Background: an optimization exercise with open tools, aiming at small area. Do not read the settings as production practice. RTL that was checked went through simulation tests only; none was proved equivalent to the original. Some runs may be left out. An edit can pass the tests and still lose a function that they never use. The RTL of runs 4 to 6 was laid out without a check of its function. The clock port is modelled as an ideal driver; clocking choices that lean on that would not hold on a real chip. Power figures rest on the tool's default switching activity, not on a simulated workload.

===== design/flow/config.mk =====
export PLATFORM = sky130hd
export DESIGN_NAME = LR5_TOP
export DESIGN_NICKNAME = LR5_TOP
export VERILOG_FILES = /design/flow/design.v
export SDC_FILE = /design/flow/constraint.sdc
export NUM_CORES = 4
export LEC_CHECK = 0
export CAP_MARGIN = 20
export CORE_MARGIN = 2
export CORE_UTILIZATION = 40
export SLEW_MARGIN = 20

===== design/flow/constraint.sdc =====
create_clock -name core_clock -period 10.0 [get_ports {CLK_100}]
set_input_delay 2.0000 -clock core_clock [delete_from_list [all_inputs] [get_ports {CLK_100}]]
set_output_delay 2.0000 -clock core_clock [all_outputs]
set_load 0.01 [all_outputs]

===== design/flow/design.v =====
`timescale 1ns / 1ps
module DECODER(
	input[2:0] ADDR,
	output[0:7] SELECT
    );
reg[0:7] DEC;
assign SELECT = ~DEC;
always@* begin
 case(ADDR)
	3'd0: DEC=8'b10000000;
   3'd1: DEC=8'b01000000;
   3'd2: DEC=8'b00100000;
   3'd3: DEC=8'b00010000;
   3'd4: DEC=8'b00001000;
   3'd5: DEC=8'b00000100;
   3'd6: DEC=8'b00000010;
   default: DEC=8'b00000001;
 endcase
end
endmodule
`timescale 1ns / 1ps
module COL_COUNTER(
	input CLK, RST,
	output reg [2:0] Q
    );
always @ (posedge CLK, posedge RST) begin
	if(RST) Q <= 3'd0;
	else Q <= Q + 3'd1;
end
endmodule
`timescale 1ns / 1ps
module LR5_MATRIX_DISP(
	input CLK, RST,
	input [63:0] SEQ,
	output [0:7] ROW,
	output [0:7] COL
    );
wire [2:0] C;
COL_COUNTER COL_CNT(.CLK(CLK), .RST(RST), .Q(C));
DECODER COL_DEC(.ADDR(C), .SELECT(COL));
genvar r;
generate
	for (r = 0; r < 8; r = r + 1) begin : row_gen
		wire [7:0] BYTE = SEQ[63-8*r -: 8];
		assign ROW[r] = BYTE[3'd7 - C];
	end
endgenerate
endmodule
`timescale 1ns / 1ps
module PWM_FSM (
	input CLK,
	input RST,
	input LD,
	input [3:0] NK,
	input [3:0] PWM_IN,
	output reg PWM_P
 );
 reg [3:0] PWM_REG;
 always @(posedge CLK) if (LD) PWM_REG <= PWM_IN;
 wire g0 = PWM_REG[0] & NK[0];
 wire g1 = (PWM_REG[1] & NK[1]) | (g0 & (PWM_REG[1] | NK[1]));
 wire g2 = (PWM_REG[2] & NK[2]) | (g1 & (PWM_REG[2] | NK[2]));
 wire g3 = (PWM_REG[3] & NK[3]) | (g2 & (PWM_REG[3] | NK[3]));
 always @(posedge CLK, posedge RST)
	if (RST) PWM_P <= 1'b0;
	else PWM_P <= g3;
endmodule
`timescale 1ns / 1ps
module SHIFT_REG(
	input clk, shift_l, shift_r, rst,
	output reg[63:0] shift
    );
always@(posedge clk, posedge rst)begin
	if(rst) shift<={{4'hD},{4'h4},{4'h7},{4'hA},{4'h8},{4'hB},{4'h8},{4'hD},{4'h3},{4'h5},{4'h2},
		{4'hF},{4'hB},{4'hC},{4'h7},{4'h0}};
	else if(shift_l) shift<=shift<<<4;
	else if(shift_r) shift<=shift>>>4;
end
endmodule
`timescale 1ns / 1ps
module LR5_TOP(
	input CLK_100,
	input BTN_0,BTN_1,BTN_2,BTN_3,
	output[0:7] ROW, 
	output[0:7] COL_B,
	output[0:15] LED
    );
wire RST = BTN_0;
wire RE = BTN_1;
wire LEFT = BTN_2;
wire RIGHT = BTN_3;
wire [63:0] SHIFT;
SHIFT_REG SH_REG(.clk(CLK_100), .shift_l(LEFT), .shift_r(RIGHT), .rst(RST), .shift(SHIFT));
reg [3:0] ST;
reg FRESH;
always @(posedge CLK_100, posedge RST) begin
	if (RST) begin
		ST <= 4'd0;
		FRESH <= 1'b1;
	end else begin
		if (ST == 4'd14) FRESH <= 1'b0;
		if (RE) ST <= 4'd0;
		else if (ST == 4'd0) ST <= 4'd14;
		else if (ST == 4'd15) ST <= 4'd1;
		else ST <= ST + 4'd1;
	end
end
wire LD = (ST == 4'd14);
wire BLOCK = RE | (ST == 4'd0) | (LD & FRESH);
wire [3:0] NK = BLOCK ? 4'd0 : (ST == 4'd15) ? 4'hF : ~ST;
genvar i;
generate
	for(i=0; i<16; i=i+1)begin : pwm_gen
		PWM_FSM PWM(.CLK(CLK_100), .RST(RST), .LD(LD), .NK(NK),
			.PWM_IN(SHIFT[4*i+:4]), .PWM_P(LED[i]));
	end
endgenerate
LR5_MATRIX_DISP MATRIX(.CLK(CLK_100), .RST(RST), .SEQ(SHIFT), .ROW(ROW), .COL(COL_B));
endmodule

===== design/flow/run.sh =====
#!/bin/bash
# synth_recipe.tcl (not shown) runs the flow's synth.tcl, then flattens the netlist and writes it again
# the make line also repeats each setting of config.mk as NAME=value (left out here)
make -C /OpenROAD-flow-scripts/flow DESIGN_CONFIG=/design/flow/config.mk WORK_HOME=/design/flow/orfs CLKGATE_MAP_FILE= SYNTH_SCRIPT=/design/flow/synth_recipe.tcl finish

Figure 1. M4 wires (run 1).
(6 px per um)
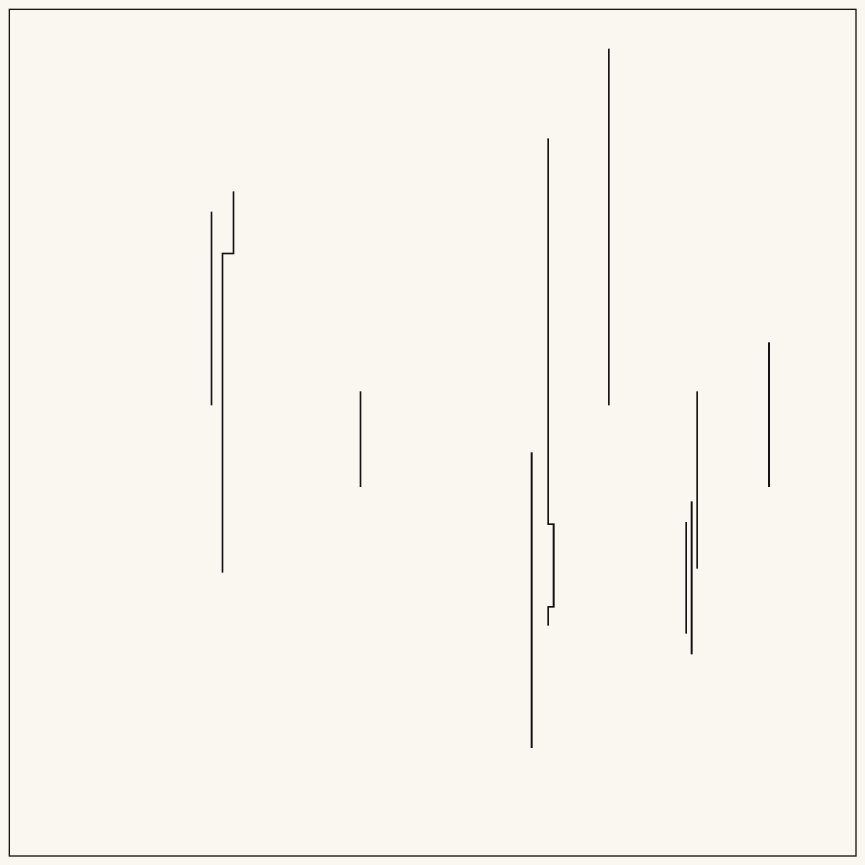
The layer carries 400 um of wire. The layer holds 2.3% of the routed length. 9 nets have wire on it. The wires run mostly vertical.

Figure 2. Metal 3 (run 1).
(3 px per um)
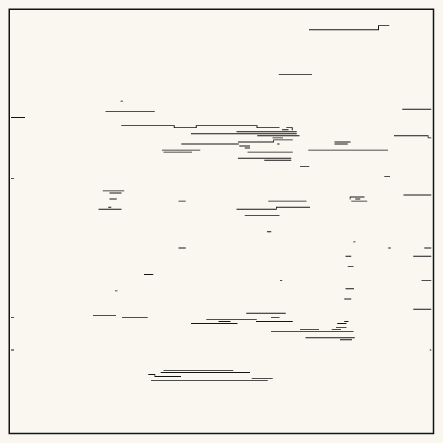
48 nets have wire on it. The wires run mostly horizontal. The layer holds 4.2% of the routed length. The longest straight run is 38.6 um. The layer carries 732 um of wire.

Figure 3. Wiring heat map (run 1).
(3 px per um) The die is cut into 28 by 28 equal tiles; black is low, pale yellow is high, scaled to the fullest tile. Values are wire area over tile area, all layers added.
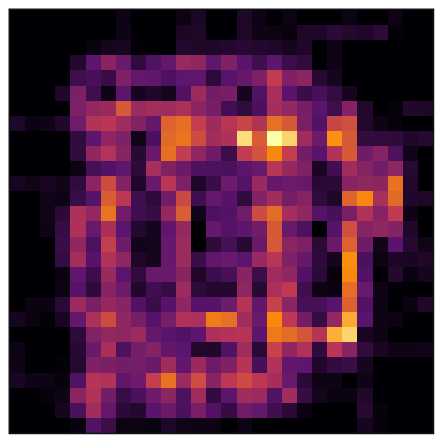
8.3% of the tiles are over half the peak. The fullest tile reaches 0.66. The mean over all tiles is 0.14. 24% of the tiles are nearly empty.
routed via count: 5014
routed len/inst: 19.7 um

==> impl_results.md, run 1 <==
* Multi-input combinational area share at 34.2%
* Hold Crit Endpoint: FRESH
* Layout Cells excl Fill at 875
* Seq_cells at 152
* Largest cells by area after synthesis: edfxtp_1 (26%), dfrtp_1 (18%), dfstp_2 (12%)
* Tap cells at 234
* Status: complete, no violations
* Post-Synth Adder-Cell Area at 3.64%
* GR Util met1 at 24.6%
* Overflow after GRT at 0
* ClkCell Share at 7.57%
* Fmax at 204 MHz
* Util after Layout at 45.9%
* Routed wl met2 at 8500 um
* Final Cycle Share at around half
* Most common cell after layout, fill and taps aside: nand2_1
* Mapped cell area at 0.00749 sq mm
* First-pass GRT wire length at 28100 um
* Ys Warns at 5
* Final hold vios at 0
* Invs w/o clock at 26
* Global route hottest layer: met2
* I/O Buffers at 36
* Met3 Usage GRT at 3.29%
* Post-synthesis simple-gate area fraction at under 10%
* Crit-path slowest cell: dfrtp_1
* Reg2reg setup slack at 6.42 ns
* Comb_multi_in at ~390
* Crit path setup slack, layout at 5.11 ns
* # DRC at 0
* Largest Pwr Group: sequential cells
* Total Power at 1.70 mW
* Seq. pwr at 0.712 mW
* Top cells by count, synth: nand2_1 (91), o21ai_0 (77), edfxtp_1 (64)
* Sequential share of cell area at about half
* Via density at 5.73
==> run 2: changes to the inputs <==
--- a/design/flow/config.mk
+++ b/design/flow/config.mk
@@ -5,7 +5,9 @@
 export SDC_FILE = /design/flow/constraint.sdc
 export NUM_CORES = 4
 export LEC_CHECK = 0
+export ABC_AREA = 1
 export CAP_MARGIN = 20
 export CORE_MARGIN = 2
 export CORE_UTILIZATION = 40
+export CTS_BUF_LIST = sky130_fd_sc_hd__clkbuf_1 sky130_fd_sc_hd__clkbuf_2 sky130_fd_sc_hd__clkbuf_4 sky130_fd_sc_hd__clkbuf_8
 export SLEW_MARGIN = 20
Figure 4. Metal 3 (run 2).
(3 px per um)
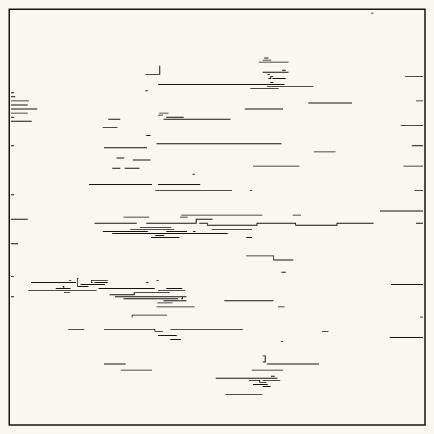
WL final: 18300 um
met3 Usage GRT: 3.64%

Figure 5. Wiring heat map (run 2).
(3 px per um) The die is cut into 28 by 28 equal tiles; black is low, pale yellow is high, scaled to the fullest tile. Values are wire area over tile area, all layers added.
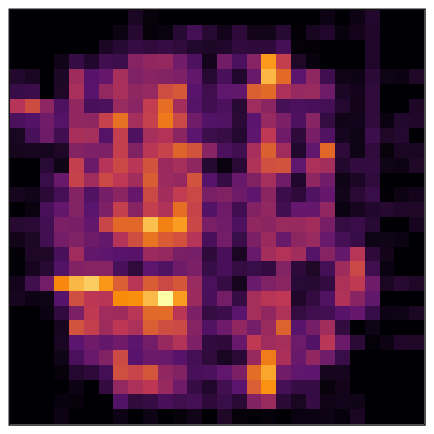
GRT Total Usage: 19.4%
routed len/inst: 18.5 um
routed via count: 5565

==> impl_results.md, run 2 <==
* Average size of a mapped cell at 9.60 sq um
* Invs w/o clock at 117
* Sequential share of cell area at 52.2%
* Seq_cells at 152
* Mux contribution to synthesized area at 0%
* Global route hottest layer: met1
* # DRC at 0
* Fmax at 188 MHz
* Switching Fraction at 33.4%
* Seq. pwr at 0.830 mW
* Ys Warns at 5
* Hold slack final at roughly 0.45 ns
* Met2 Usage GRT at between 20% and 30%
* Post-CTS Setup Bufs at 0
* Top cells by count, synth: inv_1 (113), nand2_1 (110), o21ai_0 (67)
* Setup crit end: COL_B[3]
* Mapped cell area at 0.00719 sq mm
* P_clk at 0.482 mW
* Reg2reg setup slack at a little over 7 ns
* Overflow after GRT at 0
* Comb group at 0.445 mW
* Hold Crit Endpoint: FRESH
* WS Path Type: reg -> out
* ClkCell Share at approximately 5.1%
* Floorplan Core Area at 0.0178 sq mm
* Comb_multi_in at 415
* Post-Synth Adder-Cell Area at about 1.4%
* Largest cells by area after synthesis: edfxtp_1 (27%), dfrtp_1 (18%), dfstp_2 (13%)
* GR Util met1 at ~29%
* Die area at 0.0191 sq mm
* Pre-CTS WS at 5.07 ns
* Crit-path slowest cell: dfrtp_1
* I/O Buffers at 36
* Final hold vios at 0
* Post-synthesis simple-gate area fraction at 13.4%
* Worst reg2reg path depth at 8
* Largest Pwr Group: sequential cells
* Crit path setup slack, layout at 4.67 ns
* Final Cycle Share at 53.3%
* Root Driver: clkbuf_8
* Tap cells at 229
* Util after Layout at about 45%
* Via density at between 5 and 6
* Final-report max-slew violation count at 0
* Max_cap viols at 0
* First-pass GRT wire length at a little under 30000 um
* Total Power at 1.76 mW
* Status: complete, no violations
* Routed wl met2 at 8410 um
Figure 6. Top view of the die (run 2).
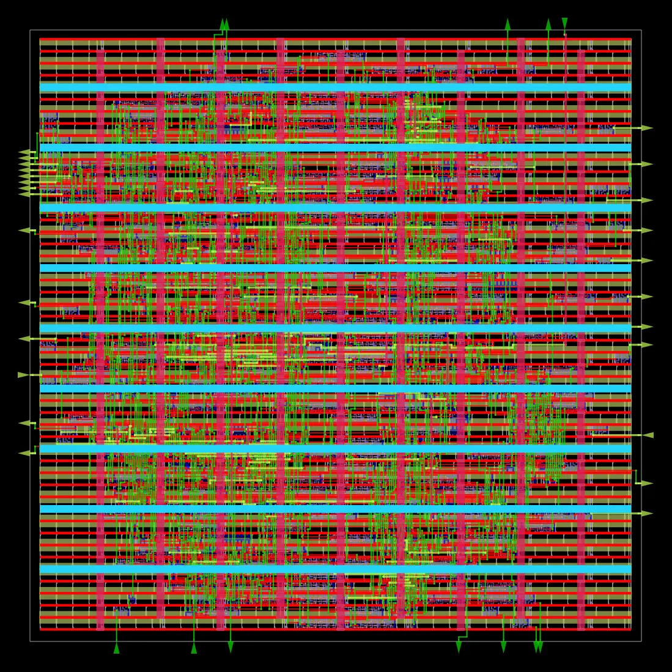
chip height: 138 um
# rows: 49
Ports: 37

Figure 7. Logic cells by family (run 2).
(3 px per um)
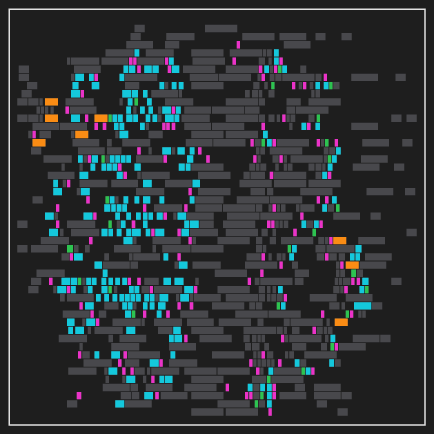
Key: fa/ha/maj cells = orange [cells 8]; nor cells = green [cells 28]; inv cells = magenta [cells 117]; aoi and oai cells = cyan [cells 193]
multi-input combinational area share: 28.3%
Layout Cells excl Fill: 990
most common cell after layout, fill and taps aside: inv_1

==> run 3: changes to the inputs <==
==> design/flow/flow/run.sh (new file) <==
#!/bin/bash
# Standard ORFS layout (standard.sh), with two changes:
#  - port buffers are the smallest buffer cell instead of the one buffer_ports picks;
#  - clock tree synthesis inserts no dummy loads and uses small clock buffers.
set -euo pipefail
bash standard.sh \
  "BUFFER_PORTS_ARGS=-buffer_cell sky130_fd_sc_hd__buf_1" \
  "CTS_ARGS=-sink_clustering_enable -repair_clock_nets -dont_use_dummy_load -buf_list {sky130_fd_sc_hd__clkbuf_1 sky130_fd_sc_hd__clkbuf_2 sky130_fd_sc_hd__clkbuf_4 sky130_fd_sc_hd__clkbuf_8}" \
  finish > standard_flow.log 2>&1
==> design/flow/standard.sh (new file) <==
#!/bin/bash
# synth_recipe.tcl (not shown) runs the flow's synth.tcl, then flattens the netlist and writes it again
# the make line also repeats each setting of config.mk as NAME=value (left out here)
make -C /OpenROAD-flow-scripts/flow DESIGN_CONFIG=/design/flow/config.mk WORK_HOME=/design/flow/orfs CLKGATE_MAP_FILE= SYNTH_SCRIPT=/design/flow/synth_recipe.tcl "${@:-finish}"
--- a/design/flow/config.mk
+++ b/design/flow/config.mk
@@ -9,5 +9,4 @@
 export CAP_MARGIN = 20
 export CORE_MARGIN = 2
 export CORE_UTILIZATION = 40
-export CTS_BUF_LIST = sky130_fd_sc_hd__clkbuf_1 sky130_fd_sc_hd__clkbuf_2 sky130_fd_sc_hd__clkbuf_4 sky130_fd_sc_hd__clkbuf_8
 export SLEW_MARGIN = 20
removed: design/flow/run.sh
Figure 8. M4 wires (run 3).
(6 px per um)
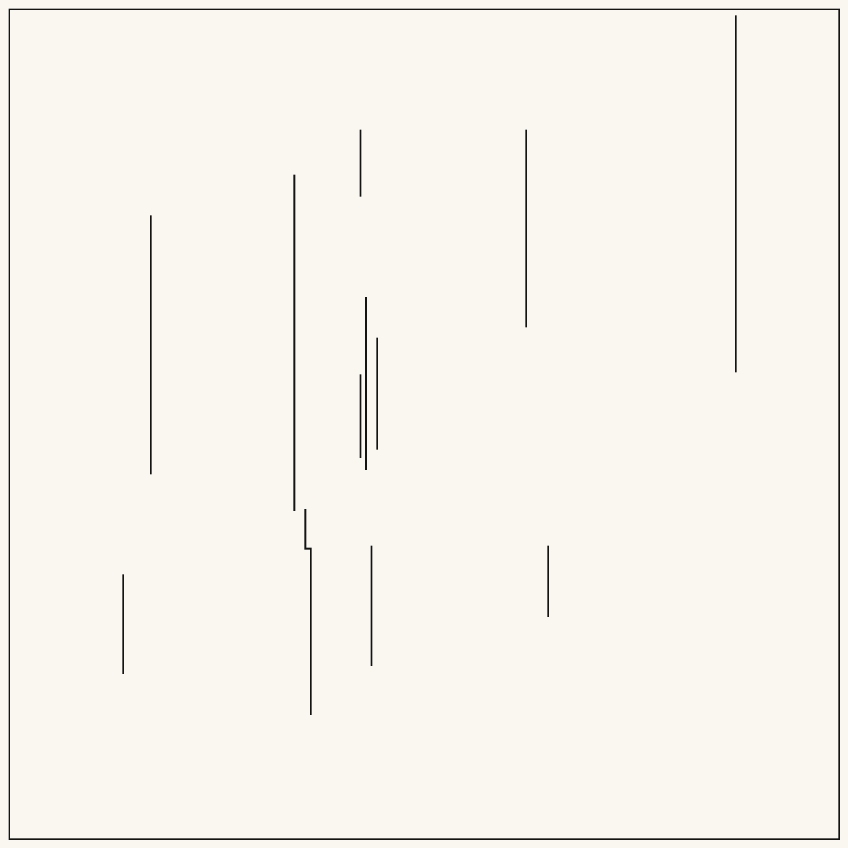
The layer holds 2.0% of the routed length. 7 nets have wire on it. The longest straight run is 59.2 um. The layer carries 344 um of wire.

Figure 9. Top view of the die (run 3).
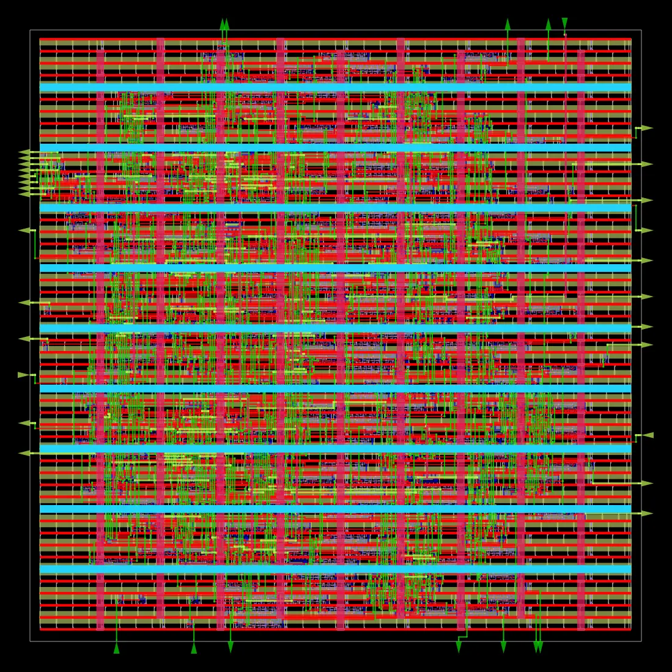
WL final: 17700 um
Layout Cells excl Fill: 975
die area: 0.0191 sq mm
fin area: 0.00759 sq mm
Die Span X: 138 um

==> impl_results.md, run 3 <==
* Mapped cell area at ~0.0072 sq mm
* Ys Warns at 5
* Hold slack final at 0.451 ns
* Mux contribution to synthesized area at 0%
* I/O Buffers at 36
* Reg2reg setup slack at between 7 and 8 ns
* # DRC at 0
* Crit path setup slack, layout at 5.12 ns
* Final Cycle Share at between 40% and 50%
* Final-report max-slew violation count at 0
* Pre-CTS WS at 5.53 ns
* Comb group at 0.396 mW
* Via density at 5.60
* Worst reg2reg path depth at 8
* WS Path Type: reg -> out
* Average size of a mapped cell at 9.60 sq um
* Met2 Usage GRT at between 20 and 30%
* First-pass GRT wire length at 28700 um
* Setup crit end: COL_B[3]
* Overflow after GRT at 0
* Total Power at 1.57 mW
* P_clk at 0.345 mW
* Status: complete, no violations
* Sequential share of cell area at 54.9%
* Post-Synth Adder-Cell Area at 1.39%
* Invs w/o clock at 117
* Util after Layout at 42.7%
* ClkCell Share at 3.08%
* Met3 Usage GRT at 3.74%
* Most common cell after layout, fill and taps aside: inv_1
* # rows at 49
* Tap cells at 229
* Largest cells by area after synthesis: edfxtp_1 (27%), dfrtp_1 (18%), dfstp_2 (13%)
* Seq_cells at 152
Figure 10. Wiring heat map (run 3).
(3 px per um) The die is cut into 28 by 28 equal tiles; black is low, pale yellow is high, scaled to the fullest tile. Values are wire area over tile area, all layers added.
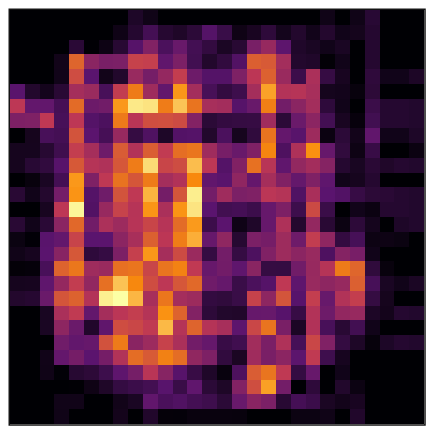
The emptiest ninth of the die: upper right. The fullest tile reaches 0.59. The mean over all tiles is 0.15. The densest ninth of the die: center. 19% of the tiles are nearly empty. 16% of the tiles are over half the peak.
routed via count: 5458
routed len/inst: 18.1 um
GRT Total Usage: 18.9%

Figure 11. Logic cells by family (run 3).
(3 px per um)
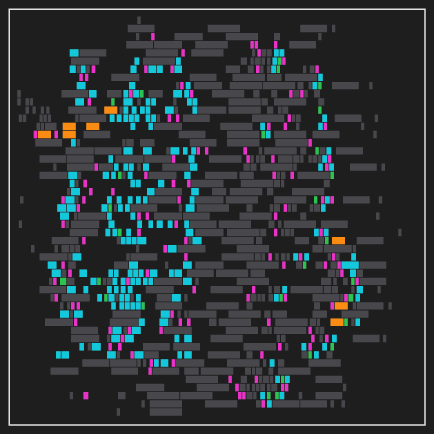
Key: aoi and oai cells = cyan [cells 193]; nor cells = green [cells 28]; inv cells = magenta [cells 117]; fa/ha/maj cells = orange [cells 8]
multi-input combinational area share: 29.8%

## Run 4: files that changed since run 3, shown whole
removed: design/flow/flow/run.sh
removed: design/flow/standard.sh
==> design/flow/design.v <==
`timescale 1ns / 1ps
module DECODER(
	input[2:0] ADDR,
	output[0:7] SELECT
    );
reg[0:7] DEC;
assign SELECT = ~DEC;
always@* begin
 case(ADDR)
	3'd0: DEC=8'b10000000;
   3'd1: DEC=8'b01000000;
   3'd2: DEC=8'b00100000;
   3'd3: DEC=8'b00010000;
   3'd4: DEC=8'b00001000;
   3'd5: DEC=8'b00000100;
   3'd6: DEC=8'b00000010;
   default: DEC=8'b00000001;
 endcase
end
endmodule
`timescale 1ns / 1ps
module COL_COUNTER(
	input CLK, CE, RST,
	output CEO, output[2:0] Q
    );
parameter [3:0] CNTR_WIDTH = 4;
parameter [3:0] MAX = 8;
reg [CNTR_WIDTH - 1:0] CNT;
reg DONE;
assign Q = CNT;
assign CEO = DONE;
always @ (posedge CLK, posedge RST) begin
	if(RST) CNT <= {CNTR_WIDTH{1'b0}};
	else if(CE) CNT <= CNT + 1; 
	else if(CNT == MAX)begin
		DONE <= 1;
		CNT <= 0;
	end
end
endmodule
`timescale 1ns / 1ps
module LR5_MATRIX_DISP(
	input CLK, CE, RST,
	input [63:0] SEQ,
	output ROW_0, ROW_1, ROW_2, ROW_3, ROW_4, ROW_5, ROW_6, ROW_7, 
	COL_0, COL_1, COL_2, COL_3, COL_4, COL_5, COL_6, COL_7
    );
wire[2:0]COL;
wire[7:0] CURR_COL;
assign ROW_0 = SEQ[(63-COL)];
assign ROW_1 = SEQ[(55-COL)];
assign ROW_2 = SEQ[(47-COL)];
assign ROW_3 = SEQ[(39-COL)];
assign ROW_4 = SEQ[(31-COL)];
assign ROW_5 = SEQ[(23-COL)];
assign ROW_6 = SEQ[(15-COL)];
assign ROW_7 = SEQ[(7-COL)];
COL_COUNTER COL_CNT(.CLK(CLK), .CE(CE), .Q(COL), .RST(RST));
DECODER COL_DEC(.ADDR(COL), .SELECT(CURR_COL));
assign {COL_0, COL_1, COL_2, COL_3, COL_4, COL_5, COL_6, COL_7} = 
 CURR_COL;
endmodule
`timescale 1ns / 1ps
module PWM_FSM #(
	parameter UDW = 4)
(
	input CLK,
	input RST,
	input RE,
	input CE,
	input [UDW-1:0] PWM_IN,
	output reg PWM_P,  
	output reg PWM_N,  
	output reg [UDW-1:0] PWM_REG, FSM_STATE
 );
 always@* PWM_N <= ~PWM_P;
 always@(posedge CLK, posedge RST)begin
	if(RST)PWM_REG <= 0;
	else if((FSM_STATE == 2**UDW-2) && CE) PWM_REG <= PWM_IN;
 end
 always @ (posedge CLK, posedge RST)begin
	if(RST)begin
		PWM_P <= 0;
		FSM_STATE <= 0;
	end	
	else if(RE)begin
		FSM_STATE <= 0;
		PWM_P <= 0;
	end
	else if(CE)begin
		case(FSM_STATE)
			0 : begin
				PWM_P <= 0;
				FSM_STATE <= 2**UDW-2;
			end
			{UDW{1'b1}} :begin
				if(PWM_REG != 0) PWM_P <= 1;
				else PWM_P <= 0;
				FSM_STATE <= 1;
			end 
			default : begin
				if(PWM_REG > FSM_STATE) PWM_P <= 1;
				else PWM_P <= 0;
				FSM_STATE <= FSM_STATE + 1;
			end
		endcase
	end
end
 endmodule
`timescale 1ns / 1ps
module SHIFT_REG(
	input clk, shift_l, shift_r, rst,
	output reg[63:0] shift
    );
always@(posedge clk, posedge rst)begin
	if(rst) shift<={{4'hD},{4'h4},{4'h7},{4'hA},{4'h8},{4'hB},{4'h8},{4'hD},{4'h3},{4'h5},{4'h2},
		{4'hF},{4'hB},{4'hC},{4'h7},{4'h0}};
	else if(shift_l) shift<=shift<<<4;
	else if(shift_r) shift<=shift>>>4;
end
endmodule
`timescale 1ns / 1ps
module LR5_TOP(
	input CLK_100,
	input BTN_0,BTN_1,BTN_2,BTN_3,
	output[0:7] ROW, 
	output[0:7] COL_B,
	output[0:15] LED
    );
wire CLK;
wire LEFT, RIGHT, RST, RE;
wire[63:0] SHIFT;
parameter PWM_WIDTH = 4;
assign RST = BTN_0;
assign RE = BTN_1;
assign LEFT = BTN_2;
assign RIGHT = BTN_3;
SHIFT_REG SH_REG(.clk(CLK_100), .shift_l(LEFT), .shift_r(RIGHT), .rst(RST), .shift(SHIFT));
genvar i;
generate
	for(i=0; i<64; i=i+4)begin : pwm_gen
		PWM_FSM#(.UDW(PWM_WIDTH)) PWM(.CLK(CLK_100), .RST(RST), .RE(RE), .CE(1'b1), 
			.PWM_IN(SHIFT[i+:4]), .PWM_P(LED[(i/4)]));
	end
endgenerate
LR5_MATRIX_DISP MATRIX(.CLK(CLK_100), .CE(1'b1), .SEQ(SHIFT), .RST(RST),
.ROW_0(ROW[0]),
.ROW_1(ROW[1]),
.ROW_2(ROW[2]),
.ROW_3(ROW[3]),
.ROW_4(ROW[4]),
.ROW_5(ROW[5]),
.ROW_6(ROW[6]),
.ROW_7(ROW[7]),
.COL_0(COL_B[0]),
.COL_1(COL_B[1]),
.COL_2(COL_B[2]),
.COL_3(COL_B[3]),
.COL_4(COL_B[4]),
.COL_5(COL_B[5]),
.COL_6(COL_B[6]),
.COL_7(COL_B[7]));
endmodule
==> design/flow/run.sh <==
#!/bin/bash
# synth_recipe.tcl (not shown) runs the flow's synth.tcl, then flattens the netlist and writes it again
# the make line also repeats each setting of config.mk as NAME=value (left out here)
make -C /OpenROAD-flow-scripts/flow DESIGN_CONFIG=/design/flow/config.mk WORK_HOME=/design/flow/orfs CLKGATE_MAP_FILE= SYNTH_SCRIPT=/design/flow/synth_recipe.tcl finish
==> design/flow/config.mk <==
export PLATFORM = sky130hd
export DESIGN_NAME = LR5_TOP
export DESIGN_NICKNAME = LR5_TOP
export VERILOG_FILES = /design/flow/design.v
export SDC_FILE = /design/flow/constraint.sdc
export NUM_CORES = 4
export LEC_CHECK = 0
export CAP_MARGIN = 20
export CORE_MARGIN = 2
export CORE_UTILIZATION = 40
export SLEW_MARGIN = 20
Figure 12. Logic cells by family (run 4).
(2 px per um)
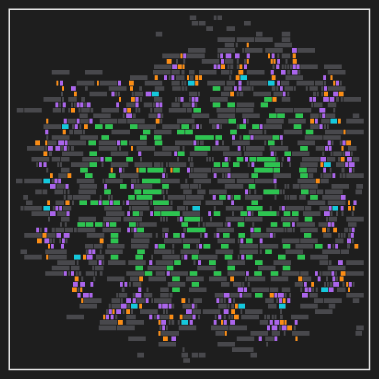
Key: nor cells = orange [cells 106, where spread over the die]; aoi and oai cells = purple [cells 245, where spread over the die]; non-inverting ao/oa cells = cyan [cells 17, where spread over the die]; mux cells = green [cells 140]
Layout Cells excl Fill: 1633
most common cell after layout, fill and taps aside: dfrtp_1

Figure 13. Top view of the die (run 4).
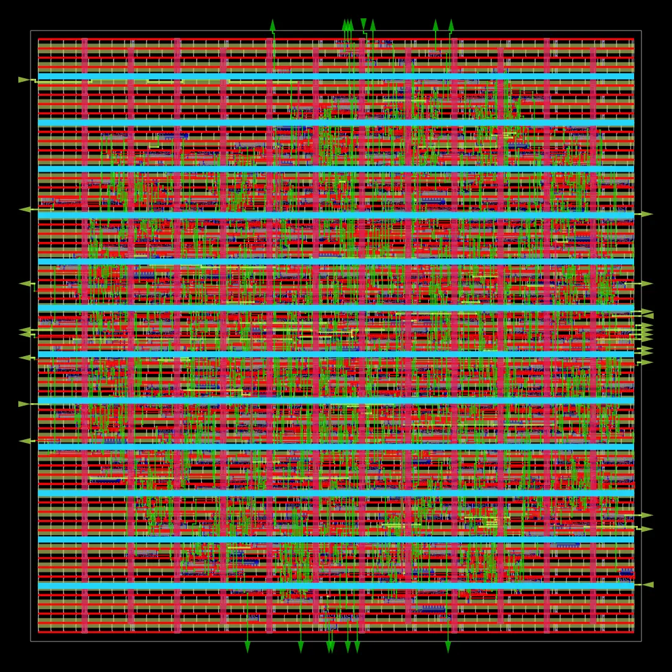
# rows: 64
Die Span X: 179 um
Util after Layout: 44.8%
die area: 0.0322 sq mm

==> impl_results.md, run 4 <==
* Status: complete, no violations
* Mux contribution to synthesized area at 13.9%
* P_clk at 0.943 mW
* GR Util met1 at 21.8%
* Via density at 5.32
* Hold slack final at 0.512 ns
* Worst reg2reg path depth at 3
* Overflow after GRT at 0
* Ports at 37
* Post-Synth Adder-Cell Area at around an eighth
* Invs w/o clock at 102
* Final Cycle Share at 51.0%
* Floorplan Core Area at between 0.03 and 0.04 sq mm
* Mapped cell area at around 0.012 sq mm
* Post-CTS Setup Bufs at 0
* Met2 Usage GRT at ~27%
* Sequential share of cell area at 39.0%
* Routed len/inst at 15.3 um
* Ys Warns at 4
* Fin area at around 0.014 sq mm
* Final hold vios at 0
* Pre-CTS WS at roughly 5.4 ns
* # DRC at 0
* Top cells by count, synth: dfrtp_1 (177), nand2_1 (172), ha_1 (117)
* Switching Fraction at 36.0%
* GRT Total Usage at between 10% and 20%
Figure 14. M4 wires (run 4).
(4 px per um)
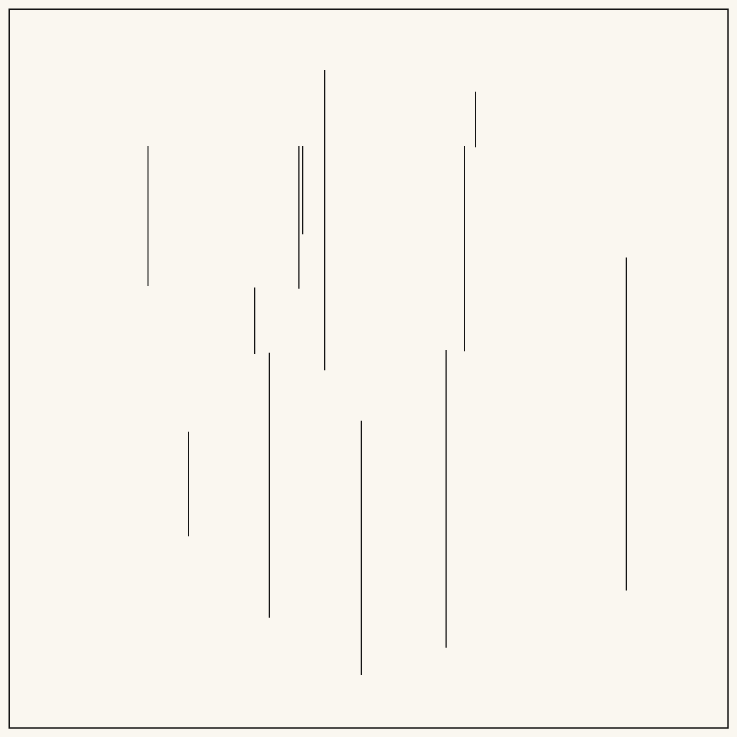
routed via count: 8683
WL final: 25000 um

Figure 15. Metal 3 (run 4).
(2 px per um)
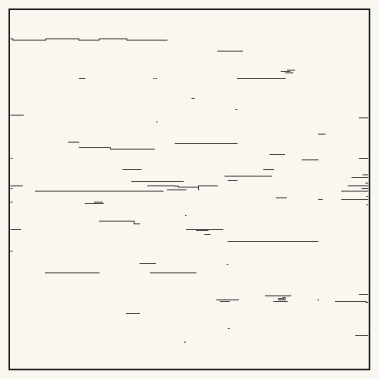
49 nets have wire on it. The longest straight run is 63.9 um. The layer carries 742 um of wire. The wires run mostly horizontal.
met3 Usage GRT: 2.13%

--- run 5 (changed files replaced; the others as in run 4) ---
removed: design/flow/run.sh
==> design/flow/design.v <==
`timescale 1ns / 1ps
module NAND3(input A, B, C, output Y);
	assign Y = ~(A & B & C);
endmodule
module INV(input A, output Y);
	assign Y = ~A;
endmodule
module DECODER(
	input[2:0] ADDR,
	output[0:7] SEL,
	output[0:7] SELECT
    );
wire [2:0] N;
INV I0(.A(ADDR[0]), .Y(N[0]));
INV I1(.A(ADDR[1]), .Y(N[1]));
INV I2(.A(ADDR[2]), .Y(N[2]));
genvar k;
generate
	for (k = 0; k < 8; k = k + 1) begin : dec_gen
		NAND3 D(.A(k[0] ? ADDR[0] : N[0]), .B(k[1] ? ADDR[1] : N[1]),
			.C(k[2] ? ADDR[2] : N[2]), .Y(SELECT[k]));
		INV I(.A(SELECT[k]), .Y(SEL[k]));
	end
endgenerate
endmodule
`timescale 1ns / 1ps
module COL_COUNTER(
	input CLK, RST,
	output reg [2:0] Q
    );
always @ (posedge CLK, posedge RST) begin
	if(RST) Q <= 3'd0;
	else Q <= Q + 3'd1;
end
endmodule
`timescale 1ns / 1ps
module AOI222(input A1, A2, B1, B2, C1, C2, output Y);
	assign Y = ~((A1 & A2) | (B1 & B2) | (C1 & C2));
endmodule
module AOI22(input A1, A2, B1, B2, output Y);
	assign Y = ~((A1 & A2) | (B1 & B2));
endmodule
module SEL8(input [7:0] D, input [7:0] S, output Y);
	wire y0, y1, y2;
	AOI222 G0(.A1(D[0]), .A2(S[0]), .B1(D[1]), .B2(S[1]), .C1(D[2]), .C2(S[2]), .Y(y0));
	AOI222 G1(.A1(D[3]), .A2(S[3]), .B1(D[4]), .B2(S[4]), .C1(D[5]), .C2(S[5]), .Y(y1));
	AOI22 G2(.A1(D[6]), .A2(S[6]), .B1(D[7]), .B2(S[7]), .Y(y2));
	NAND3 G3(.A(y0), .B(y1), .C(y2), .Y(Y));
endmodule
module LR5_MATRIX_DISP(
	input CLK, RST,
	input [63:0] SEQ,
	output [0:7] ROW,
	output [0:7] COL
    );
wire [2:0] C;
wire [0:7] OH;
COL_COUNTER COL_CNT(.CLK(CLK), .RST(RST), .Q(C));
DECODER COL_DEC(.ADDR(C), .SEL(OH), .SELECT(COL));
genvar r, k;
generate
	for (r = 0; r < 8; r = r + 1) begin : row_gen
		wire [7:0] D;
		for (k = 0; k < 8; k = k + 1) begin : k_gen
			assign D[k] = SEQ[63 - 8*r - k];
		end
		SEL8 RSEL(.D(D), .S({OH[7], OH[6], OH[5], OH[4], OH[3], OH[2], OH[1], OH[0]}), .Y(ROW[r]));
	end
endgenerate
endmodule
`timescale 1ns / 1ps
module MAJ3(input A, B, C, output Y);
	assign Y = (A & B) | (C & (A | B));
endmodule
module PWM_CMP(input [3:0] R, input [3:0] NK, output Y);
	wire g0 = R[0] & NK[0];
	wire g1, g2;
	MAJ3 M1(.A(R[1]), .B(g0), .C(NK[1]), .Y(g1));
	MAJ3 M2(.A(R[2]), .B(g1), .C(NK[2]), .Y(g2));
	MAJ3 M3(.A(R[3]), .B(g2), .C(NK[3]), .Y(Y));
endmodule
module PWM_FSM (
	input CLK,
	input RST,
	input LD,
	input [3:0] NK,
	input [63:0] PWM_IN,
	output reg [0:15] PWM_P
 );
 reg [63:0] PWM_REG;
 always @(posedge CLK) if (LD) PWM_REG <= PWM_IN;
 wire [0:15] NEXT;
 genvar i;
 generate
	for (i = 0; i < 16; i = i + 1) begin : ch_gen
		PWM_CMP CMP(.R(PWM_REG[4*i+:4]), .NK(NK), .Y(NEXT[i]));
	end
 endgenerate
 always @(posedge CLK, posedge RST)
	if (RST) PWM_P <= 16'd0;
	else PWM_P <= NEXT;
endmodule
`timescale 1ns / 1ps
module SEL2(input A, SA, B, SB, output Y);
	assign Y = (A & SA) | (B & SB);
endmodule
module SEL3(input A, SA, B, SB, C, SC, output Y);
	assign Y = (A & SA) | (B & SB) | (C & SC);
endmodule
module SHIFT_REG(
	input clk, shift_l, shift_r, rst,
	output reg[63:0] shift
    );
wire SL = shift_l;
wire SR = ~shift_l & shift_r;
wire SH = ~shift_l & ~shift_r;
wire [63:0] NEXT;
genvar i;
generate
	for (i = 0; i < 64; i = i + 1) begin : bit_gen
		if (i < 4) begin : lo
			SEL2 SEL(.A(shift[i+4]), .SA(SR), .B(shift[i]), .SB(SH), .Y(NEXT[i]));
		end else if (i >= 60) begin : hi
			SEL2 SEL(.A(shift[i-4]), .SA(SL), .B(shift[i]), .SB(SH), .Y(NEXT[i]));
		end else begin : mid
			SEL3 SEL(.A(shift[i-4]), .SA(SL), .B(shift[i+4]), .SB(SR), .C(shift[i]), .SC(SH), .Y(NEXT[i]));
		end
	end
endgenerate
always@(posedge clk, posedge rst)begin
	if(rst) shift<={{4'hD},{4'h4},{4'h7},{4'hA},{4'h8},{4'hB},{4'h8},{4'hD},{4'h3},{4'h5},{4'h2},
		{4'hF},{4'hB},{4'hC},{4'h7},{4'h0}};
	else shift<=NEXT;
end
endmodule
`timescale 1ns / 1ps
module LR5_TOP(
	input CLK_100,
	input BTN_0,BTN_1,BTN_2,BTN_3,
	output[0:7] ROW, 
	output[0:7] COL_B,
	output[0:15] LED
    );
wire RST = BTN_0;
wire RE = BTN_1;
wire LEFT = BTN_2;
wire RIGHT = BTN_3;
wire [63:0] SHIFT;
SHIFT_REG SH_REG(.clk(CLK_100), .shift_l(LEFT), .shift_r(RIGHT), .rst(RST), .shift(SHIFT));
reg [3:0] K;
reg FRESH;
wire LD = (K == 4'd14);
always @(posedge CLK_100, posedge RST) begin
	if (RST) begin
		K <= 4'd15;
		FRESH <= 1'b1;
	end else begin
		if (LD) FRESH <= 1'b0;
		if (RE) K <= 4'd15;
		else if (K == 4'd15) K <= 4'd14;
		else if (LD) K <= 4'd0;
		else K <= K + 4'd1;
	end
end
wire BLOCK = RE | (LD & FRESH);
wire [3:0] NK = BLOCK ? 4'd0 : ~K;
PWM_FSM PWM(.CLK(CLK_100), .RST(RST), .LD(LD), .NK(NK), .PWM_IN(SHIFT), .PWM_P(LED));
LR5_MATRIX_DISP MATRIX(.CLK(CLK_100), .RST(RST), .SEQ(SHIFT), .ROW(ROW), .COL(COL_B));
endmodule
==> design/flow/flow/run.sh <==
#!/bin/bash
# Standard ORFS layout (standard.sh), with these changes:
#  - port buffers are the smallest buffer cell instead of the one buffer_ports picks;
#  - clock tree synthesis inserts no dummy loads and uses small clock buffers;
#  - after floorplan, combinational cells get their smallest drive strength
#    (repair_design later upsizes or buffers where slew or load needs it);
#  - power recovery after global routing downsizes non-critical cells.
set -euo pipefail
bash standard.sh \
  "BUFFER_PORTS_ARGS=-buffer_cell sky130_fd_sc_hd__buf_1" \
  "CTS_ARGS=-sink_clustering_enable -repair_clock_nets -dont_use_dummy_load -buf_list {sky130_fd_sc_hd__clkbuf_1 sky130_fd_sc_hd__clkbuf_2 sky130_fd_sc_hd__clkbuf_4 sky130_fd_sc_hd__clkbuf_8}" \
  "POST_FLOORPLAN_TCL=$PWD/flow/downsize.tcl" \
  "RECOVER_POWER=100" \
  finish > standard_flow.log 2>&1
==> design/flow/flow/downsize.tcl <==
# Replace every combinational cell by the smallest-area cell of the same
# function family (same base name, other drive strength).
set n 0
set saved 0.0
foreach inst [get_cells *] {
  set master [get_property $inst ref_name]
  if {![regexp {^(sky130_fd_sc_hd__[a-z0-9]+)_([0-9]+)$} $master -> base drive]} { continue }
  if {[regexp {^sky130_fd_sc_hd__(df|edf|sdf|dl|sdl|clk|tap|fill|decap|conb|dly|lpflow|buf|inv|bufinv|probe|diode)} $base]} { continue }
  set best $master
  set best_area [get_property [get_lib_cells */$master] area]
  foreach d {0 1 2} {
    set cand ${base}_$d
    set lcs [get_lib_cells -quiet */$cand]
    if {[llength $lcs] == 0} { continue }
    if {[lsearch $::env(DONT_USE_CELLS) $cand] >= 0} { continue }
    set a [get_property $lcs area]
    if {$a < $best_area} { set best $cand; set best_area $a }
  }
  if {$best ne $master} {
    set saved [expr {$saved + [get_property [get_lib_cells */$master] area] - $best_area}]
    replace_cell $inst [get_lib_cells */$best]
    incr n
  }
}
puts "downsize: replaced $n cells, saved $saved um2"
==> design/flow/standard.sh <==
#!/bin/bash
# synth_recipe.tcl (not shown) runs the flow's synth.tcl, then flattens the netlist and writes it again
# the make line also repeats each setting of config.mk as NAME=value (left out here)
make -C /OpenROAD-flow-scripts/flow DESIGN_CONFIG=/design/flow/config.mk WORK_HOME=/design/flow/orfs CLKGATE_MAP_FILE= SYNTH_SCRIPT=/design/flow/synth_recipe.tcl "${@:-finish}"
==> design/flow/config.mk <==
export PLATFORM = sky130hd
export DESIGN_NAME = LR5_TOP
export DESIGN_NICKNAME = LR5_TOP
export VERILOG_FILES = /design/flow/design.v
export SDC_FILE = /design/flow/constraint.sdc
export NUM_CORES = 4
export LEC_CHECK = 0
export CAP_MARGIN = 20
export CORE_MARGIN = 2
export CORE_UTILIZATION = 40
export SLEW_MARGIN = 20
export SYNTH_HIERARCHICAL = 1
Figure 16. Drive-strength map (run 5).
(3 px per um)
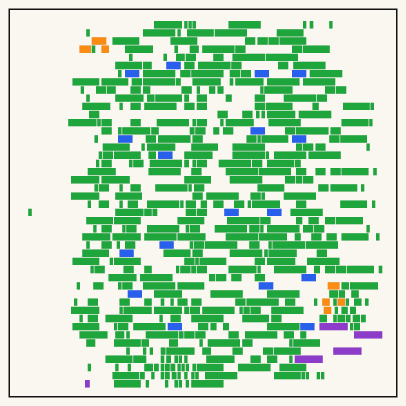
Key: _3 and _4 cells = orange [cells 7]; _2 cells = purple [cells 5]; _0 and _1 cells = green [cells 448]; _6 and larger = blue [cells 17]
crit path setup slack, layout: 4.20 ns
area grow syn2layout: 9.00%
fin area: 0.00678 sq mm

Figure 17. Top view of the die (run 5).
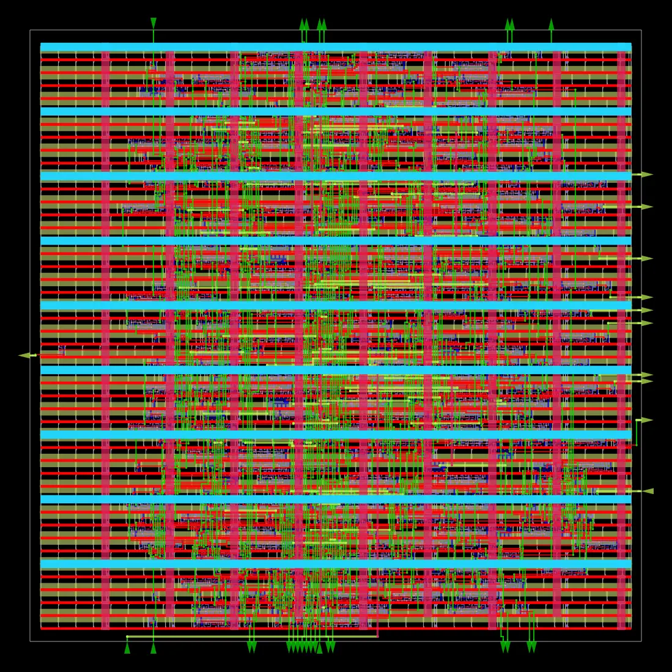
# rows: 45
WL final: 12900 um
die area: 0.0166 sq mm

==> impl_results.md, run 5 <==
* Top cells by count, synth: a222oi_1 (72), inv_1 (72), edfxtp_1 (64)
* Reg2reg setup slack at 6.14 ns
* Sequential share of cell area at 61.6%
* Final Cycle Share at between 50% and 60%
* Switching Fraction at 24.5%
* Routed wl met2 at 6320 um
* Average size of a mapped cell at roughly 15 sq um
* Met3 Usage GRT at 3.87%
* Most common cell after layout, fill and taps aside: a222oi_1
* Post-CTS Setup Bufs at 0
* CP arrival at slightly above 6 ns
* Seq_cells at 152
* Mux contribution to synthesized area at 0%
* Floorplan Core Area at between 0.015 and 0.02 sq mm
* Max_cap viols at 5
* Mapped cell area at between 0.006 and 0.007 sq mm
* Worst reg2reg path depth at 3
* Met2 Usage GRT at 26.1%
* Seq. pwr at ~0.76 mW
* Status: failed layout checks
* Final hold vios at 0
* Layout violations: capacitance limit, slew limit
* P_clk at 0.335 mW
* Layout Cells excl Fill at ~670
* Largest cells by area after synthesis: edfxtp_1 (31%), dfrtp_1 (20%), dfstp_2 (16%)
* Global route hottest layer: met2
* Root Driver: clkbuf_8
* Overflow after GRT at 0
* First-pass GRT wire length at 20700 um
* Setup crit end: SH_REG.shift[39]
* Comb_multi_in at around 190
* Hold Crit Endpoint: PWM.PWM_P[11]
* # DRC at 0
* Hold slack final at 0.491 ns
* Ys Warns at 10
* Ports at 37
* Invs w/o clock at between 70 and 80
* Via density at roughly 6
* Largest Pwr Group: sequential cells
* Total Power at 1.23 mW
* Post-Synth Adder-Cell Area at 8.90%
* Comb group at 0.131 mW
* Fmax at 172 MHz
* Die Span X at 129 um
* Crit-path slowest cell: clkbuf_1
* Pre-CTS WS at 6.06 ns
* Final-report max-slew violation count at around 280
* WS Path Type: in -> reg
* Tap cells at 188
* GR Util met1 at 22.3%
* GRT Total Usage at 16.5%
* I/O Buffers at 36
* Multi-input combinational area share at 24.8%
Figure 18. Wiring heat map (run 5).
(3 px per um) The die is cut into 26 by 26 equal tiles; black is low, pale yellow is high, scaled to the fullest tile. Values are wire area over tile area, all layers added.
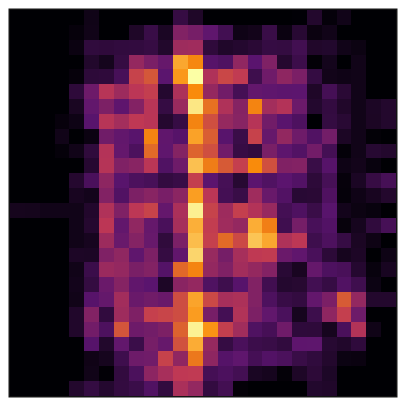
26% of the tiles are nearly empty. 10% of the tiles are over half the peak. The densest ninth of the die: center. The fullest tile reaches 0.60. The mean over all tiles is 0.13.
routed len/inst: 19.5 um
routed via count: 3894

Figure 19. Logic cells by family (run 5).
(3 px per um)
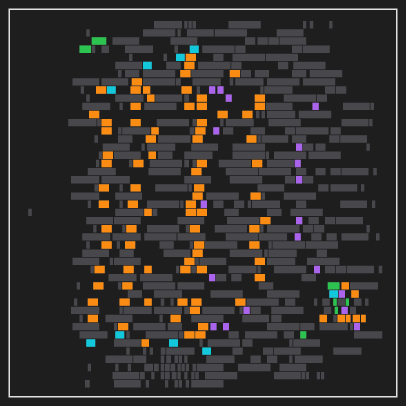
Key: and/or cells = purple [cells 19]; non-inverting ao/oa cells = cyan [cells 9]; aoi and oai cells = orange [cells 87]; nor cells = green [cells 7, where spread over the die]

==> run 6: changes to the inputs <==
==> design/flow/flow/run.sh (replaced) <==
#!/bin/bash
# Standard ORFS layout (standard.sh), with these changes:
#  - port buffers are the smallest buffer cell instead of the one buffer_ports picks;
#  - clock tree synthesis inserts no dummy loads and uses small clock buffers;
#  - after floorplan, combinational cells get their smallest drive strength
#    (repair_design later upsizes or buffers where slew or load needs it);

set -euo pipefail
bash standard.sh \
  "BUFFER_PORTS_ARGS=-buffer_cell sky130_fd_sc_hd__buf_1" \
  "CTS_ARGS=-sink_clustering_enable -repair_clock_nets -dont_use_dummy_load -buf_list {sky130_fd_sc_hd__clkbuf_1 sky130_fd_sc_hd__clkbuf_2 sky130_fd_sc_hd__clkbuf_4 sky130_fd_sc_hd__clkbuf_8}" \
  "POST_FLOORPLAN_TCL=$PWD/flow/downsize.tcl" \
  finish > standard_flow.log 2>&1
Figure 20. Top view of the die (run 6).
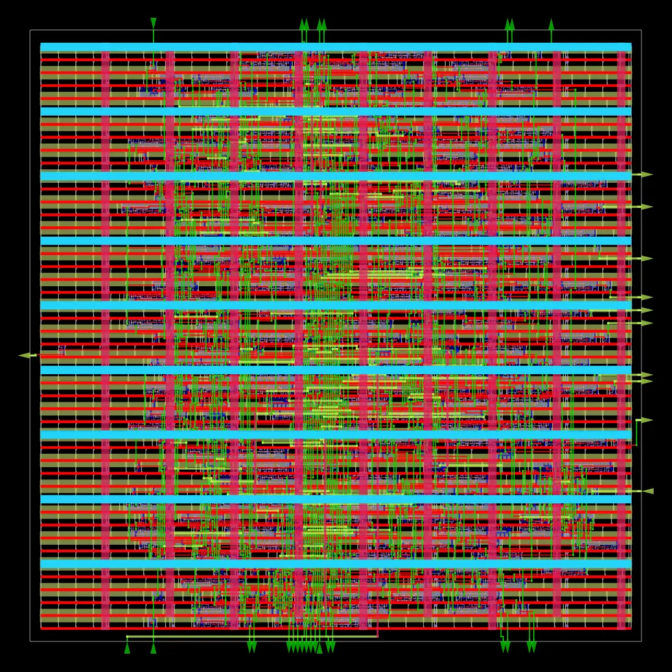
chip height: 129 um
Die Span X: 129 um
fin area: 0.00680 sq mm
WL final: 12900 um
Layout Cells excl Fill: 665

Figure 21. Metal 3 (run 6).
(3 px per um)
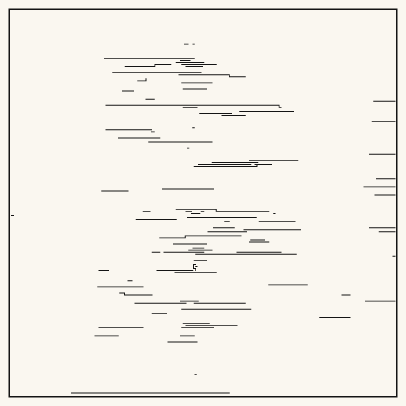
The layer holds 7.9% of the routed length. The layer carries 1020 um of wire. The longest straight run is 57.7 um.
met3 Usage GRT: 3.87%
routed via count: 3907

==> impl_results.md, run 6 <==
* Invs w/o clock at 72
* Util after Layout at 44.7%
* Met2 Usage GRT at about a quarter
* Floorplan Core Area at 0.0152 sq mm
* Seq_cells at 152
* R2r endpoint: PWM.PWM_P[12]
* Largest cells by area after synthesis: edfxtp_1 (31%), dfrtp_1 (20%), dfstp_2 (16%)
* P_clk at 0.336 mW
* Most common cell after layout, fill and taps aside: a222oi_1
* Global route hottest layer: met2
* I/O Buffers at 36
* Hold slack final at 0.491 ns
* ClkCell Share at 3.44%
* GRT Total Usage at 16.5%
* Final Cycle Share at 40.2%
* Fmax at 249 MHz
* Comb_multi_in at roughly 190
* Routed wl met2 at ~6200 um
* GR Util met1 at 22.3%
* Nets at just under 500
* Via density at between 5 and 6
* Sequential share of cell area at 61.4%
* Final-report max-slew violation count at 0
* Worst reg2reg path depth at 6
* Seq. pwr at 0.756 mW
* Final hold vios at 0
* Ys Warns at 10
* # DRC at 0
* Routed len/inst at just under 20 um
* Comb group at 0.133 mW
* Switching Fraction at between 20% and 30%
* Crit-path slowest cell: dfrtp_1
* Average size of a mapped cell at between 10 and 15 sq um
* Hold Crit Endpoint: PWM.PWM_P[11]
* Pre-CTS WS at 6.06 ns
* Antenna violations before repair at 0
* WS Path Type: reg -> out
* Multi-input combinational area share at between 20% and 30%
* Overflow after GRT at 0
* # rows at 45
* Setup crit end: ROW[4]
* Mux contribution to synthesized area at 0%
* Total Power at 1.23 mW
* Status: complete, no violations
* Post-Synth Adder-Cell Area at 8.90%
* Die area at 0.0166 sq mm
* Top cells by count, synth: a222oi_1 (72), inv_1 (72), edfxtp_1 (64)
Figure 22. Drive-strength map (run 6).
(3 px per um)
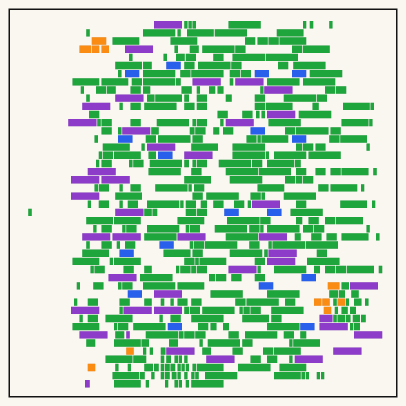
Key: _3 and _4 cells = orange [cells 11]; _6 and larger = blue [cells 17]; _2 cells = purple [cells 42]; _0 and _1 cells = green [cells 407]
area grow syn2layout: 9.32%
crit path setup slack, layout: 5.98 ns
nonclk buf count: 44

Figure 23. Logic cells by family (run 6).
(3 px per um)
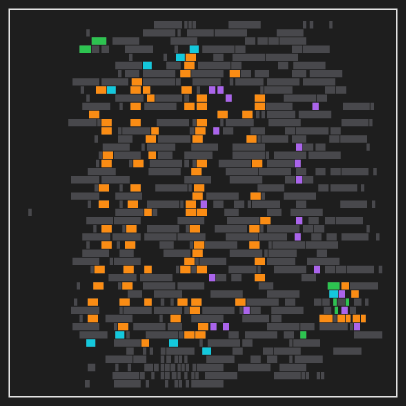
Key: aoi and oai cells = orange [cells 87]; nor cells = green [cells 7, where spread over the die]; non-inverting ao/oa cells = cyan [cells 9]; and/or cells = purple [cells 19]

==> run 7: changes to the inputs <==
--- a/design/flow/design.v
+++ b/design/flow/design.v
@@ -34,18 +34,8 @@
 end
 endmodule
 `timescale 1ns / 1ps
-module AOI222(input A1, A2, B1, B2, C1, C2, output Y);
-	assign Y = ~((A1 & A2) | (B1 & B2) | (C1 & C2));
-endmodule
-module AOI22(input A1, A2, B1, B2, output Y);
-	assign Y = ~((A1 & A2) | (B1 & B2));
-endmodule
 module SEL8(input [7:0] D, input [7:0] S, output Y);
-	wire y0, y1, y2;
-	AOI222 G0(.A1(D[0]), .A2(S[0]), .B1(D[1]), .B2(S[1]), .C1(D[2]), .C2(S[2]), .Y(y0));
-	AOI222 G1(.A1(D[3]), .A2(S[3]), .B1(D[4]), .B2(S[4]), .C1(D[5]), .C2(S[5]), .Y(y1));
-	AOI22 G2(.A1(D[6]), .A2(S[6]), .B1(D[7]), .B2(S[7]), .Y(y2));
-	NAND3 G3(.A(y0), .B(y1), .C(y2), .Y(Y));
+	assign Y = |(D & S);
 endmodule
 module LR5_MATRIX_DISP(
 	input CLK, RST,
==> design/flow/flow/run.sh (replaced) <==
#!/bin/bash
# Standard ORFS layout (standard.sh), with two changes:
#  - port buffers are the smallest buffer cell instead of the one buffer_ports picks;
#  - clock tree synthesis inserts no dummy loads and uses small clock buffers.
set -euo pipefail
bash standard.sh \
  "BUFFER_PORTS_ARGS=-buffer_cell sky130_fd_sc_hd__buf_1" \
  "CTS_ARGS=-sink_clustering_enable -repair_clock_nets -dont_use_dummy_load -buf_list {sky130_fd_sc_hd__clkbuf_1 sky130_fd_sc_hd__clkbuf_2 sky130_fd_sc_hd__clkbuf_4 sky130_fd_sc_hd__clkbuf_8}" \
  finish > standard_flow.log 2>&1
removed: design/flow/flow/downsize.tcl
Figure 24. Wiring heat map (run 7).
(3 px per um) The die is cut into 26 by 26 equal tiles; black is low, pale yellow is high, scaled to the fullest tile. Values are wire area over tile area, all layers added.
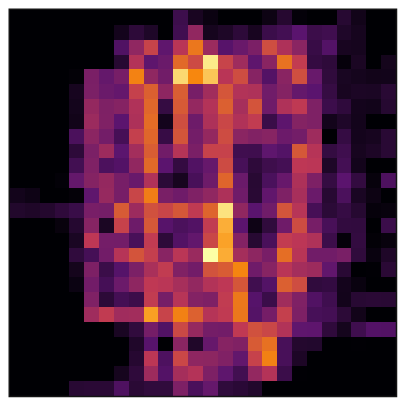
28% of the tiles are nearly empty. The mean over all tiles is 0.12. 14% of the tiles are over half the peak.
GRT Total Usage: 15.8%
routed via count: 3851
routed len/inst: 18.5 um
WL final: 12400 um

Figure 25. Logic cells by family (run 7).
(3 px per um)
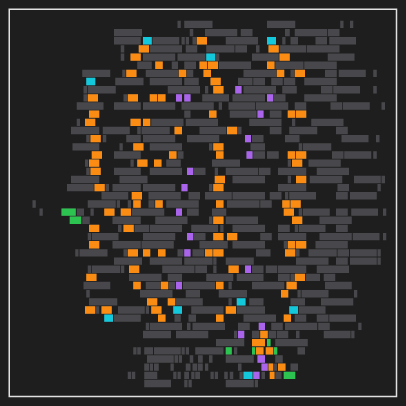
Key: nor cells = green [cells 7]; non-inverting ao/oa cells = cyan [cells 9]; aoi and oai cells = orange [cells 95]; and/or cells = purple [cells 19]

==> impl_results.md, run 7 <==
* Ports at 37
* ClkCell Share at 3.40%
* Fmax at 250 MHz
* Pre-CTS WS at 6.10 ns
* Status: complete, no violations
* Multi-input combinational area share at 25.8%
* Area grow syn2layout at 11.0%
* Switching Fraction at roughly 25%
* GR Util met1 at 21.4%
* Overflow after GRT at 0
* Total Power at 1.24 mW
* Most common cell after layout, fill and taps aside: inv_1
* Seq_cells at around 150
* # DRC at 0
* Hold slack final at between 0.4 and 0.5 ns
* Ys Warns at 10
* Sequential share of cell area at 60.6%
* Largest Pwr Group: sequential cells
* Layout Cells excl Fill at 673
* Crit-path slowest cell: dfrtp_1
* Comb_multi_in at 200
* Floorplan Core Area at 0.0152 sq mm
* Final hold vios at 0
* Mux contribution to synthesized area at 0%
* P_clk at 0.335 mW
* I/O Buffers at 36
* Post-synthesis simple-gate area fraction at ~4.4%
* Average size of a mapped cell at ~15 sq um
* Nonclk buf count at between 40 and 50
* CP arrival at 2.00 ns
* Nets at just under 500
Figure 26. Metal 3 (run 7).
(3 px per um)
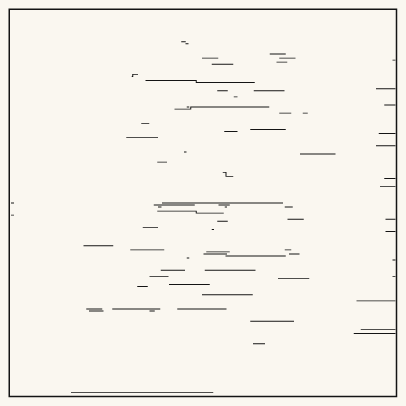
The layer holds 4.7% of the routed length. The wires run mostly horizontal. The longest straight run is 47.2 um.
met3 Usage GRT: 4.12%

Figure 27. Top view of the die (run 7).
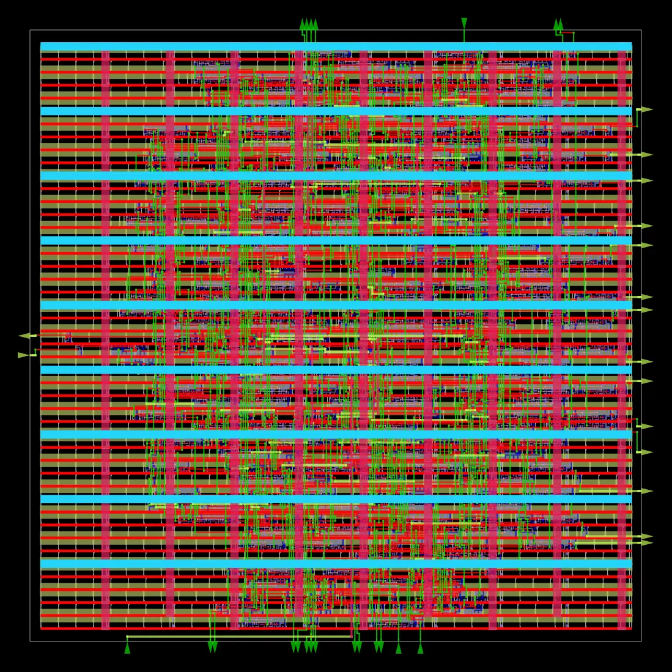
fin area: 0.00689 sq mm
chip height: 129 um
Die Span X: 129 um
die area: 0.0165 sq mm
Util after Layout: 45.3%

==> run 8: a larger rewrite; changed files in full <==
==> design/flow/design.v <==
`timescale 1ns / 1ps
module NAND2(input A, B, output Y);
	assign Y = ~(A & B);
endmodule
module NOR2(input A, B, output Y);
	assign Y = ~(A | B);
endmodule
module INV(input A, output Y);
	assign Y = ~A;
endmodule
module NAND3(input A, B, C, output Y);
	assign Y = ~(A & B & C);
endmodule
module DECODER(
	input[3:0] ADDR,
	output[0:7] SEL,
	output[0:7] SELECT,
	output NADDR3
    );
wire [3:0] J = ADDR;
wire [3:0] N;
INV I0(.A(J[0]), .Y(N[0]));
INV I1(.A(J[1]), .Y(N[1]));
INV I2(.A(J[2]), .Y(N[2]));
INV I3(.A(J[3]), .Y(N[3]));
assign NADDR3 = N[3];
NOR2 S0(.A(J[0]), .B(J[3]), .Y(SEL[0])); NAND2 B0(.A(N[0]), .B(N[3]), .Y(SELECT[0]));
NOR2 S1(.A(N[0]), .B(J[1]), .Y(SEL[1])); NAND2 B1(.A(J[0]), .B(N[1]), .Y(SELECT[1]));
NOR2 S2(.A(N[1]), .B(J[2]), .Y(SEL[2])); NAND2 B2(.A(J[1]), .B(N[2]), .Y(SELECT[2]));
NOR2 S3(.A(N[2]), .B(J[3]), .Y(SEL[3])); NAND2 B3(.A(J[2]), .B(N[3]), .Y(SELECT[3]));
NOR2 S4(.A(N[3]), .B(N[0]), .Y(SEL[4])); NAND2 B4(.A(J[3]), .B(J[0]), .Y(SELECT[4]));
NOR2 S5(.A(N[1]), .B(J[0]), .Y(SEL[5])); NAND2 B5(.A(J[1]), .B(N[0]), .Y(SELECT[5]));
NOR2 S6(.A(N[2]), .B(J[1]), .Y(SEL[6])); NAND2 B6(.A(J[2]), .B(N[1]), .Y(SELECT[6]));
NOR2 S7(.A(N[3]), .B(J[2]), .Y(SEL[7])); NAND2 B7(.A(J[3]), .B(N[2]), .Y(SELECT[7]));
endmodule
`timescale 1ns / 1ps
module COL_COUNTER(
	input CLK, RST,
	input QN3,		 
	output reg [3:0] Q
    );
always @ (posedge CLK, posedge RST) begin
	if(RST) Q <= 4'd0;
	else Q <= {Q[2:0], QN3};
end
endmodule
`timescale 1ns / 1ps
module AOI222(input A1, A2, B1, B2, C1, C2, output Y);
	assign Y = ~((A1 & A2) | (B1 & B2) | (C1 & C2));
endmodule
module AOI22(input A1, A2, B1, B2, output Y);
	assign Y = ~((A1 & A2) | (B1 & B2));
endmodule
module SEL8(input [7:0] D, input [7:0] S, output Y);
	wire y0, y1, y2;
	AOI222 G0(.A1(D[0]), .A2(S[0]), .B1(D[1]), .B2(S[1]), .C1(D[2]), .C2(S[2]), .Y(y0));
	AOI222 G1(.A1(D[3]), .A2(S[3]), .B1(D[4]), .B2(S[4]), .C1(D[5]), .C2(S[5]), .Y(y1));
	AOI22 G2(.A1(D[6]), .A2(S[6]), .B1(D[7]), .B2(S[7]), .Y(y2));
	NAND3 G3(.A(y0), .B(y1), .C(y2), .Y(Y));
endmodule
module LR5_MATRIX_DISP(
	input CLK, RST,
	input [63:0] SEQ,
	output [0:7] ROW,
	output [0:7] COL
    );
wire [3:0] C;
wire [0:7] OH;
wire QN3;
COL_COUNTER COL_CNT(.CLK(CLK), .RST(RST), .QN3(QN3), .Q(C));
DECODER COL_DEC(.ADDR(C), .SEL(OH), .SELECT(COL), .NADDR3(QN3));
genvar r, k;
generate
	for (r = 0; r < 8; r = r + 1) begin : row_gen
		wire [7:0] D;
		for (k = 0; k < 8; k = k + 1) begin : k_gen
			assign D[k] = SEQ[63 - 8*r - k];
		end
		SEL8 RSEL(.D(D), .S({OH[7], OH[6], OH[5], OH[4], OH[3], OH[2], OH[1], OH[0]}), .Y(ROW[r]));
	end
endgenerate
endmodule
`timescale 1ns / 1ps
module MAJ3(input A, B, C, output Y);
	assign Y = (A & B) | (C & (A | B));
endmodule
module PWM_CMP(input [3:0] R, input [3:0] NK, output Y);
	wire g0 = R[0] & NK[0];
	wire g1, g2;
	MAJ3 M1(.A(R[1]), .B(g0), .C(NK[1]), .Y(g1));
	MAJ3 M2(.A(R[2]), .B(g1), .C(NK[2]), .Y(g2));
	MAJ3 M3(.A(R[3]), .B(g2), .C(NK[3]), .Y(Y));
endmodule
module PWM_FSM (
	input CLK,
	input RST,
	input LD,
	input [3:0] NK,
	input [63:0] PWM_IN,
	output reg [0:15] PWM_P
 );
 reg [63:0] PWM_REG;
 always @(posedge CLK) if (LD) PWM_REG <= PWM_IN;
 wire [0:15] NEXT;
 genvar i;
 generate
	for (i = 0; i < 16; i = i + 1) begin : ch_gen
		PWM_CMP CMP(.R(PWM_REG[4*i+:4]), .NK(NK), .Y(NEXT[i]));
	end
 endgenerate
 always @(posedge CLK, posedge RST)
	if (RST) PWM_P <= 16'd0;
	else PWM_P <= NEXT;
endmodule
`timescale 1ns / 1ps
module SEL2(input A, SA, B, SB, output Y);
	assign Y = (A & SA) | (B & SB);
endmodule
module SEL3(input A, SA, B, SB, C, SC, output Y);
	assign Y = (A & SA) | (B & SB) | (C & SC);
endmodule
module SHIFT_REG(
	input clk, shift_l, shift_r, rst,
	output reg[63:0] shift
    );
wire SL = shift_l;
wire SR = ~shift_l & shift_r;
wire SH = ~shift_l & ~shift_r;
wire [63:0] NEXT;
genvar i;
generate
	for (i = 0; i < 64; i = i + 1) begin : bit_gen
		if (i < 4) begin : lo
			SEL2 SEL(.A(shift[i+4]), .SA(SR), .B(shift[i]), .SB(SH), .Y(NEXT[i]));
		end else if (i >= 60) begin : hi
			SEL2 SEL(.A(shift[i-4]), .SA(SL), .B(shift[i]), .SB(SH), .Y(NEXT[i]));
		end else begin : mid
			SEL3 SEL(.A(shift[i-4]), .SA(SL), .B(shift[i+4]), .SB(SR), .C(shift[i]), .SC(SH), .Y(NEXT[i]));
		end
	end
endgenerate
always@(posedge clk, posedge rst)begin
	if(rst) shift<={{4'hD},{4'h4},{4'h7},{4'hA},{4'h8},{4'hB},{4'h8},{4'hD},{4'h3},{4'h5},{4'h2},
		{4'hF},{4'hB},{4'hC},{4'h7},{4'h0}};
	else shift<=NEXT;
end
endmodule
`timescale 1ns / 1ps
module LR5_TOP(
	input CLK_100,
	input BTN_0,BTN_1,BTN_2,BTN_3,
	output[0:7] ROW, 
	output[0:7] COL_B,
	output[0:15] LED
    );
wire RST = BTN_0;
wire RE = BTN_1;
wire LEFT = BTN_2;
wire RIGHT = BTN_3;
wire [63:0] SHIFT;
SHIFT_REG SH_REG(.clk(CLK_100), .shift_l(LEFT), .shift_r(RIGHT), .rst(RST), .shift(SHIFT));
reg [3:0] K;
reg FRESH;
wire LD = (K == 4'd14);
always @(posedge CLK_100, posedge RST) begin
	if (RST) begin
		K <= 4'd15;
		FRESH <= 1'b1;
	end else begin
		if (LD) FRESH <= 1'b0;
		if (RE) K <= 4'd15;
		else if (K == 4'd15) K <= 4'd14;
		else if (LD) K <= 4'd0;
		else K <= K + 4'd1;
	end
end
wire BLOCK = RE | (LD & FRESH);
wire [3:0] NK = BLOCK ? 4'd0 : ~K;
PWM_FSM PWM(.CLK(CLK_100), .RST(RST), .LD(LD), .NK(NK), .PWM_IN(SHIFT), .PWM_P(LED));
LR5_MATRIX_DISP MATRIX(.CLK(CLK_100), .RST(RST), .SEQ(SHIFT), .ROW(ROW), .COL(COL_B));
endmodule
==> design/flow/flow/run.sh <==
#!/bin/bash
# Standard ORFS layout (standard.sh), with these changes:
#  - port buffers are the smallest buffer cell instead of the one buffer_ports picks;
#  - clock tree synthesis inserts no dummy loads and uses clkbuf_4 buffers;
#    after it, fix_clk_slew.tcl upsizes the clock buffers whose flip-flop
#    clock pins would see too high a slew;
#  - after floorplan, combinational cells get their smallest drive strength
#    (repair_design later upsizes or buffers where slew or load needs it).
set -euo pipefail
export CLK_SLEW_TARGET=0.108
bash standard.sh \
  "BUFFER_PORTS_ARGS=-buffer_cell sky130_fd_sc_hd__buf_1" \
  "CTS_ARGS=-sink_clustering_enable -repair_clock_nets -dont_use_dummy_load -buf_list {sky130_fd_sc_hd__clkbuf_4}" \
  "POST_FLOORPLAN_TCL=$PWD/flow/downsize.tcl" \
  "POST_CTS_TCL=$PWD/flow/fix_clk_slew.tcl" \
  finish > standard_flow.log 2>&1
==> design/flow/flow/downsize.tcl <==
# Replace every combinational cell by the smallest-area cell of the same
# function family (same base name, other drive strength).
set n 0
set saved 0.0
foreach inst [get_cells *] {
  set master [get_property $inst ref_name]
  if {![regexp {^(sky130_fd_sc_hd__[a-z0-9]+)_([0-9]+)$} $master -> base drive]} { continue }
  if {[regexp {^sky130_fd_sc_hd__(df|edf|sdf|dl|sdl|clk|tap|fill|decap|conb|dly|lpflow|buf|inv|bufinv|probe|diode)} $base]} { continue }
  set best $master
  set best_area [get_property [get_lib_cells */$master] area]
  foreach d {0 1 2} {
    set cand ${base}_$d
    set lcs [get_lib_cells -quiet */$cand]
    if {[llength $lcs] == 0} { continue }
    if {[lsearch $::env(DONT_USE_CELLS) $cand] >= 0} { continue }
    set a [get_property $lcs area]
    if {$a < $best_area} { set best $cand; set best_area $a }
  }
  if {$best ne $master} {
    set saved [expr {$saved + [get_property [get_lib_cells */$master] area] - $best_area}]
    replace_cell $inst [get_lib_cells */$best]
    incr n
  }
}
puts "downsize: replaced $n cells, saved $saved um2"
==> design/flow/flow/fix_clk_slew.tcl <==
proc fix_clk_slew {} {
  set target $::env(CLK_SLEW_TARGET)
  set next_size [dict create \
    sky130_fd_sc_hd__clkbuf_1 sky130_fd_sc_hd__clkbuf_2 \
    sky130_fd_sc_hd__clkbuf_2 sky130_fd_sc_hd__clkbuf_4 \
    sky130_fd_sc_hd__clkbuf_4 sky130_fd_sc_hd__clkbuf_8 \
    sky130_fd_sc_hd__clkbuf_8 sky130_fd_sc_hd__clkbuf_16]
  for {set pass 0} {$pass < 4} {incr pass} {
    estimate_parasitics -placement
    set drivers {}
    foreach p [get_pins -hierarchical */CLK] {
      if {[get_property $p slew_max] <= $target} { continue }
      set net [get_nets -of_objects $p]
      foreach d [get_pins -of_objects $net -filter "direction == output"] {
        set inst [get_cells -of_objects $d]
        set name [get_full_name $inst]
        if {[lsearch $drivers $name] < 0} { lappend drivers $name }
      }
    }
    if {[llength $drivers] == 0} { break }
    set n 0
    foreach name $drivers {
      set inst [get_cells $name]
      set m [get_property $inst ref_name]
      if {![dict exists $next_size $m]} { continue }
      replace_cell $inst [get_lib_cells */[dict get $next_size $m]]
      incr n
    }
    puts "fix_clk_slew: pass $pass upsized $n clock buffers"
    if {$n == 0} { break }
  }
  detailed_placement
  check_placement -verbose
}
fix_clk_slew
==> design/flow/config.mk <==
export PLATFORM = sky130hd
export DESIGN_NAME = LR5_TOP
export DESIGN_NICKNAME = LR5_TOP
export VERILOG_FILES = /design/flow/design.v
export SDC_FILE = /design/flow/constraint.sdc
export NUM_CORES = 4
export LEC_CHECK = 0
export CAP_MARGIN = 5
export CORE_MARGIN = 2
export CORE_UTILIZATION = 55
export SLEW_MARGIN = 5
export SYNTH_HIERARCHICAL = 1
Figure 28. Metal 3 (run 8).
(3 px per um)
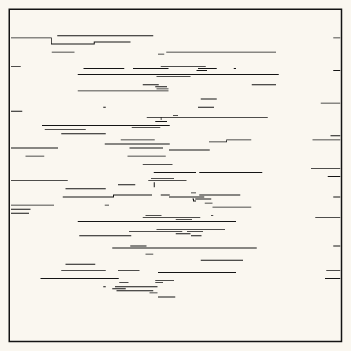
The layer carries 1160 um of wire. The longest straight run is 66.7 um. 72 nets have wire on it.
WL final: 13300 um
routed via count: 3917
met3 Usage GRT: 6.00%

Figure 29. Logic cells by family (run 8).
(3 px per um)
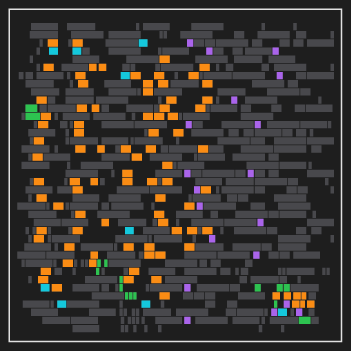
Key: non-inverting ao/oa cells = cyan [cells 9]; nor cells = green [cells 15]; aoi and oai cells = orange [cells 87]; and/or cells = purple [cells 19]
multi-input combinational area share: 25.4%
most common cell after layout, fill and taps aside: a222oi_1
Layout Cells excl Fill: 615

==> impl_results.md, run 8 <==
* Met2 Usage GRT at approximately 33%
* Global route hottest layer: met1
* Pre-CTS WS at 6.07 ns
* Die area at roughly 0.012 sq mm
* WS Path Type: reg -> out
* Max_cap viols at 0
* Via density at 6.37
* Tap cells at 140
* Floorplan Core Area at 0.0109 sq mm
* R2r endpoint: PWM.PWM_P[10]
* Overflow after GRT at 0
* Final hold vios at 0
* Invs w/o clock at 64
* Fin area at 0.00664 sq mm
* Sequential share of cell area at between 60 and 70%
* Post-Synth Adder-Cell Area at under 10%
* Largest cells by area after synthesis: edfxtp_1 (31%), dfrtp_1 (20%), dfstp_2 (16%)
* Post-synthesis simple-gate area fraction at 4.51%
* Die Span X at 110 um
* Comb group at 0.133 mW
* Chip height at 110 um
* Crit-path slowest cell: nor2_1
* Seq_cells at 153
* Mapped cell area at roughly 0.0062 sq mm
* Final Cycle Share at a little over two fifths
* I/O Buffers at 36
* Status: complete, no violations
* Ports at 37
* Crit path setup slack, layout at 5.81 ns
* Nets at about 480
* ClkCell Share at ~2.3%
* Routed wl met2 at 5790 um
* # rows at 38
* Final-report max-slew violation count at 0
* # DRC at 0
* Largest Pwr Group: sequential cells
* Top cells by count, synth: a222oi_1 (72), edfxtp_1 (64), inv_1 (64)
* Reg2reg setup slack at 7.57 ns
* CP arrival at 2.19 ns
* Worst reg2reg path depth at 7
Figure 30. M4 wires (run 8).
(6 px per um)
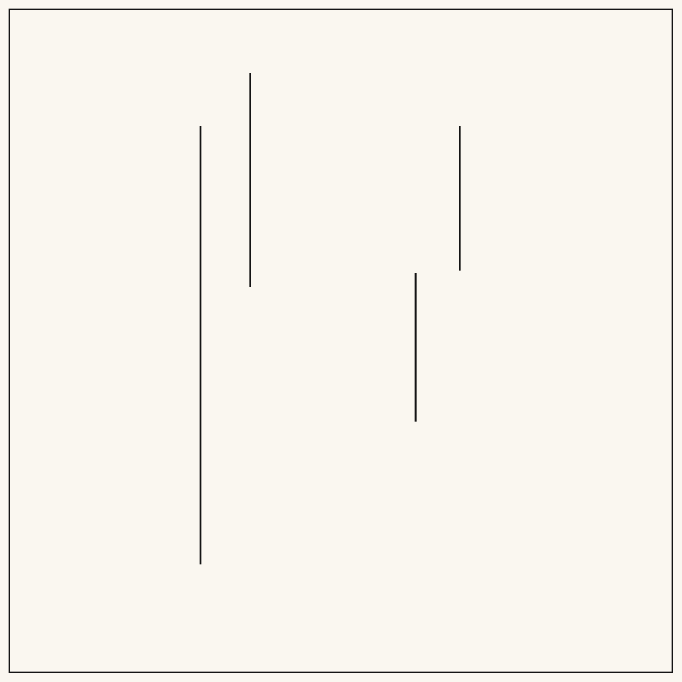
The longest straight run is 72.8 um. The layer carries 156 um of wire. The layer holds 1.2% of the routed length. 2 nets have wire on it.

Figure 31. Wiring heat map (run 8).
(3 px per um) The die is cut into 22 by 22 equal tiles; black is low, pale yellow is high, scaled to the fullest tile. Values are wire area over tile area, all layers added.
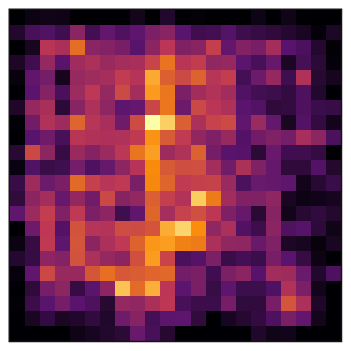
The densest ninth of the die: center. The fullest tile reaches 0.59. 9.9% of the tiles are nearly empty.
GRT Total Usage: 24.4%
routed len/inst: 21.6 um

==> run 9: changes to the inputs <==
--- a/design/flow/flow/run.sh
+++ b/design/flow/flow/run.sh
@@ -7,7 +7,7 @@
 #  - after floorplan, combinational cells get their smallest drive strength
 #    (repair_design later upsizes or buffers where slew or load needs it).
 set -euo pipefail
-export CLK_SLEW_TARGET=0.108
+export CLK_SLEW_TARGET=0.100
 bash standard.sh \
   "BUFFER_PORTS_ARGS=-buffer_cell sky130_fd_sc_hd__buf_1" \
   "CTS_ARGS=-sink_clustering_enable -repair_clock_nets -dont_use_dummy_load -buf_list {sky130_fd_sc_hd__clkbuf_4}" \
Figure 32. Top view of the die (run 9).
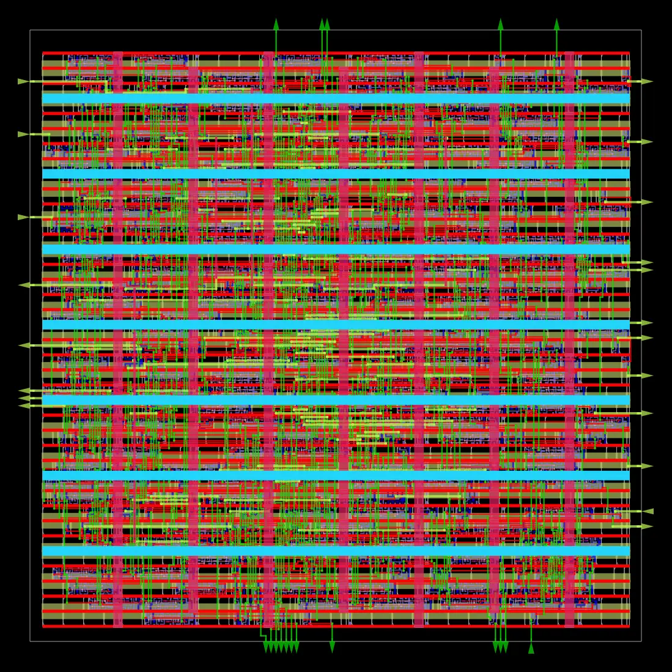
WL final: 13300 um
# rows: 38
Util after Layout: 61.0%

Figure 33. Wiring heat map (run 9).
(3 px per um) The die is cut into 22 by 22 equal tiles; black is low, pale yellow is high, scaled to the fullest tile. Values are wire area over tile area, all layers added.
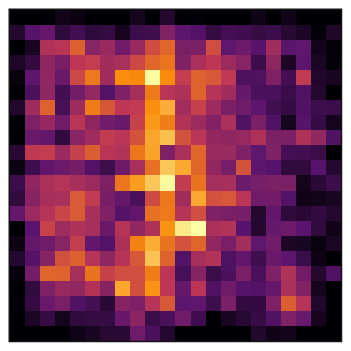
The fullest tile reaches 0.56. The mean over all tiles is 0.18. 9.7% of the tiles are nearly empty. 19% of the tiles are over half the peak. The densest ninth of the die: center.

==> impl_results.md, run 9 <==
* Status: complete, no violations
* Invs w/o clock at 64
* Post-synthesis simple-gate area fraction at 4.51%
* Mapped cell area at 0.00621 sq mm
* Crit-path slowest cell: nor2_1
* Reg2reg setup slack at ~7.6 ns
* Overflow after GRT at 0
* Setup crit end: ROW[5]
* Average size of a mapped cell at 15.0 sq um
* WS Path Type: reg -> out
* GRT Total Usage at 24.5%
* Floorplan Core Area at ~0.011 sq mm
* Hold slack final at 0.446 ns
* Fin area at approximately 0.0067 sq mm
* Most common cell after layout, fill and taps aside: a222oi_1
* Nonclk buf count at 43
* Total Power at 1.19 mW
* Hold Crit Endpoint: MATRIX.COL_CNT.Q[1]
* Largest cells by area after synthesis: edfxtp_1 (31%), dfrtp_1 (20%), dfstp_2 (16%)
* Ys Warns at 10
* P_clk at ~0.30 mW
* Sequential share of cell area at 62.9%
* Final Cycle Share at 42.0%
* GR Util met1 at about two fifths
* Mux contribution to synthesized area at 0%
* Die area at 0.0122 sq mm
* Pre-CTS WS at 6.07 ns
* Crit path setup slack, layout at 5.80 ns
* R2r endpoint: PWM.PWM_P[7]
* Routed via count at 3904
* Final hold vios at 0
* Met3 Usage GRT at under 10%
* Global route hottest layer: met1
* Seq_cells at 153
* Routed len/inst at 21.6 um
* First-pass GRT wire length at 21800 um
* Nets at 482
* Max_cap viols at 0
* Antenna violations before repair at 0
* I/O Buffers at 36
* Post-Synth Adder-Cell Area at 8.70%
Figure 34. Logic cells by family (run 9).
(3 px per um)
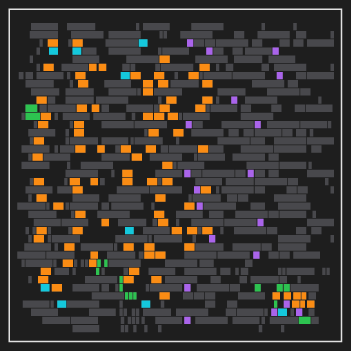
Key: nor cells = green [cells 15]; and/or cells = purple [cells 19]; non-inverting ao/oa cells = cyan [cells 9]; aoi and oai cells = orange [cells 87]
multi-input combinational area share: 25.3%

Figure 35. M4 wires (run 9).
(6 px per um)
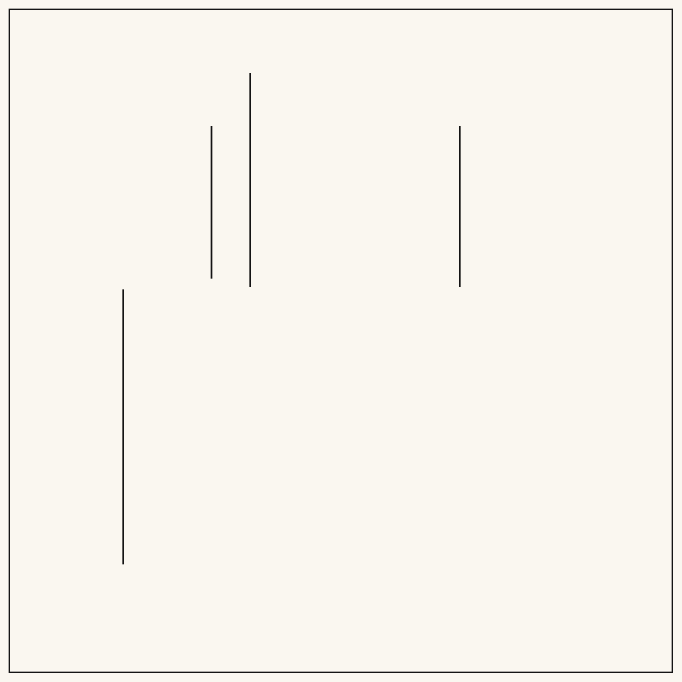
The wires run mostly vertical. The layer carries 133 um of wire.

==> run 10: changes to the inputs <==
--- a/design/flow/design.v
+++ b/design/flow/design.v
@@ -119,30 +119,41 @@
 module SEL3(input A, SA, B, SB, C, SC, output Y);
 	assign Y = (A & SA) | (B & SB) | (C & SC);
 endmodule
+module SEL3N(input A, SA, B, SB, C, SC, output Y);
+	assign Y = ~((A & SA) | (B & SB) | (C & SC));
+endmodule
 module SHIFT_REG(
 	input clk, shift_l, shift_r, rst,
-	output reg[63:0] shift
+	output [63:0] shift
     );
+localparam [63:0] INIT = {4'hD, 4'h4, 4'h7, 4'hA, 4'h8, 4'hB, 4'h8, 4'hD,
+	4'h3, 4'h5, 4'h2, 4'hF, 4'hB, 4'hC, 4'h7, 4'h0};
 wire SL = shift_l;
 wire SR = ~shift_l & shift_r;
 wire SH = ~shift_l & ~shift_r;
-wire [63:0] NEXT;
+reg [63:0] Q;
+wire [63:0] NEXT;	 
 genvar i;
 generate
 	for (i = 0; i < 64; i = i + 1) begin : bit_gen
 		if (i < 4) begin : lo
 			SEL2 SEL(.A(shift[i+4]), .SA(SR), .B(shift[i]), .SB(SH), .Y(NEXT[i]));
+			assign shift[i] = Q[i];
 		end else if (i >= 60) begin : hi
 			SEL2 SEL(.A(shift[i-4]), .SA(SL), .B(shift[i]), .SB(SH), .Y(NEXT[i]));
+			assign shift[i] = Q[i];
+		end else if (INIT[i]) begin : mid_inv
+			SEL3N SEL(.A(shift[i-4]), .SA(SL), .B(shift[i+4]), .SB(SR), .C(shift[i]), .SC(SH), .Y(NEXT[i]));
+			assign shift[i] = ~Q[i];
 		end else begin : mid
 			SEL3 SEL(.A(shift[i-4]), .SA(SL), .B(shift[i+4]), .SB(SR), .C(shift[i]), .SC(SH), .Y(NEXT[i]));
+			assign shift[i] = Q[i];
 		end
 	end
 endgenerate
 always@(posedge clk, posedge rst)begin
-	if(rst) shift<={{4'hD},{4'h4},{4'h7},{4'hA},{4'h8},{4'hB},{4'h8},{4'hD},{4'h3},{4'h5},{4'h2},
-		{4'hF},{4'hB},{4'hC},{4'h7},{4'h0}};
-	else shift<=NEXT;
+	if(rst) Q <= {INIT[63:60], 56'd0, INIT[3:0]};
+	else Q <= NEXT;
 end
 endmodule
 `timescale 1ns / 1ps
--- a/design/flow/flow/run.sh
+++ b/design/flow/flow/run.sh
@@ -7,7 +7,7 @@
 #  - after floorplan, combinational cells get their smallest drive strength
 #    (repair_design later upsizes or buffers where slew or load needs it).
 set -euo pipefail
-export CLK_SLEW_TARGET=0.100
+export CLK_SLEW_TARGET=0.108
 bash standard.sh \
   "BUFFER_PORTS_ARGS=-buffer_cell sky130_fd_sc_hd__buf_1" \
   "CTS_ARGS=-sink_clustering_enable -repair_clock_nets -dont_use_dummy_load -buf_list {sky130_fd_sc_hd__clkbuf_4}" \
--- a/design/flow/config.mk
+++ b/design/flow/config.mk
@@ -5,8 +5,8 @@
 export SDC_FILE = /design/flow/constraint.sdc
 export NUM_CORES = 4
 export LEC_CHECK = 0
-export CAP_MARGIN = 5
+export CAP_MARGIN = 0
 export CORE_MARGIN = 2
 export CORE_UTILIZATION = 55
-export SLEW_MARGIN = 5
+export SLEW_MARGIN = 0
 export SYNTH_HIERARCHICAL = 1
Figure 36. Drive-strength map (run 10).
(3 px per um)
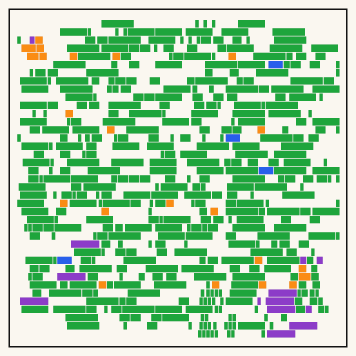
Key: _0 and _1 cells = green [cells 435]; _2 cells = purple [cells 13]; _3 and _4 cells = orange [cells 22]; _6 and larger = blue [cells 4]

Figure 37. Wiring heat map (run 10).
(3 px per um) The die is cut into 22 by 22 equal tiles; black is low, pale yellow is high, scaled to the fullest tile. Values are wire area over tile area, all layers added.
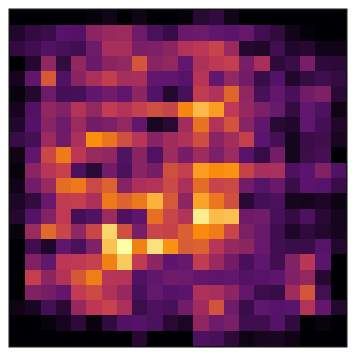
The densest ninth of the die: center. The mean over all tiles is 0.18. The fullest tile reaches 0.60. 18% of the tiles are over half the peak. The emptiest ninth of the die: upper right.

==> impl_results.md, run 10 <==
* Top cells by count, synth: dfrtp_1 (81), a222oi_1 (72), edfxtp_1 (64), inv_1 (64), maj3_2 (48)
* # DRC at 0
* Switching Fraction at 25.5%
* Fin area at 0.00660 sq mm
* Seq_cells at between 150 and 200
* Global route hottest layer: met1
* Largest Pwr Group: sequential cells
* Ys Warns at 10
* Setup crit end: ROW[0]
* Comb_multi_in at 198
* Tap cells at 143
* GRT Total Usage at 23.6%
* Mapped cell area at 0.00642 sq mm
* Invs w/o clock at 64
* Area grow syn2layout at 2.86%
* CP arrival at 2.45 ns
* Crit path setup slack, layout at 5.55 ns
* Crit-path slowest cell: nor2_1
* Met3 Usage GRT at 5.62%
* Fmax at 225 MHz
* Routed len/inst at 22.7 um
* Total Power at 1.17 mW
* Overflow after GRT at 0
* # rows at 39
* First-pass GRT wire length at 22200 um
* GR Util met1 at 35.7%
* Status: complete, no violations
* Via density at between 6 and 7
* Floorplan Core Area at ~0.011 sq mm
* Average size of a mapped cell at roughly 14 sq um
* Hold Crit Endpoint: PWM.PWM_P[8]
* Worst reg2reg path depth at 7
* R2r endpoint: PWM.PWM_P[1]
* Sequential share of cell area at 63.0%
* Pre-CTS WS at 6.00 ns
* WL final at 14000 um
* Reg2reg setup slack at roughly 7.5 ns
* Met2 Usage GRT at between 30% and 40%
* P_clk at 0.275 mW
* Final-report max-slew violation count at 0
* Util after Layout at approximately 58%
* Final Cycle Share at approximately 45%
* I/O Buffers at 36
* Antenna violations before repair at 1
Figure 38. Top view of the die (run 10).
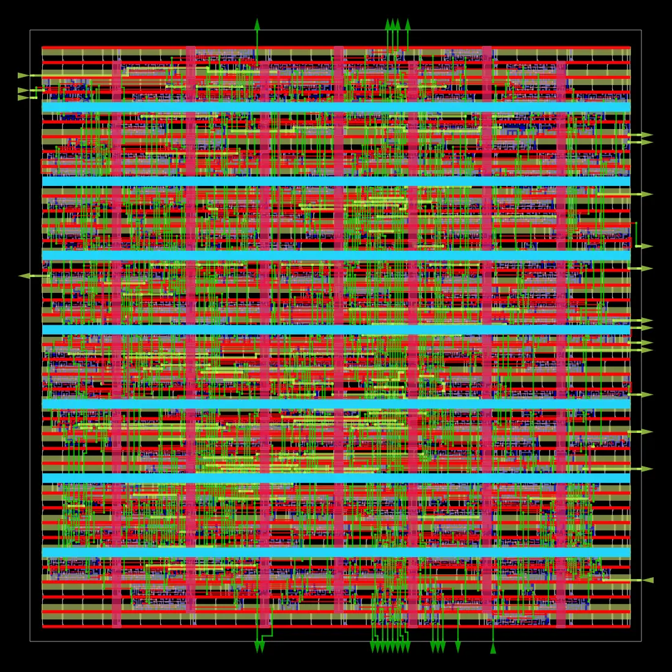
die area: 0.0126 sq mm
Die Span X: 112 um

Figure 39. Logic cells by family (run 10).
(3 px per um)
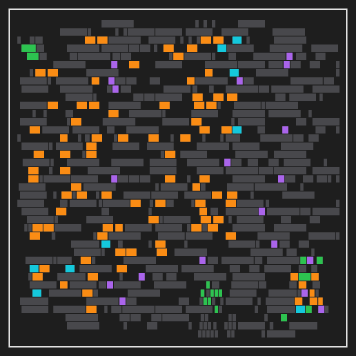
Layout Cells excl Fill: 618
most common cell after layout, fill and taps aside: dfrtp_1
multi-input combinational area share: 25.6%

==> run 11: changes to the inputs <==
==> design/flow/config.mk (replaced) <==
export PLATFORM = sky130hd
export DESIGN_NAME = LR5_TOP
export DESIGN_NICKNAME = LR5_TOP
export VERILOG_FILES = /design/flow/design.v
export SDC_FILE = /design/flow/constraint.sdc
export NUM_CORES = 4
export LEC_CHECK = 0
export CAP_MARGIN = 5
export CORE_MARGIN = 2
export CORE_UTILIZATION = 50
export SLEW_MARGIN = 5
export SYNTH_HIERARCHICAL = 1
Figure 40. Wiring heat map (run 11).
(3 px per um) The die is cut into 23 by 23 equal tiles; black is low, pale yellow is high, scaled to the fullest tile. Values are wire area over tile area, all layers added.
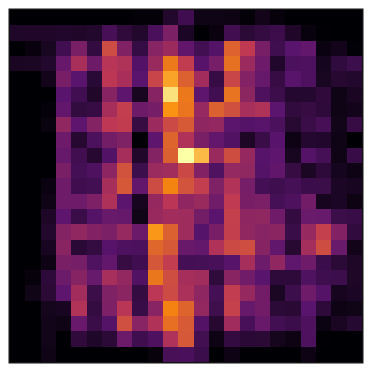
The densest ninth of the die: center. 11% of the tiles are over half the peak. The mean over all tiles is 0.15. 16% of the tiles are nearly empty. The fullest tile reaches 0.66.

Figure 41. Logic cells by family (run 11).
(3 px per um)
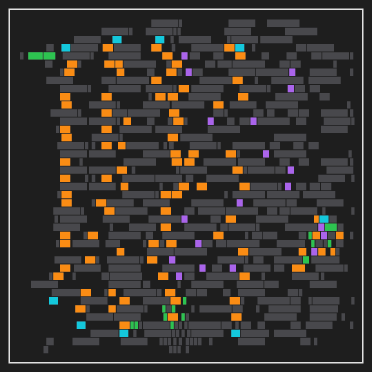
Key: nor cells = green [cells 15]; and/or cells = purple [cells 19]; non-inverting ao/oa cells = cyan [cells 9]; aoi and oai cells = orange [cells 87]
multi-input combinational area share: 25.3%
Layout Cells excl Fill: 648

==> impl_results.md, run 11 <==
* Status: complete, no violations
* Largest cells by area after synthesis: dfrtp_1 (32%), edfxtp_1 (30%), a222oi_1 (11%)
* P_clk at about 0.28 mW
* Hold Crit Endpoint: PWM.PWM_P[8]
* Hold Path Class: reg -> reg
* Chip height at 117 um
* Fin area at 0.00666 sq mm
* Crit-path slowest cell: nor2_1
* Nets at just under 500
* Tap cells at 172
* Comb group at about 0.14 mW
* Total Power at 1.18 mW
* Mapped cell area at approximately 0.0064 sq mm
* Seq_cells at 153
* Post-Synth Adder-Cell Area at under 10%
* Fmax at 237 MHz
* Mux contribution to synthesized area at 0%
* Die area at 0.0138 sq mm
* Final hold vios at 0
* Ys Warns at 10
* Reg2reg setup slack at ~7.5 ns
* Post-synthesis simple-gate area fraction at under 10%
* Comb_multi_in at 198
* Pre-CTS WS at 6.02 ns
* Met1 WL at 5880 um
* Setup crit end: ROW[3]
* Number of global-route vias before repair at 3923
* ClkCell Share at between 2 and 2.5%
* R2r endpoint: PWM.PWM_P[15]
* Average size of a mapped cell at 14.3 sq um
* Via density at 6.04
* Top cells by count, synth: dfrtp_1 (81), a222oi_1 (72), edfxtp_1 (64), inv_1 (64), maj3_2 (48)
* Routed len/inst at 20.2 um
* Area grow syn2layout at 3.78%
* Nonclk buf count at 44
* Util after Layout at 53.0%
* Hold slack final at 0.477 ns
* Sequential share of cell area at 62.4%
* Seq. pwr at 0.760 mW
* Routed wl met2 at 6170 um
* # rows at 41
* Met2 Usage GRT at 30.2%
* First-pass GRT wire length at 21200 um
* CP Capture Type: primary output
* Final Cycle Share at 42.1%
* Switching Fraction at approximately 25%
* # DRC at 0
* Invs w/o clock at 64
* I/O Buffers at 36
* Largest Pwr Group: sequential cells
* Antenna violations before repair at 0
* GR Util met1 at between 20 and 30%
* Overflow after GRT at 0
* Crit path setup slack, layout at 5.79 ns
* CP arrival at approximately 2.2 ns
* WS Path Type: reg -> out
Figure 42. Metal 3 (run 11).
(3 px per um)
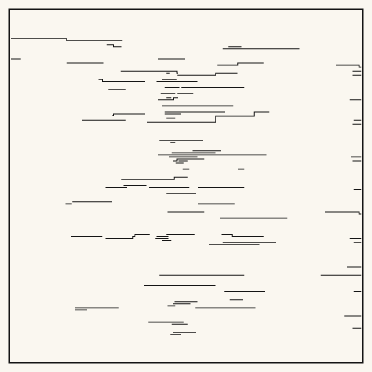
met3 Usage GRT: 4.72%
WL final: 13100 um
routed via count: 3914

Figure 43. Drive-strength map (run 11).
(3 px per um)
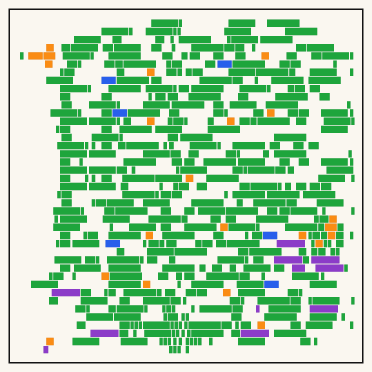
Key: _0 and _1 cells = green [cells 437]; _3 and _4 cells = orange [cells 22]; _6 and larger = blue [cells 6]; _2 cells = purple [cells 11]

==> run 12: changes to the inputs <==
--- a/design/flow/config.mk
+++ b/design/flow/config.mk
@@ -7,6 +7,7 @@
 export LEC_CHECK = 0
 export CAP_MARGIN = 5
 export CORE_MARGIN = 2
-export CORE_UTILIZATION = 50
+export CORE_UTILIZATION = 55
+export PLACE_DENSITY = 0.75
 export SLEW_MARGIN = 5
 export SYNTH_HIERARCHICAL = 1
Figure 44. Wiring heat map (run 12).
(3 px per um) The die is cut into 22 by 22 equal tiles; black is low, pale yellow is high, scaled to the fullest tile. Values are wire area over tile area, all layers added.
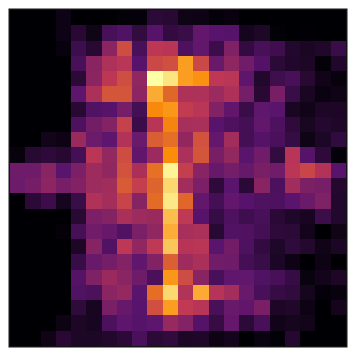
The mean over all tiles is 0.17. The densest ninth of the die: center. The fullest tile reaches 0.72. 20% of the tiles are nearly empty. 11% of the tiles are over half the peak.

Figure 45. Metal 3 (run 12).
(3 px per um)
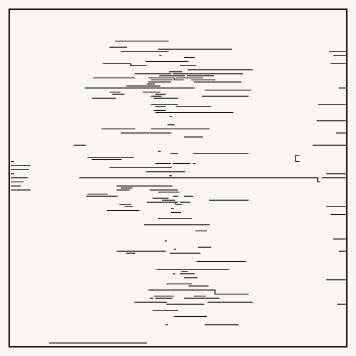
The layer holds 9.3% of the routed length. The wires run mostly horizontal. The longest straight run is 79.4 um. The layer carries 1190 um of wire. 85 nets have wire on it.
WL final: 12800 um
met3 Usage GRT: 7.18%
routed via count: 4043

==> impl_results.md, run 12 <==
* Status: complete, no violations
* Crit-path slowest cell: nor2_1
* Met1 WL at 5460 um
* Setup crit end: ROW[4]
* Nets at about 480
* Antenna violations before repair at 1
* Chip height at about 110 um
* Reg2reg setup slack at ~7.6 ns
* Nonclk buf count at 44
* Largest Pwr Group: sequential cells
* Layout Cells excl Fill at 620
* Number of global-route vias before repair at 3953
* Post-synthesis simple-gate area fraction at 4.37%
* Final-report max-slew violation count at 0
* CP arrival at 2.26 ns
* Largest cells by area after synthesis: dfrtp_1 (32%), edfxtp_1 (30%), a222oi_1 (11%)
* Hold Path Class: reg -> reg
* Fin area at ~0.0066 sq mm
* WS Path Type: reg -> out
* Tap cells at around 140
* First-pass GRT wire length at approximately 21000 um
* Mapped cell area at 0.00642 sq mm
* Total Power at 1.17 mW
* Floorplan Core Area at ~0.011 sq mm
* ClkCell Share at 2.40%
* # rows at 39
* Average size of a mapped cell at 14.3 sq um
* Die Span X at about 110 um
Figure 46. M4 wires (run 12).
(6 px per um)
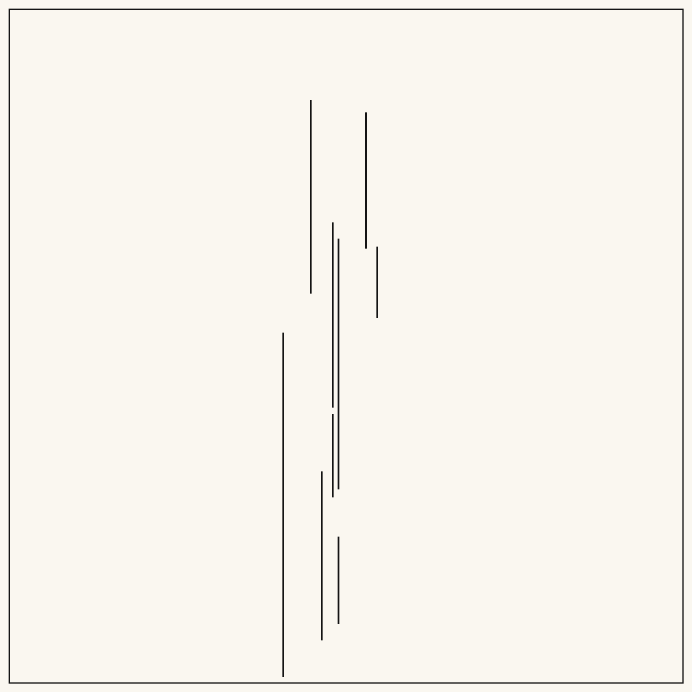
The layer carries 251 um of wire. The layer holds 2.0% of the routed length.

Figure 47. Logic cells by family (run 12).
(3 px per um)
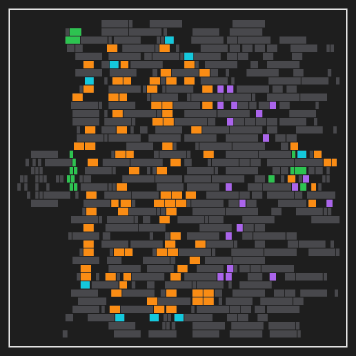
Key: aoi and oai cells = orange [cells 87]; nor cells = green [cells 15]; non-inverting ao/oa cells = cyan [cells 9]; and/or cells = purple [cells 19]

==> run 13: changes to the inputs <==
--- a/design/flow/config.mk
+++ b/design/flow/config.mk
@@ -8,6 +8,5 @@
 export CAP_MARGIN = 5
 export CORE_MARGIN = 2
 export CORE_UTILIZATION = 55
-export PLACE_DENSITY = 0.75
 export SLEW_MARGIN = 5
 export SYNTH_HIERARCHICAL = 1
Figure 48. Metal 3 (run 13).
(3 px per um)
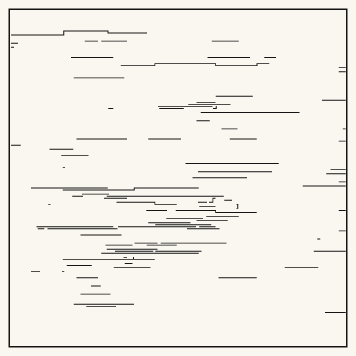
60 nets have wire on it. The layer carries 1090 um of wire. The layer holds 7.7% of the routed length. The wires run mostly horizontal. The longest straight run is 38.6 um.

==> impl_results.md, run 13 <==
* Status: complete, no violations
* Fin area at 0.00660 sq mm
* Multi-input combinational area share at approximately a quarter
* Worst reg2reg path depth at 7
* Most common cell after layout, fill and taps aside: dfrtp_1
* Top cells by count, synth: dfrtp_1 (81), a222oi_1 (72), edfxtp_1 (64), inv_1 (64), maj3_2 (48)
* Met2 Usage GRT at roughly 34%
* Tap cells at 143
* Invs w/o clock at 64
* Max_cap viols at 0
* Hold Path Class: reg -> reg
* Routed wl met2 at 6590 um
* Via density at 6.45
* Chip height at 112 um
* Antenna violations before repair at 1
* WS Path Type: reg -> out
* # DRC at 0
* # rows at 39
* Sequential share of cell area at between 60% and 70%
* WL final at 14000 um
* Layout Cells excl Fill at 618
* Util after Layout at 57.8%
* Global route hottest layer: met1
* Comb_multi_in at just under 200
* First-pass GRT wire length at 22200 um
* ClkCell Share at 2.31%
* Largest cells by area after synthesis: dfrtp_1 (32%), edfxtp_1 (30%), a222oi_1 (11%)
* Hold Crit Endpoint: PWM.PWM_P[8]

-- separate check: timing with driven ports --
In the flow no input, the clock included, has a driving cell. The finished layouts below were timed again as built, in two steps. Step 1: set_driving_cell puts a clkbuf_16 on CLK_100 and a buf_2 on each other input, an assumption about the parent block. Step 2 also shifts input and output timing later by t, the mid clock arrival at the registers, as if the neighbouring blocks saw the same clock. Slacks: no drivers / after step 1 / after step 2; pairs: no drivers / after step 1.
run	shift t [ns]	setup slack, ns	worst register clock-pin slew, ns	cell pins on the clock port's net
run 1	0.466	5.107 / 5.064 / 5.224	0.06 / 0.06	1
run 2	0.497	4.668 / 4.629 / 5.126	0.09 / 0.09	1
run 3	0.485	5.121 / 5.086 / 5.571	0.08 / 0.08	1
run 4	0.564	4.903 / 4.856 / 5.420	0.06 / 0.06	1
run 5	0.459	4.202 / 4.217 / 3.759	0.08 / 0.08	1
run 6	0.459	5.984 / 5.950 / 6.070	0.08 / 0.08	1
run 7	0.459	5.999 / 5.967 / 6.165	0.08 / 0.08	1
run 8	0.559	5.807 / 5.776 / 6.065	0.11 / 0.11	1
run 9	0.576	5.801 / 5.770 / 6.064	0.10 / 0.10	1
run 10	0.576	5.549 / 5.511 / 5.973	0.11 / 0.11	1
run 11	0.572	5.787 / 5.753 / 6.038	0.10 / 0.10	1
run 12	0.569	5.738 / 5.703 / 6.072	0.11 / 0.11	1
run 13	0.576	5.549 / 5.511 / 5.973	0.11 / 0.11	1
The setup slack of run 5, which loses most, moves by +0.015 ns with the drivers and by -0.443 ns with both steps.
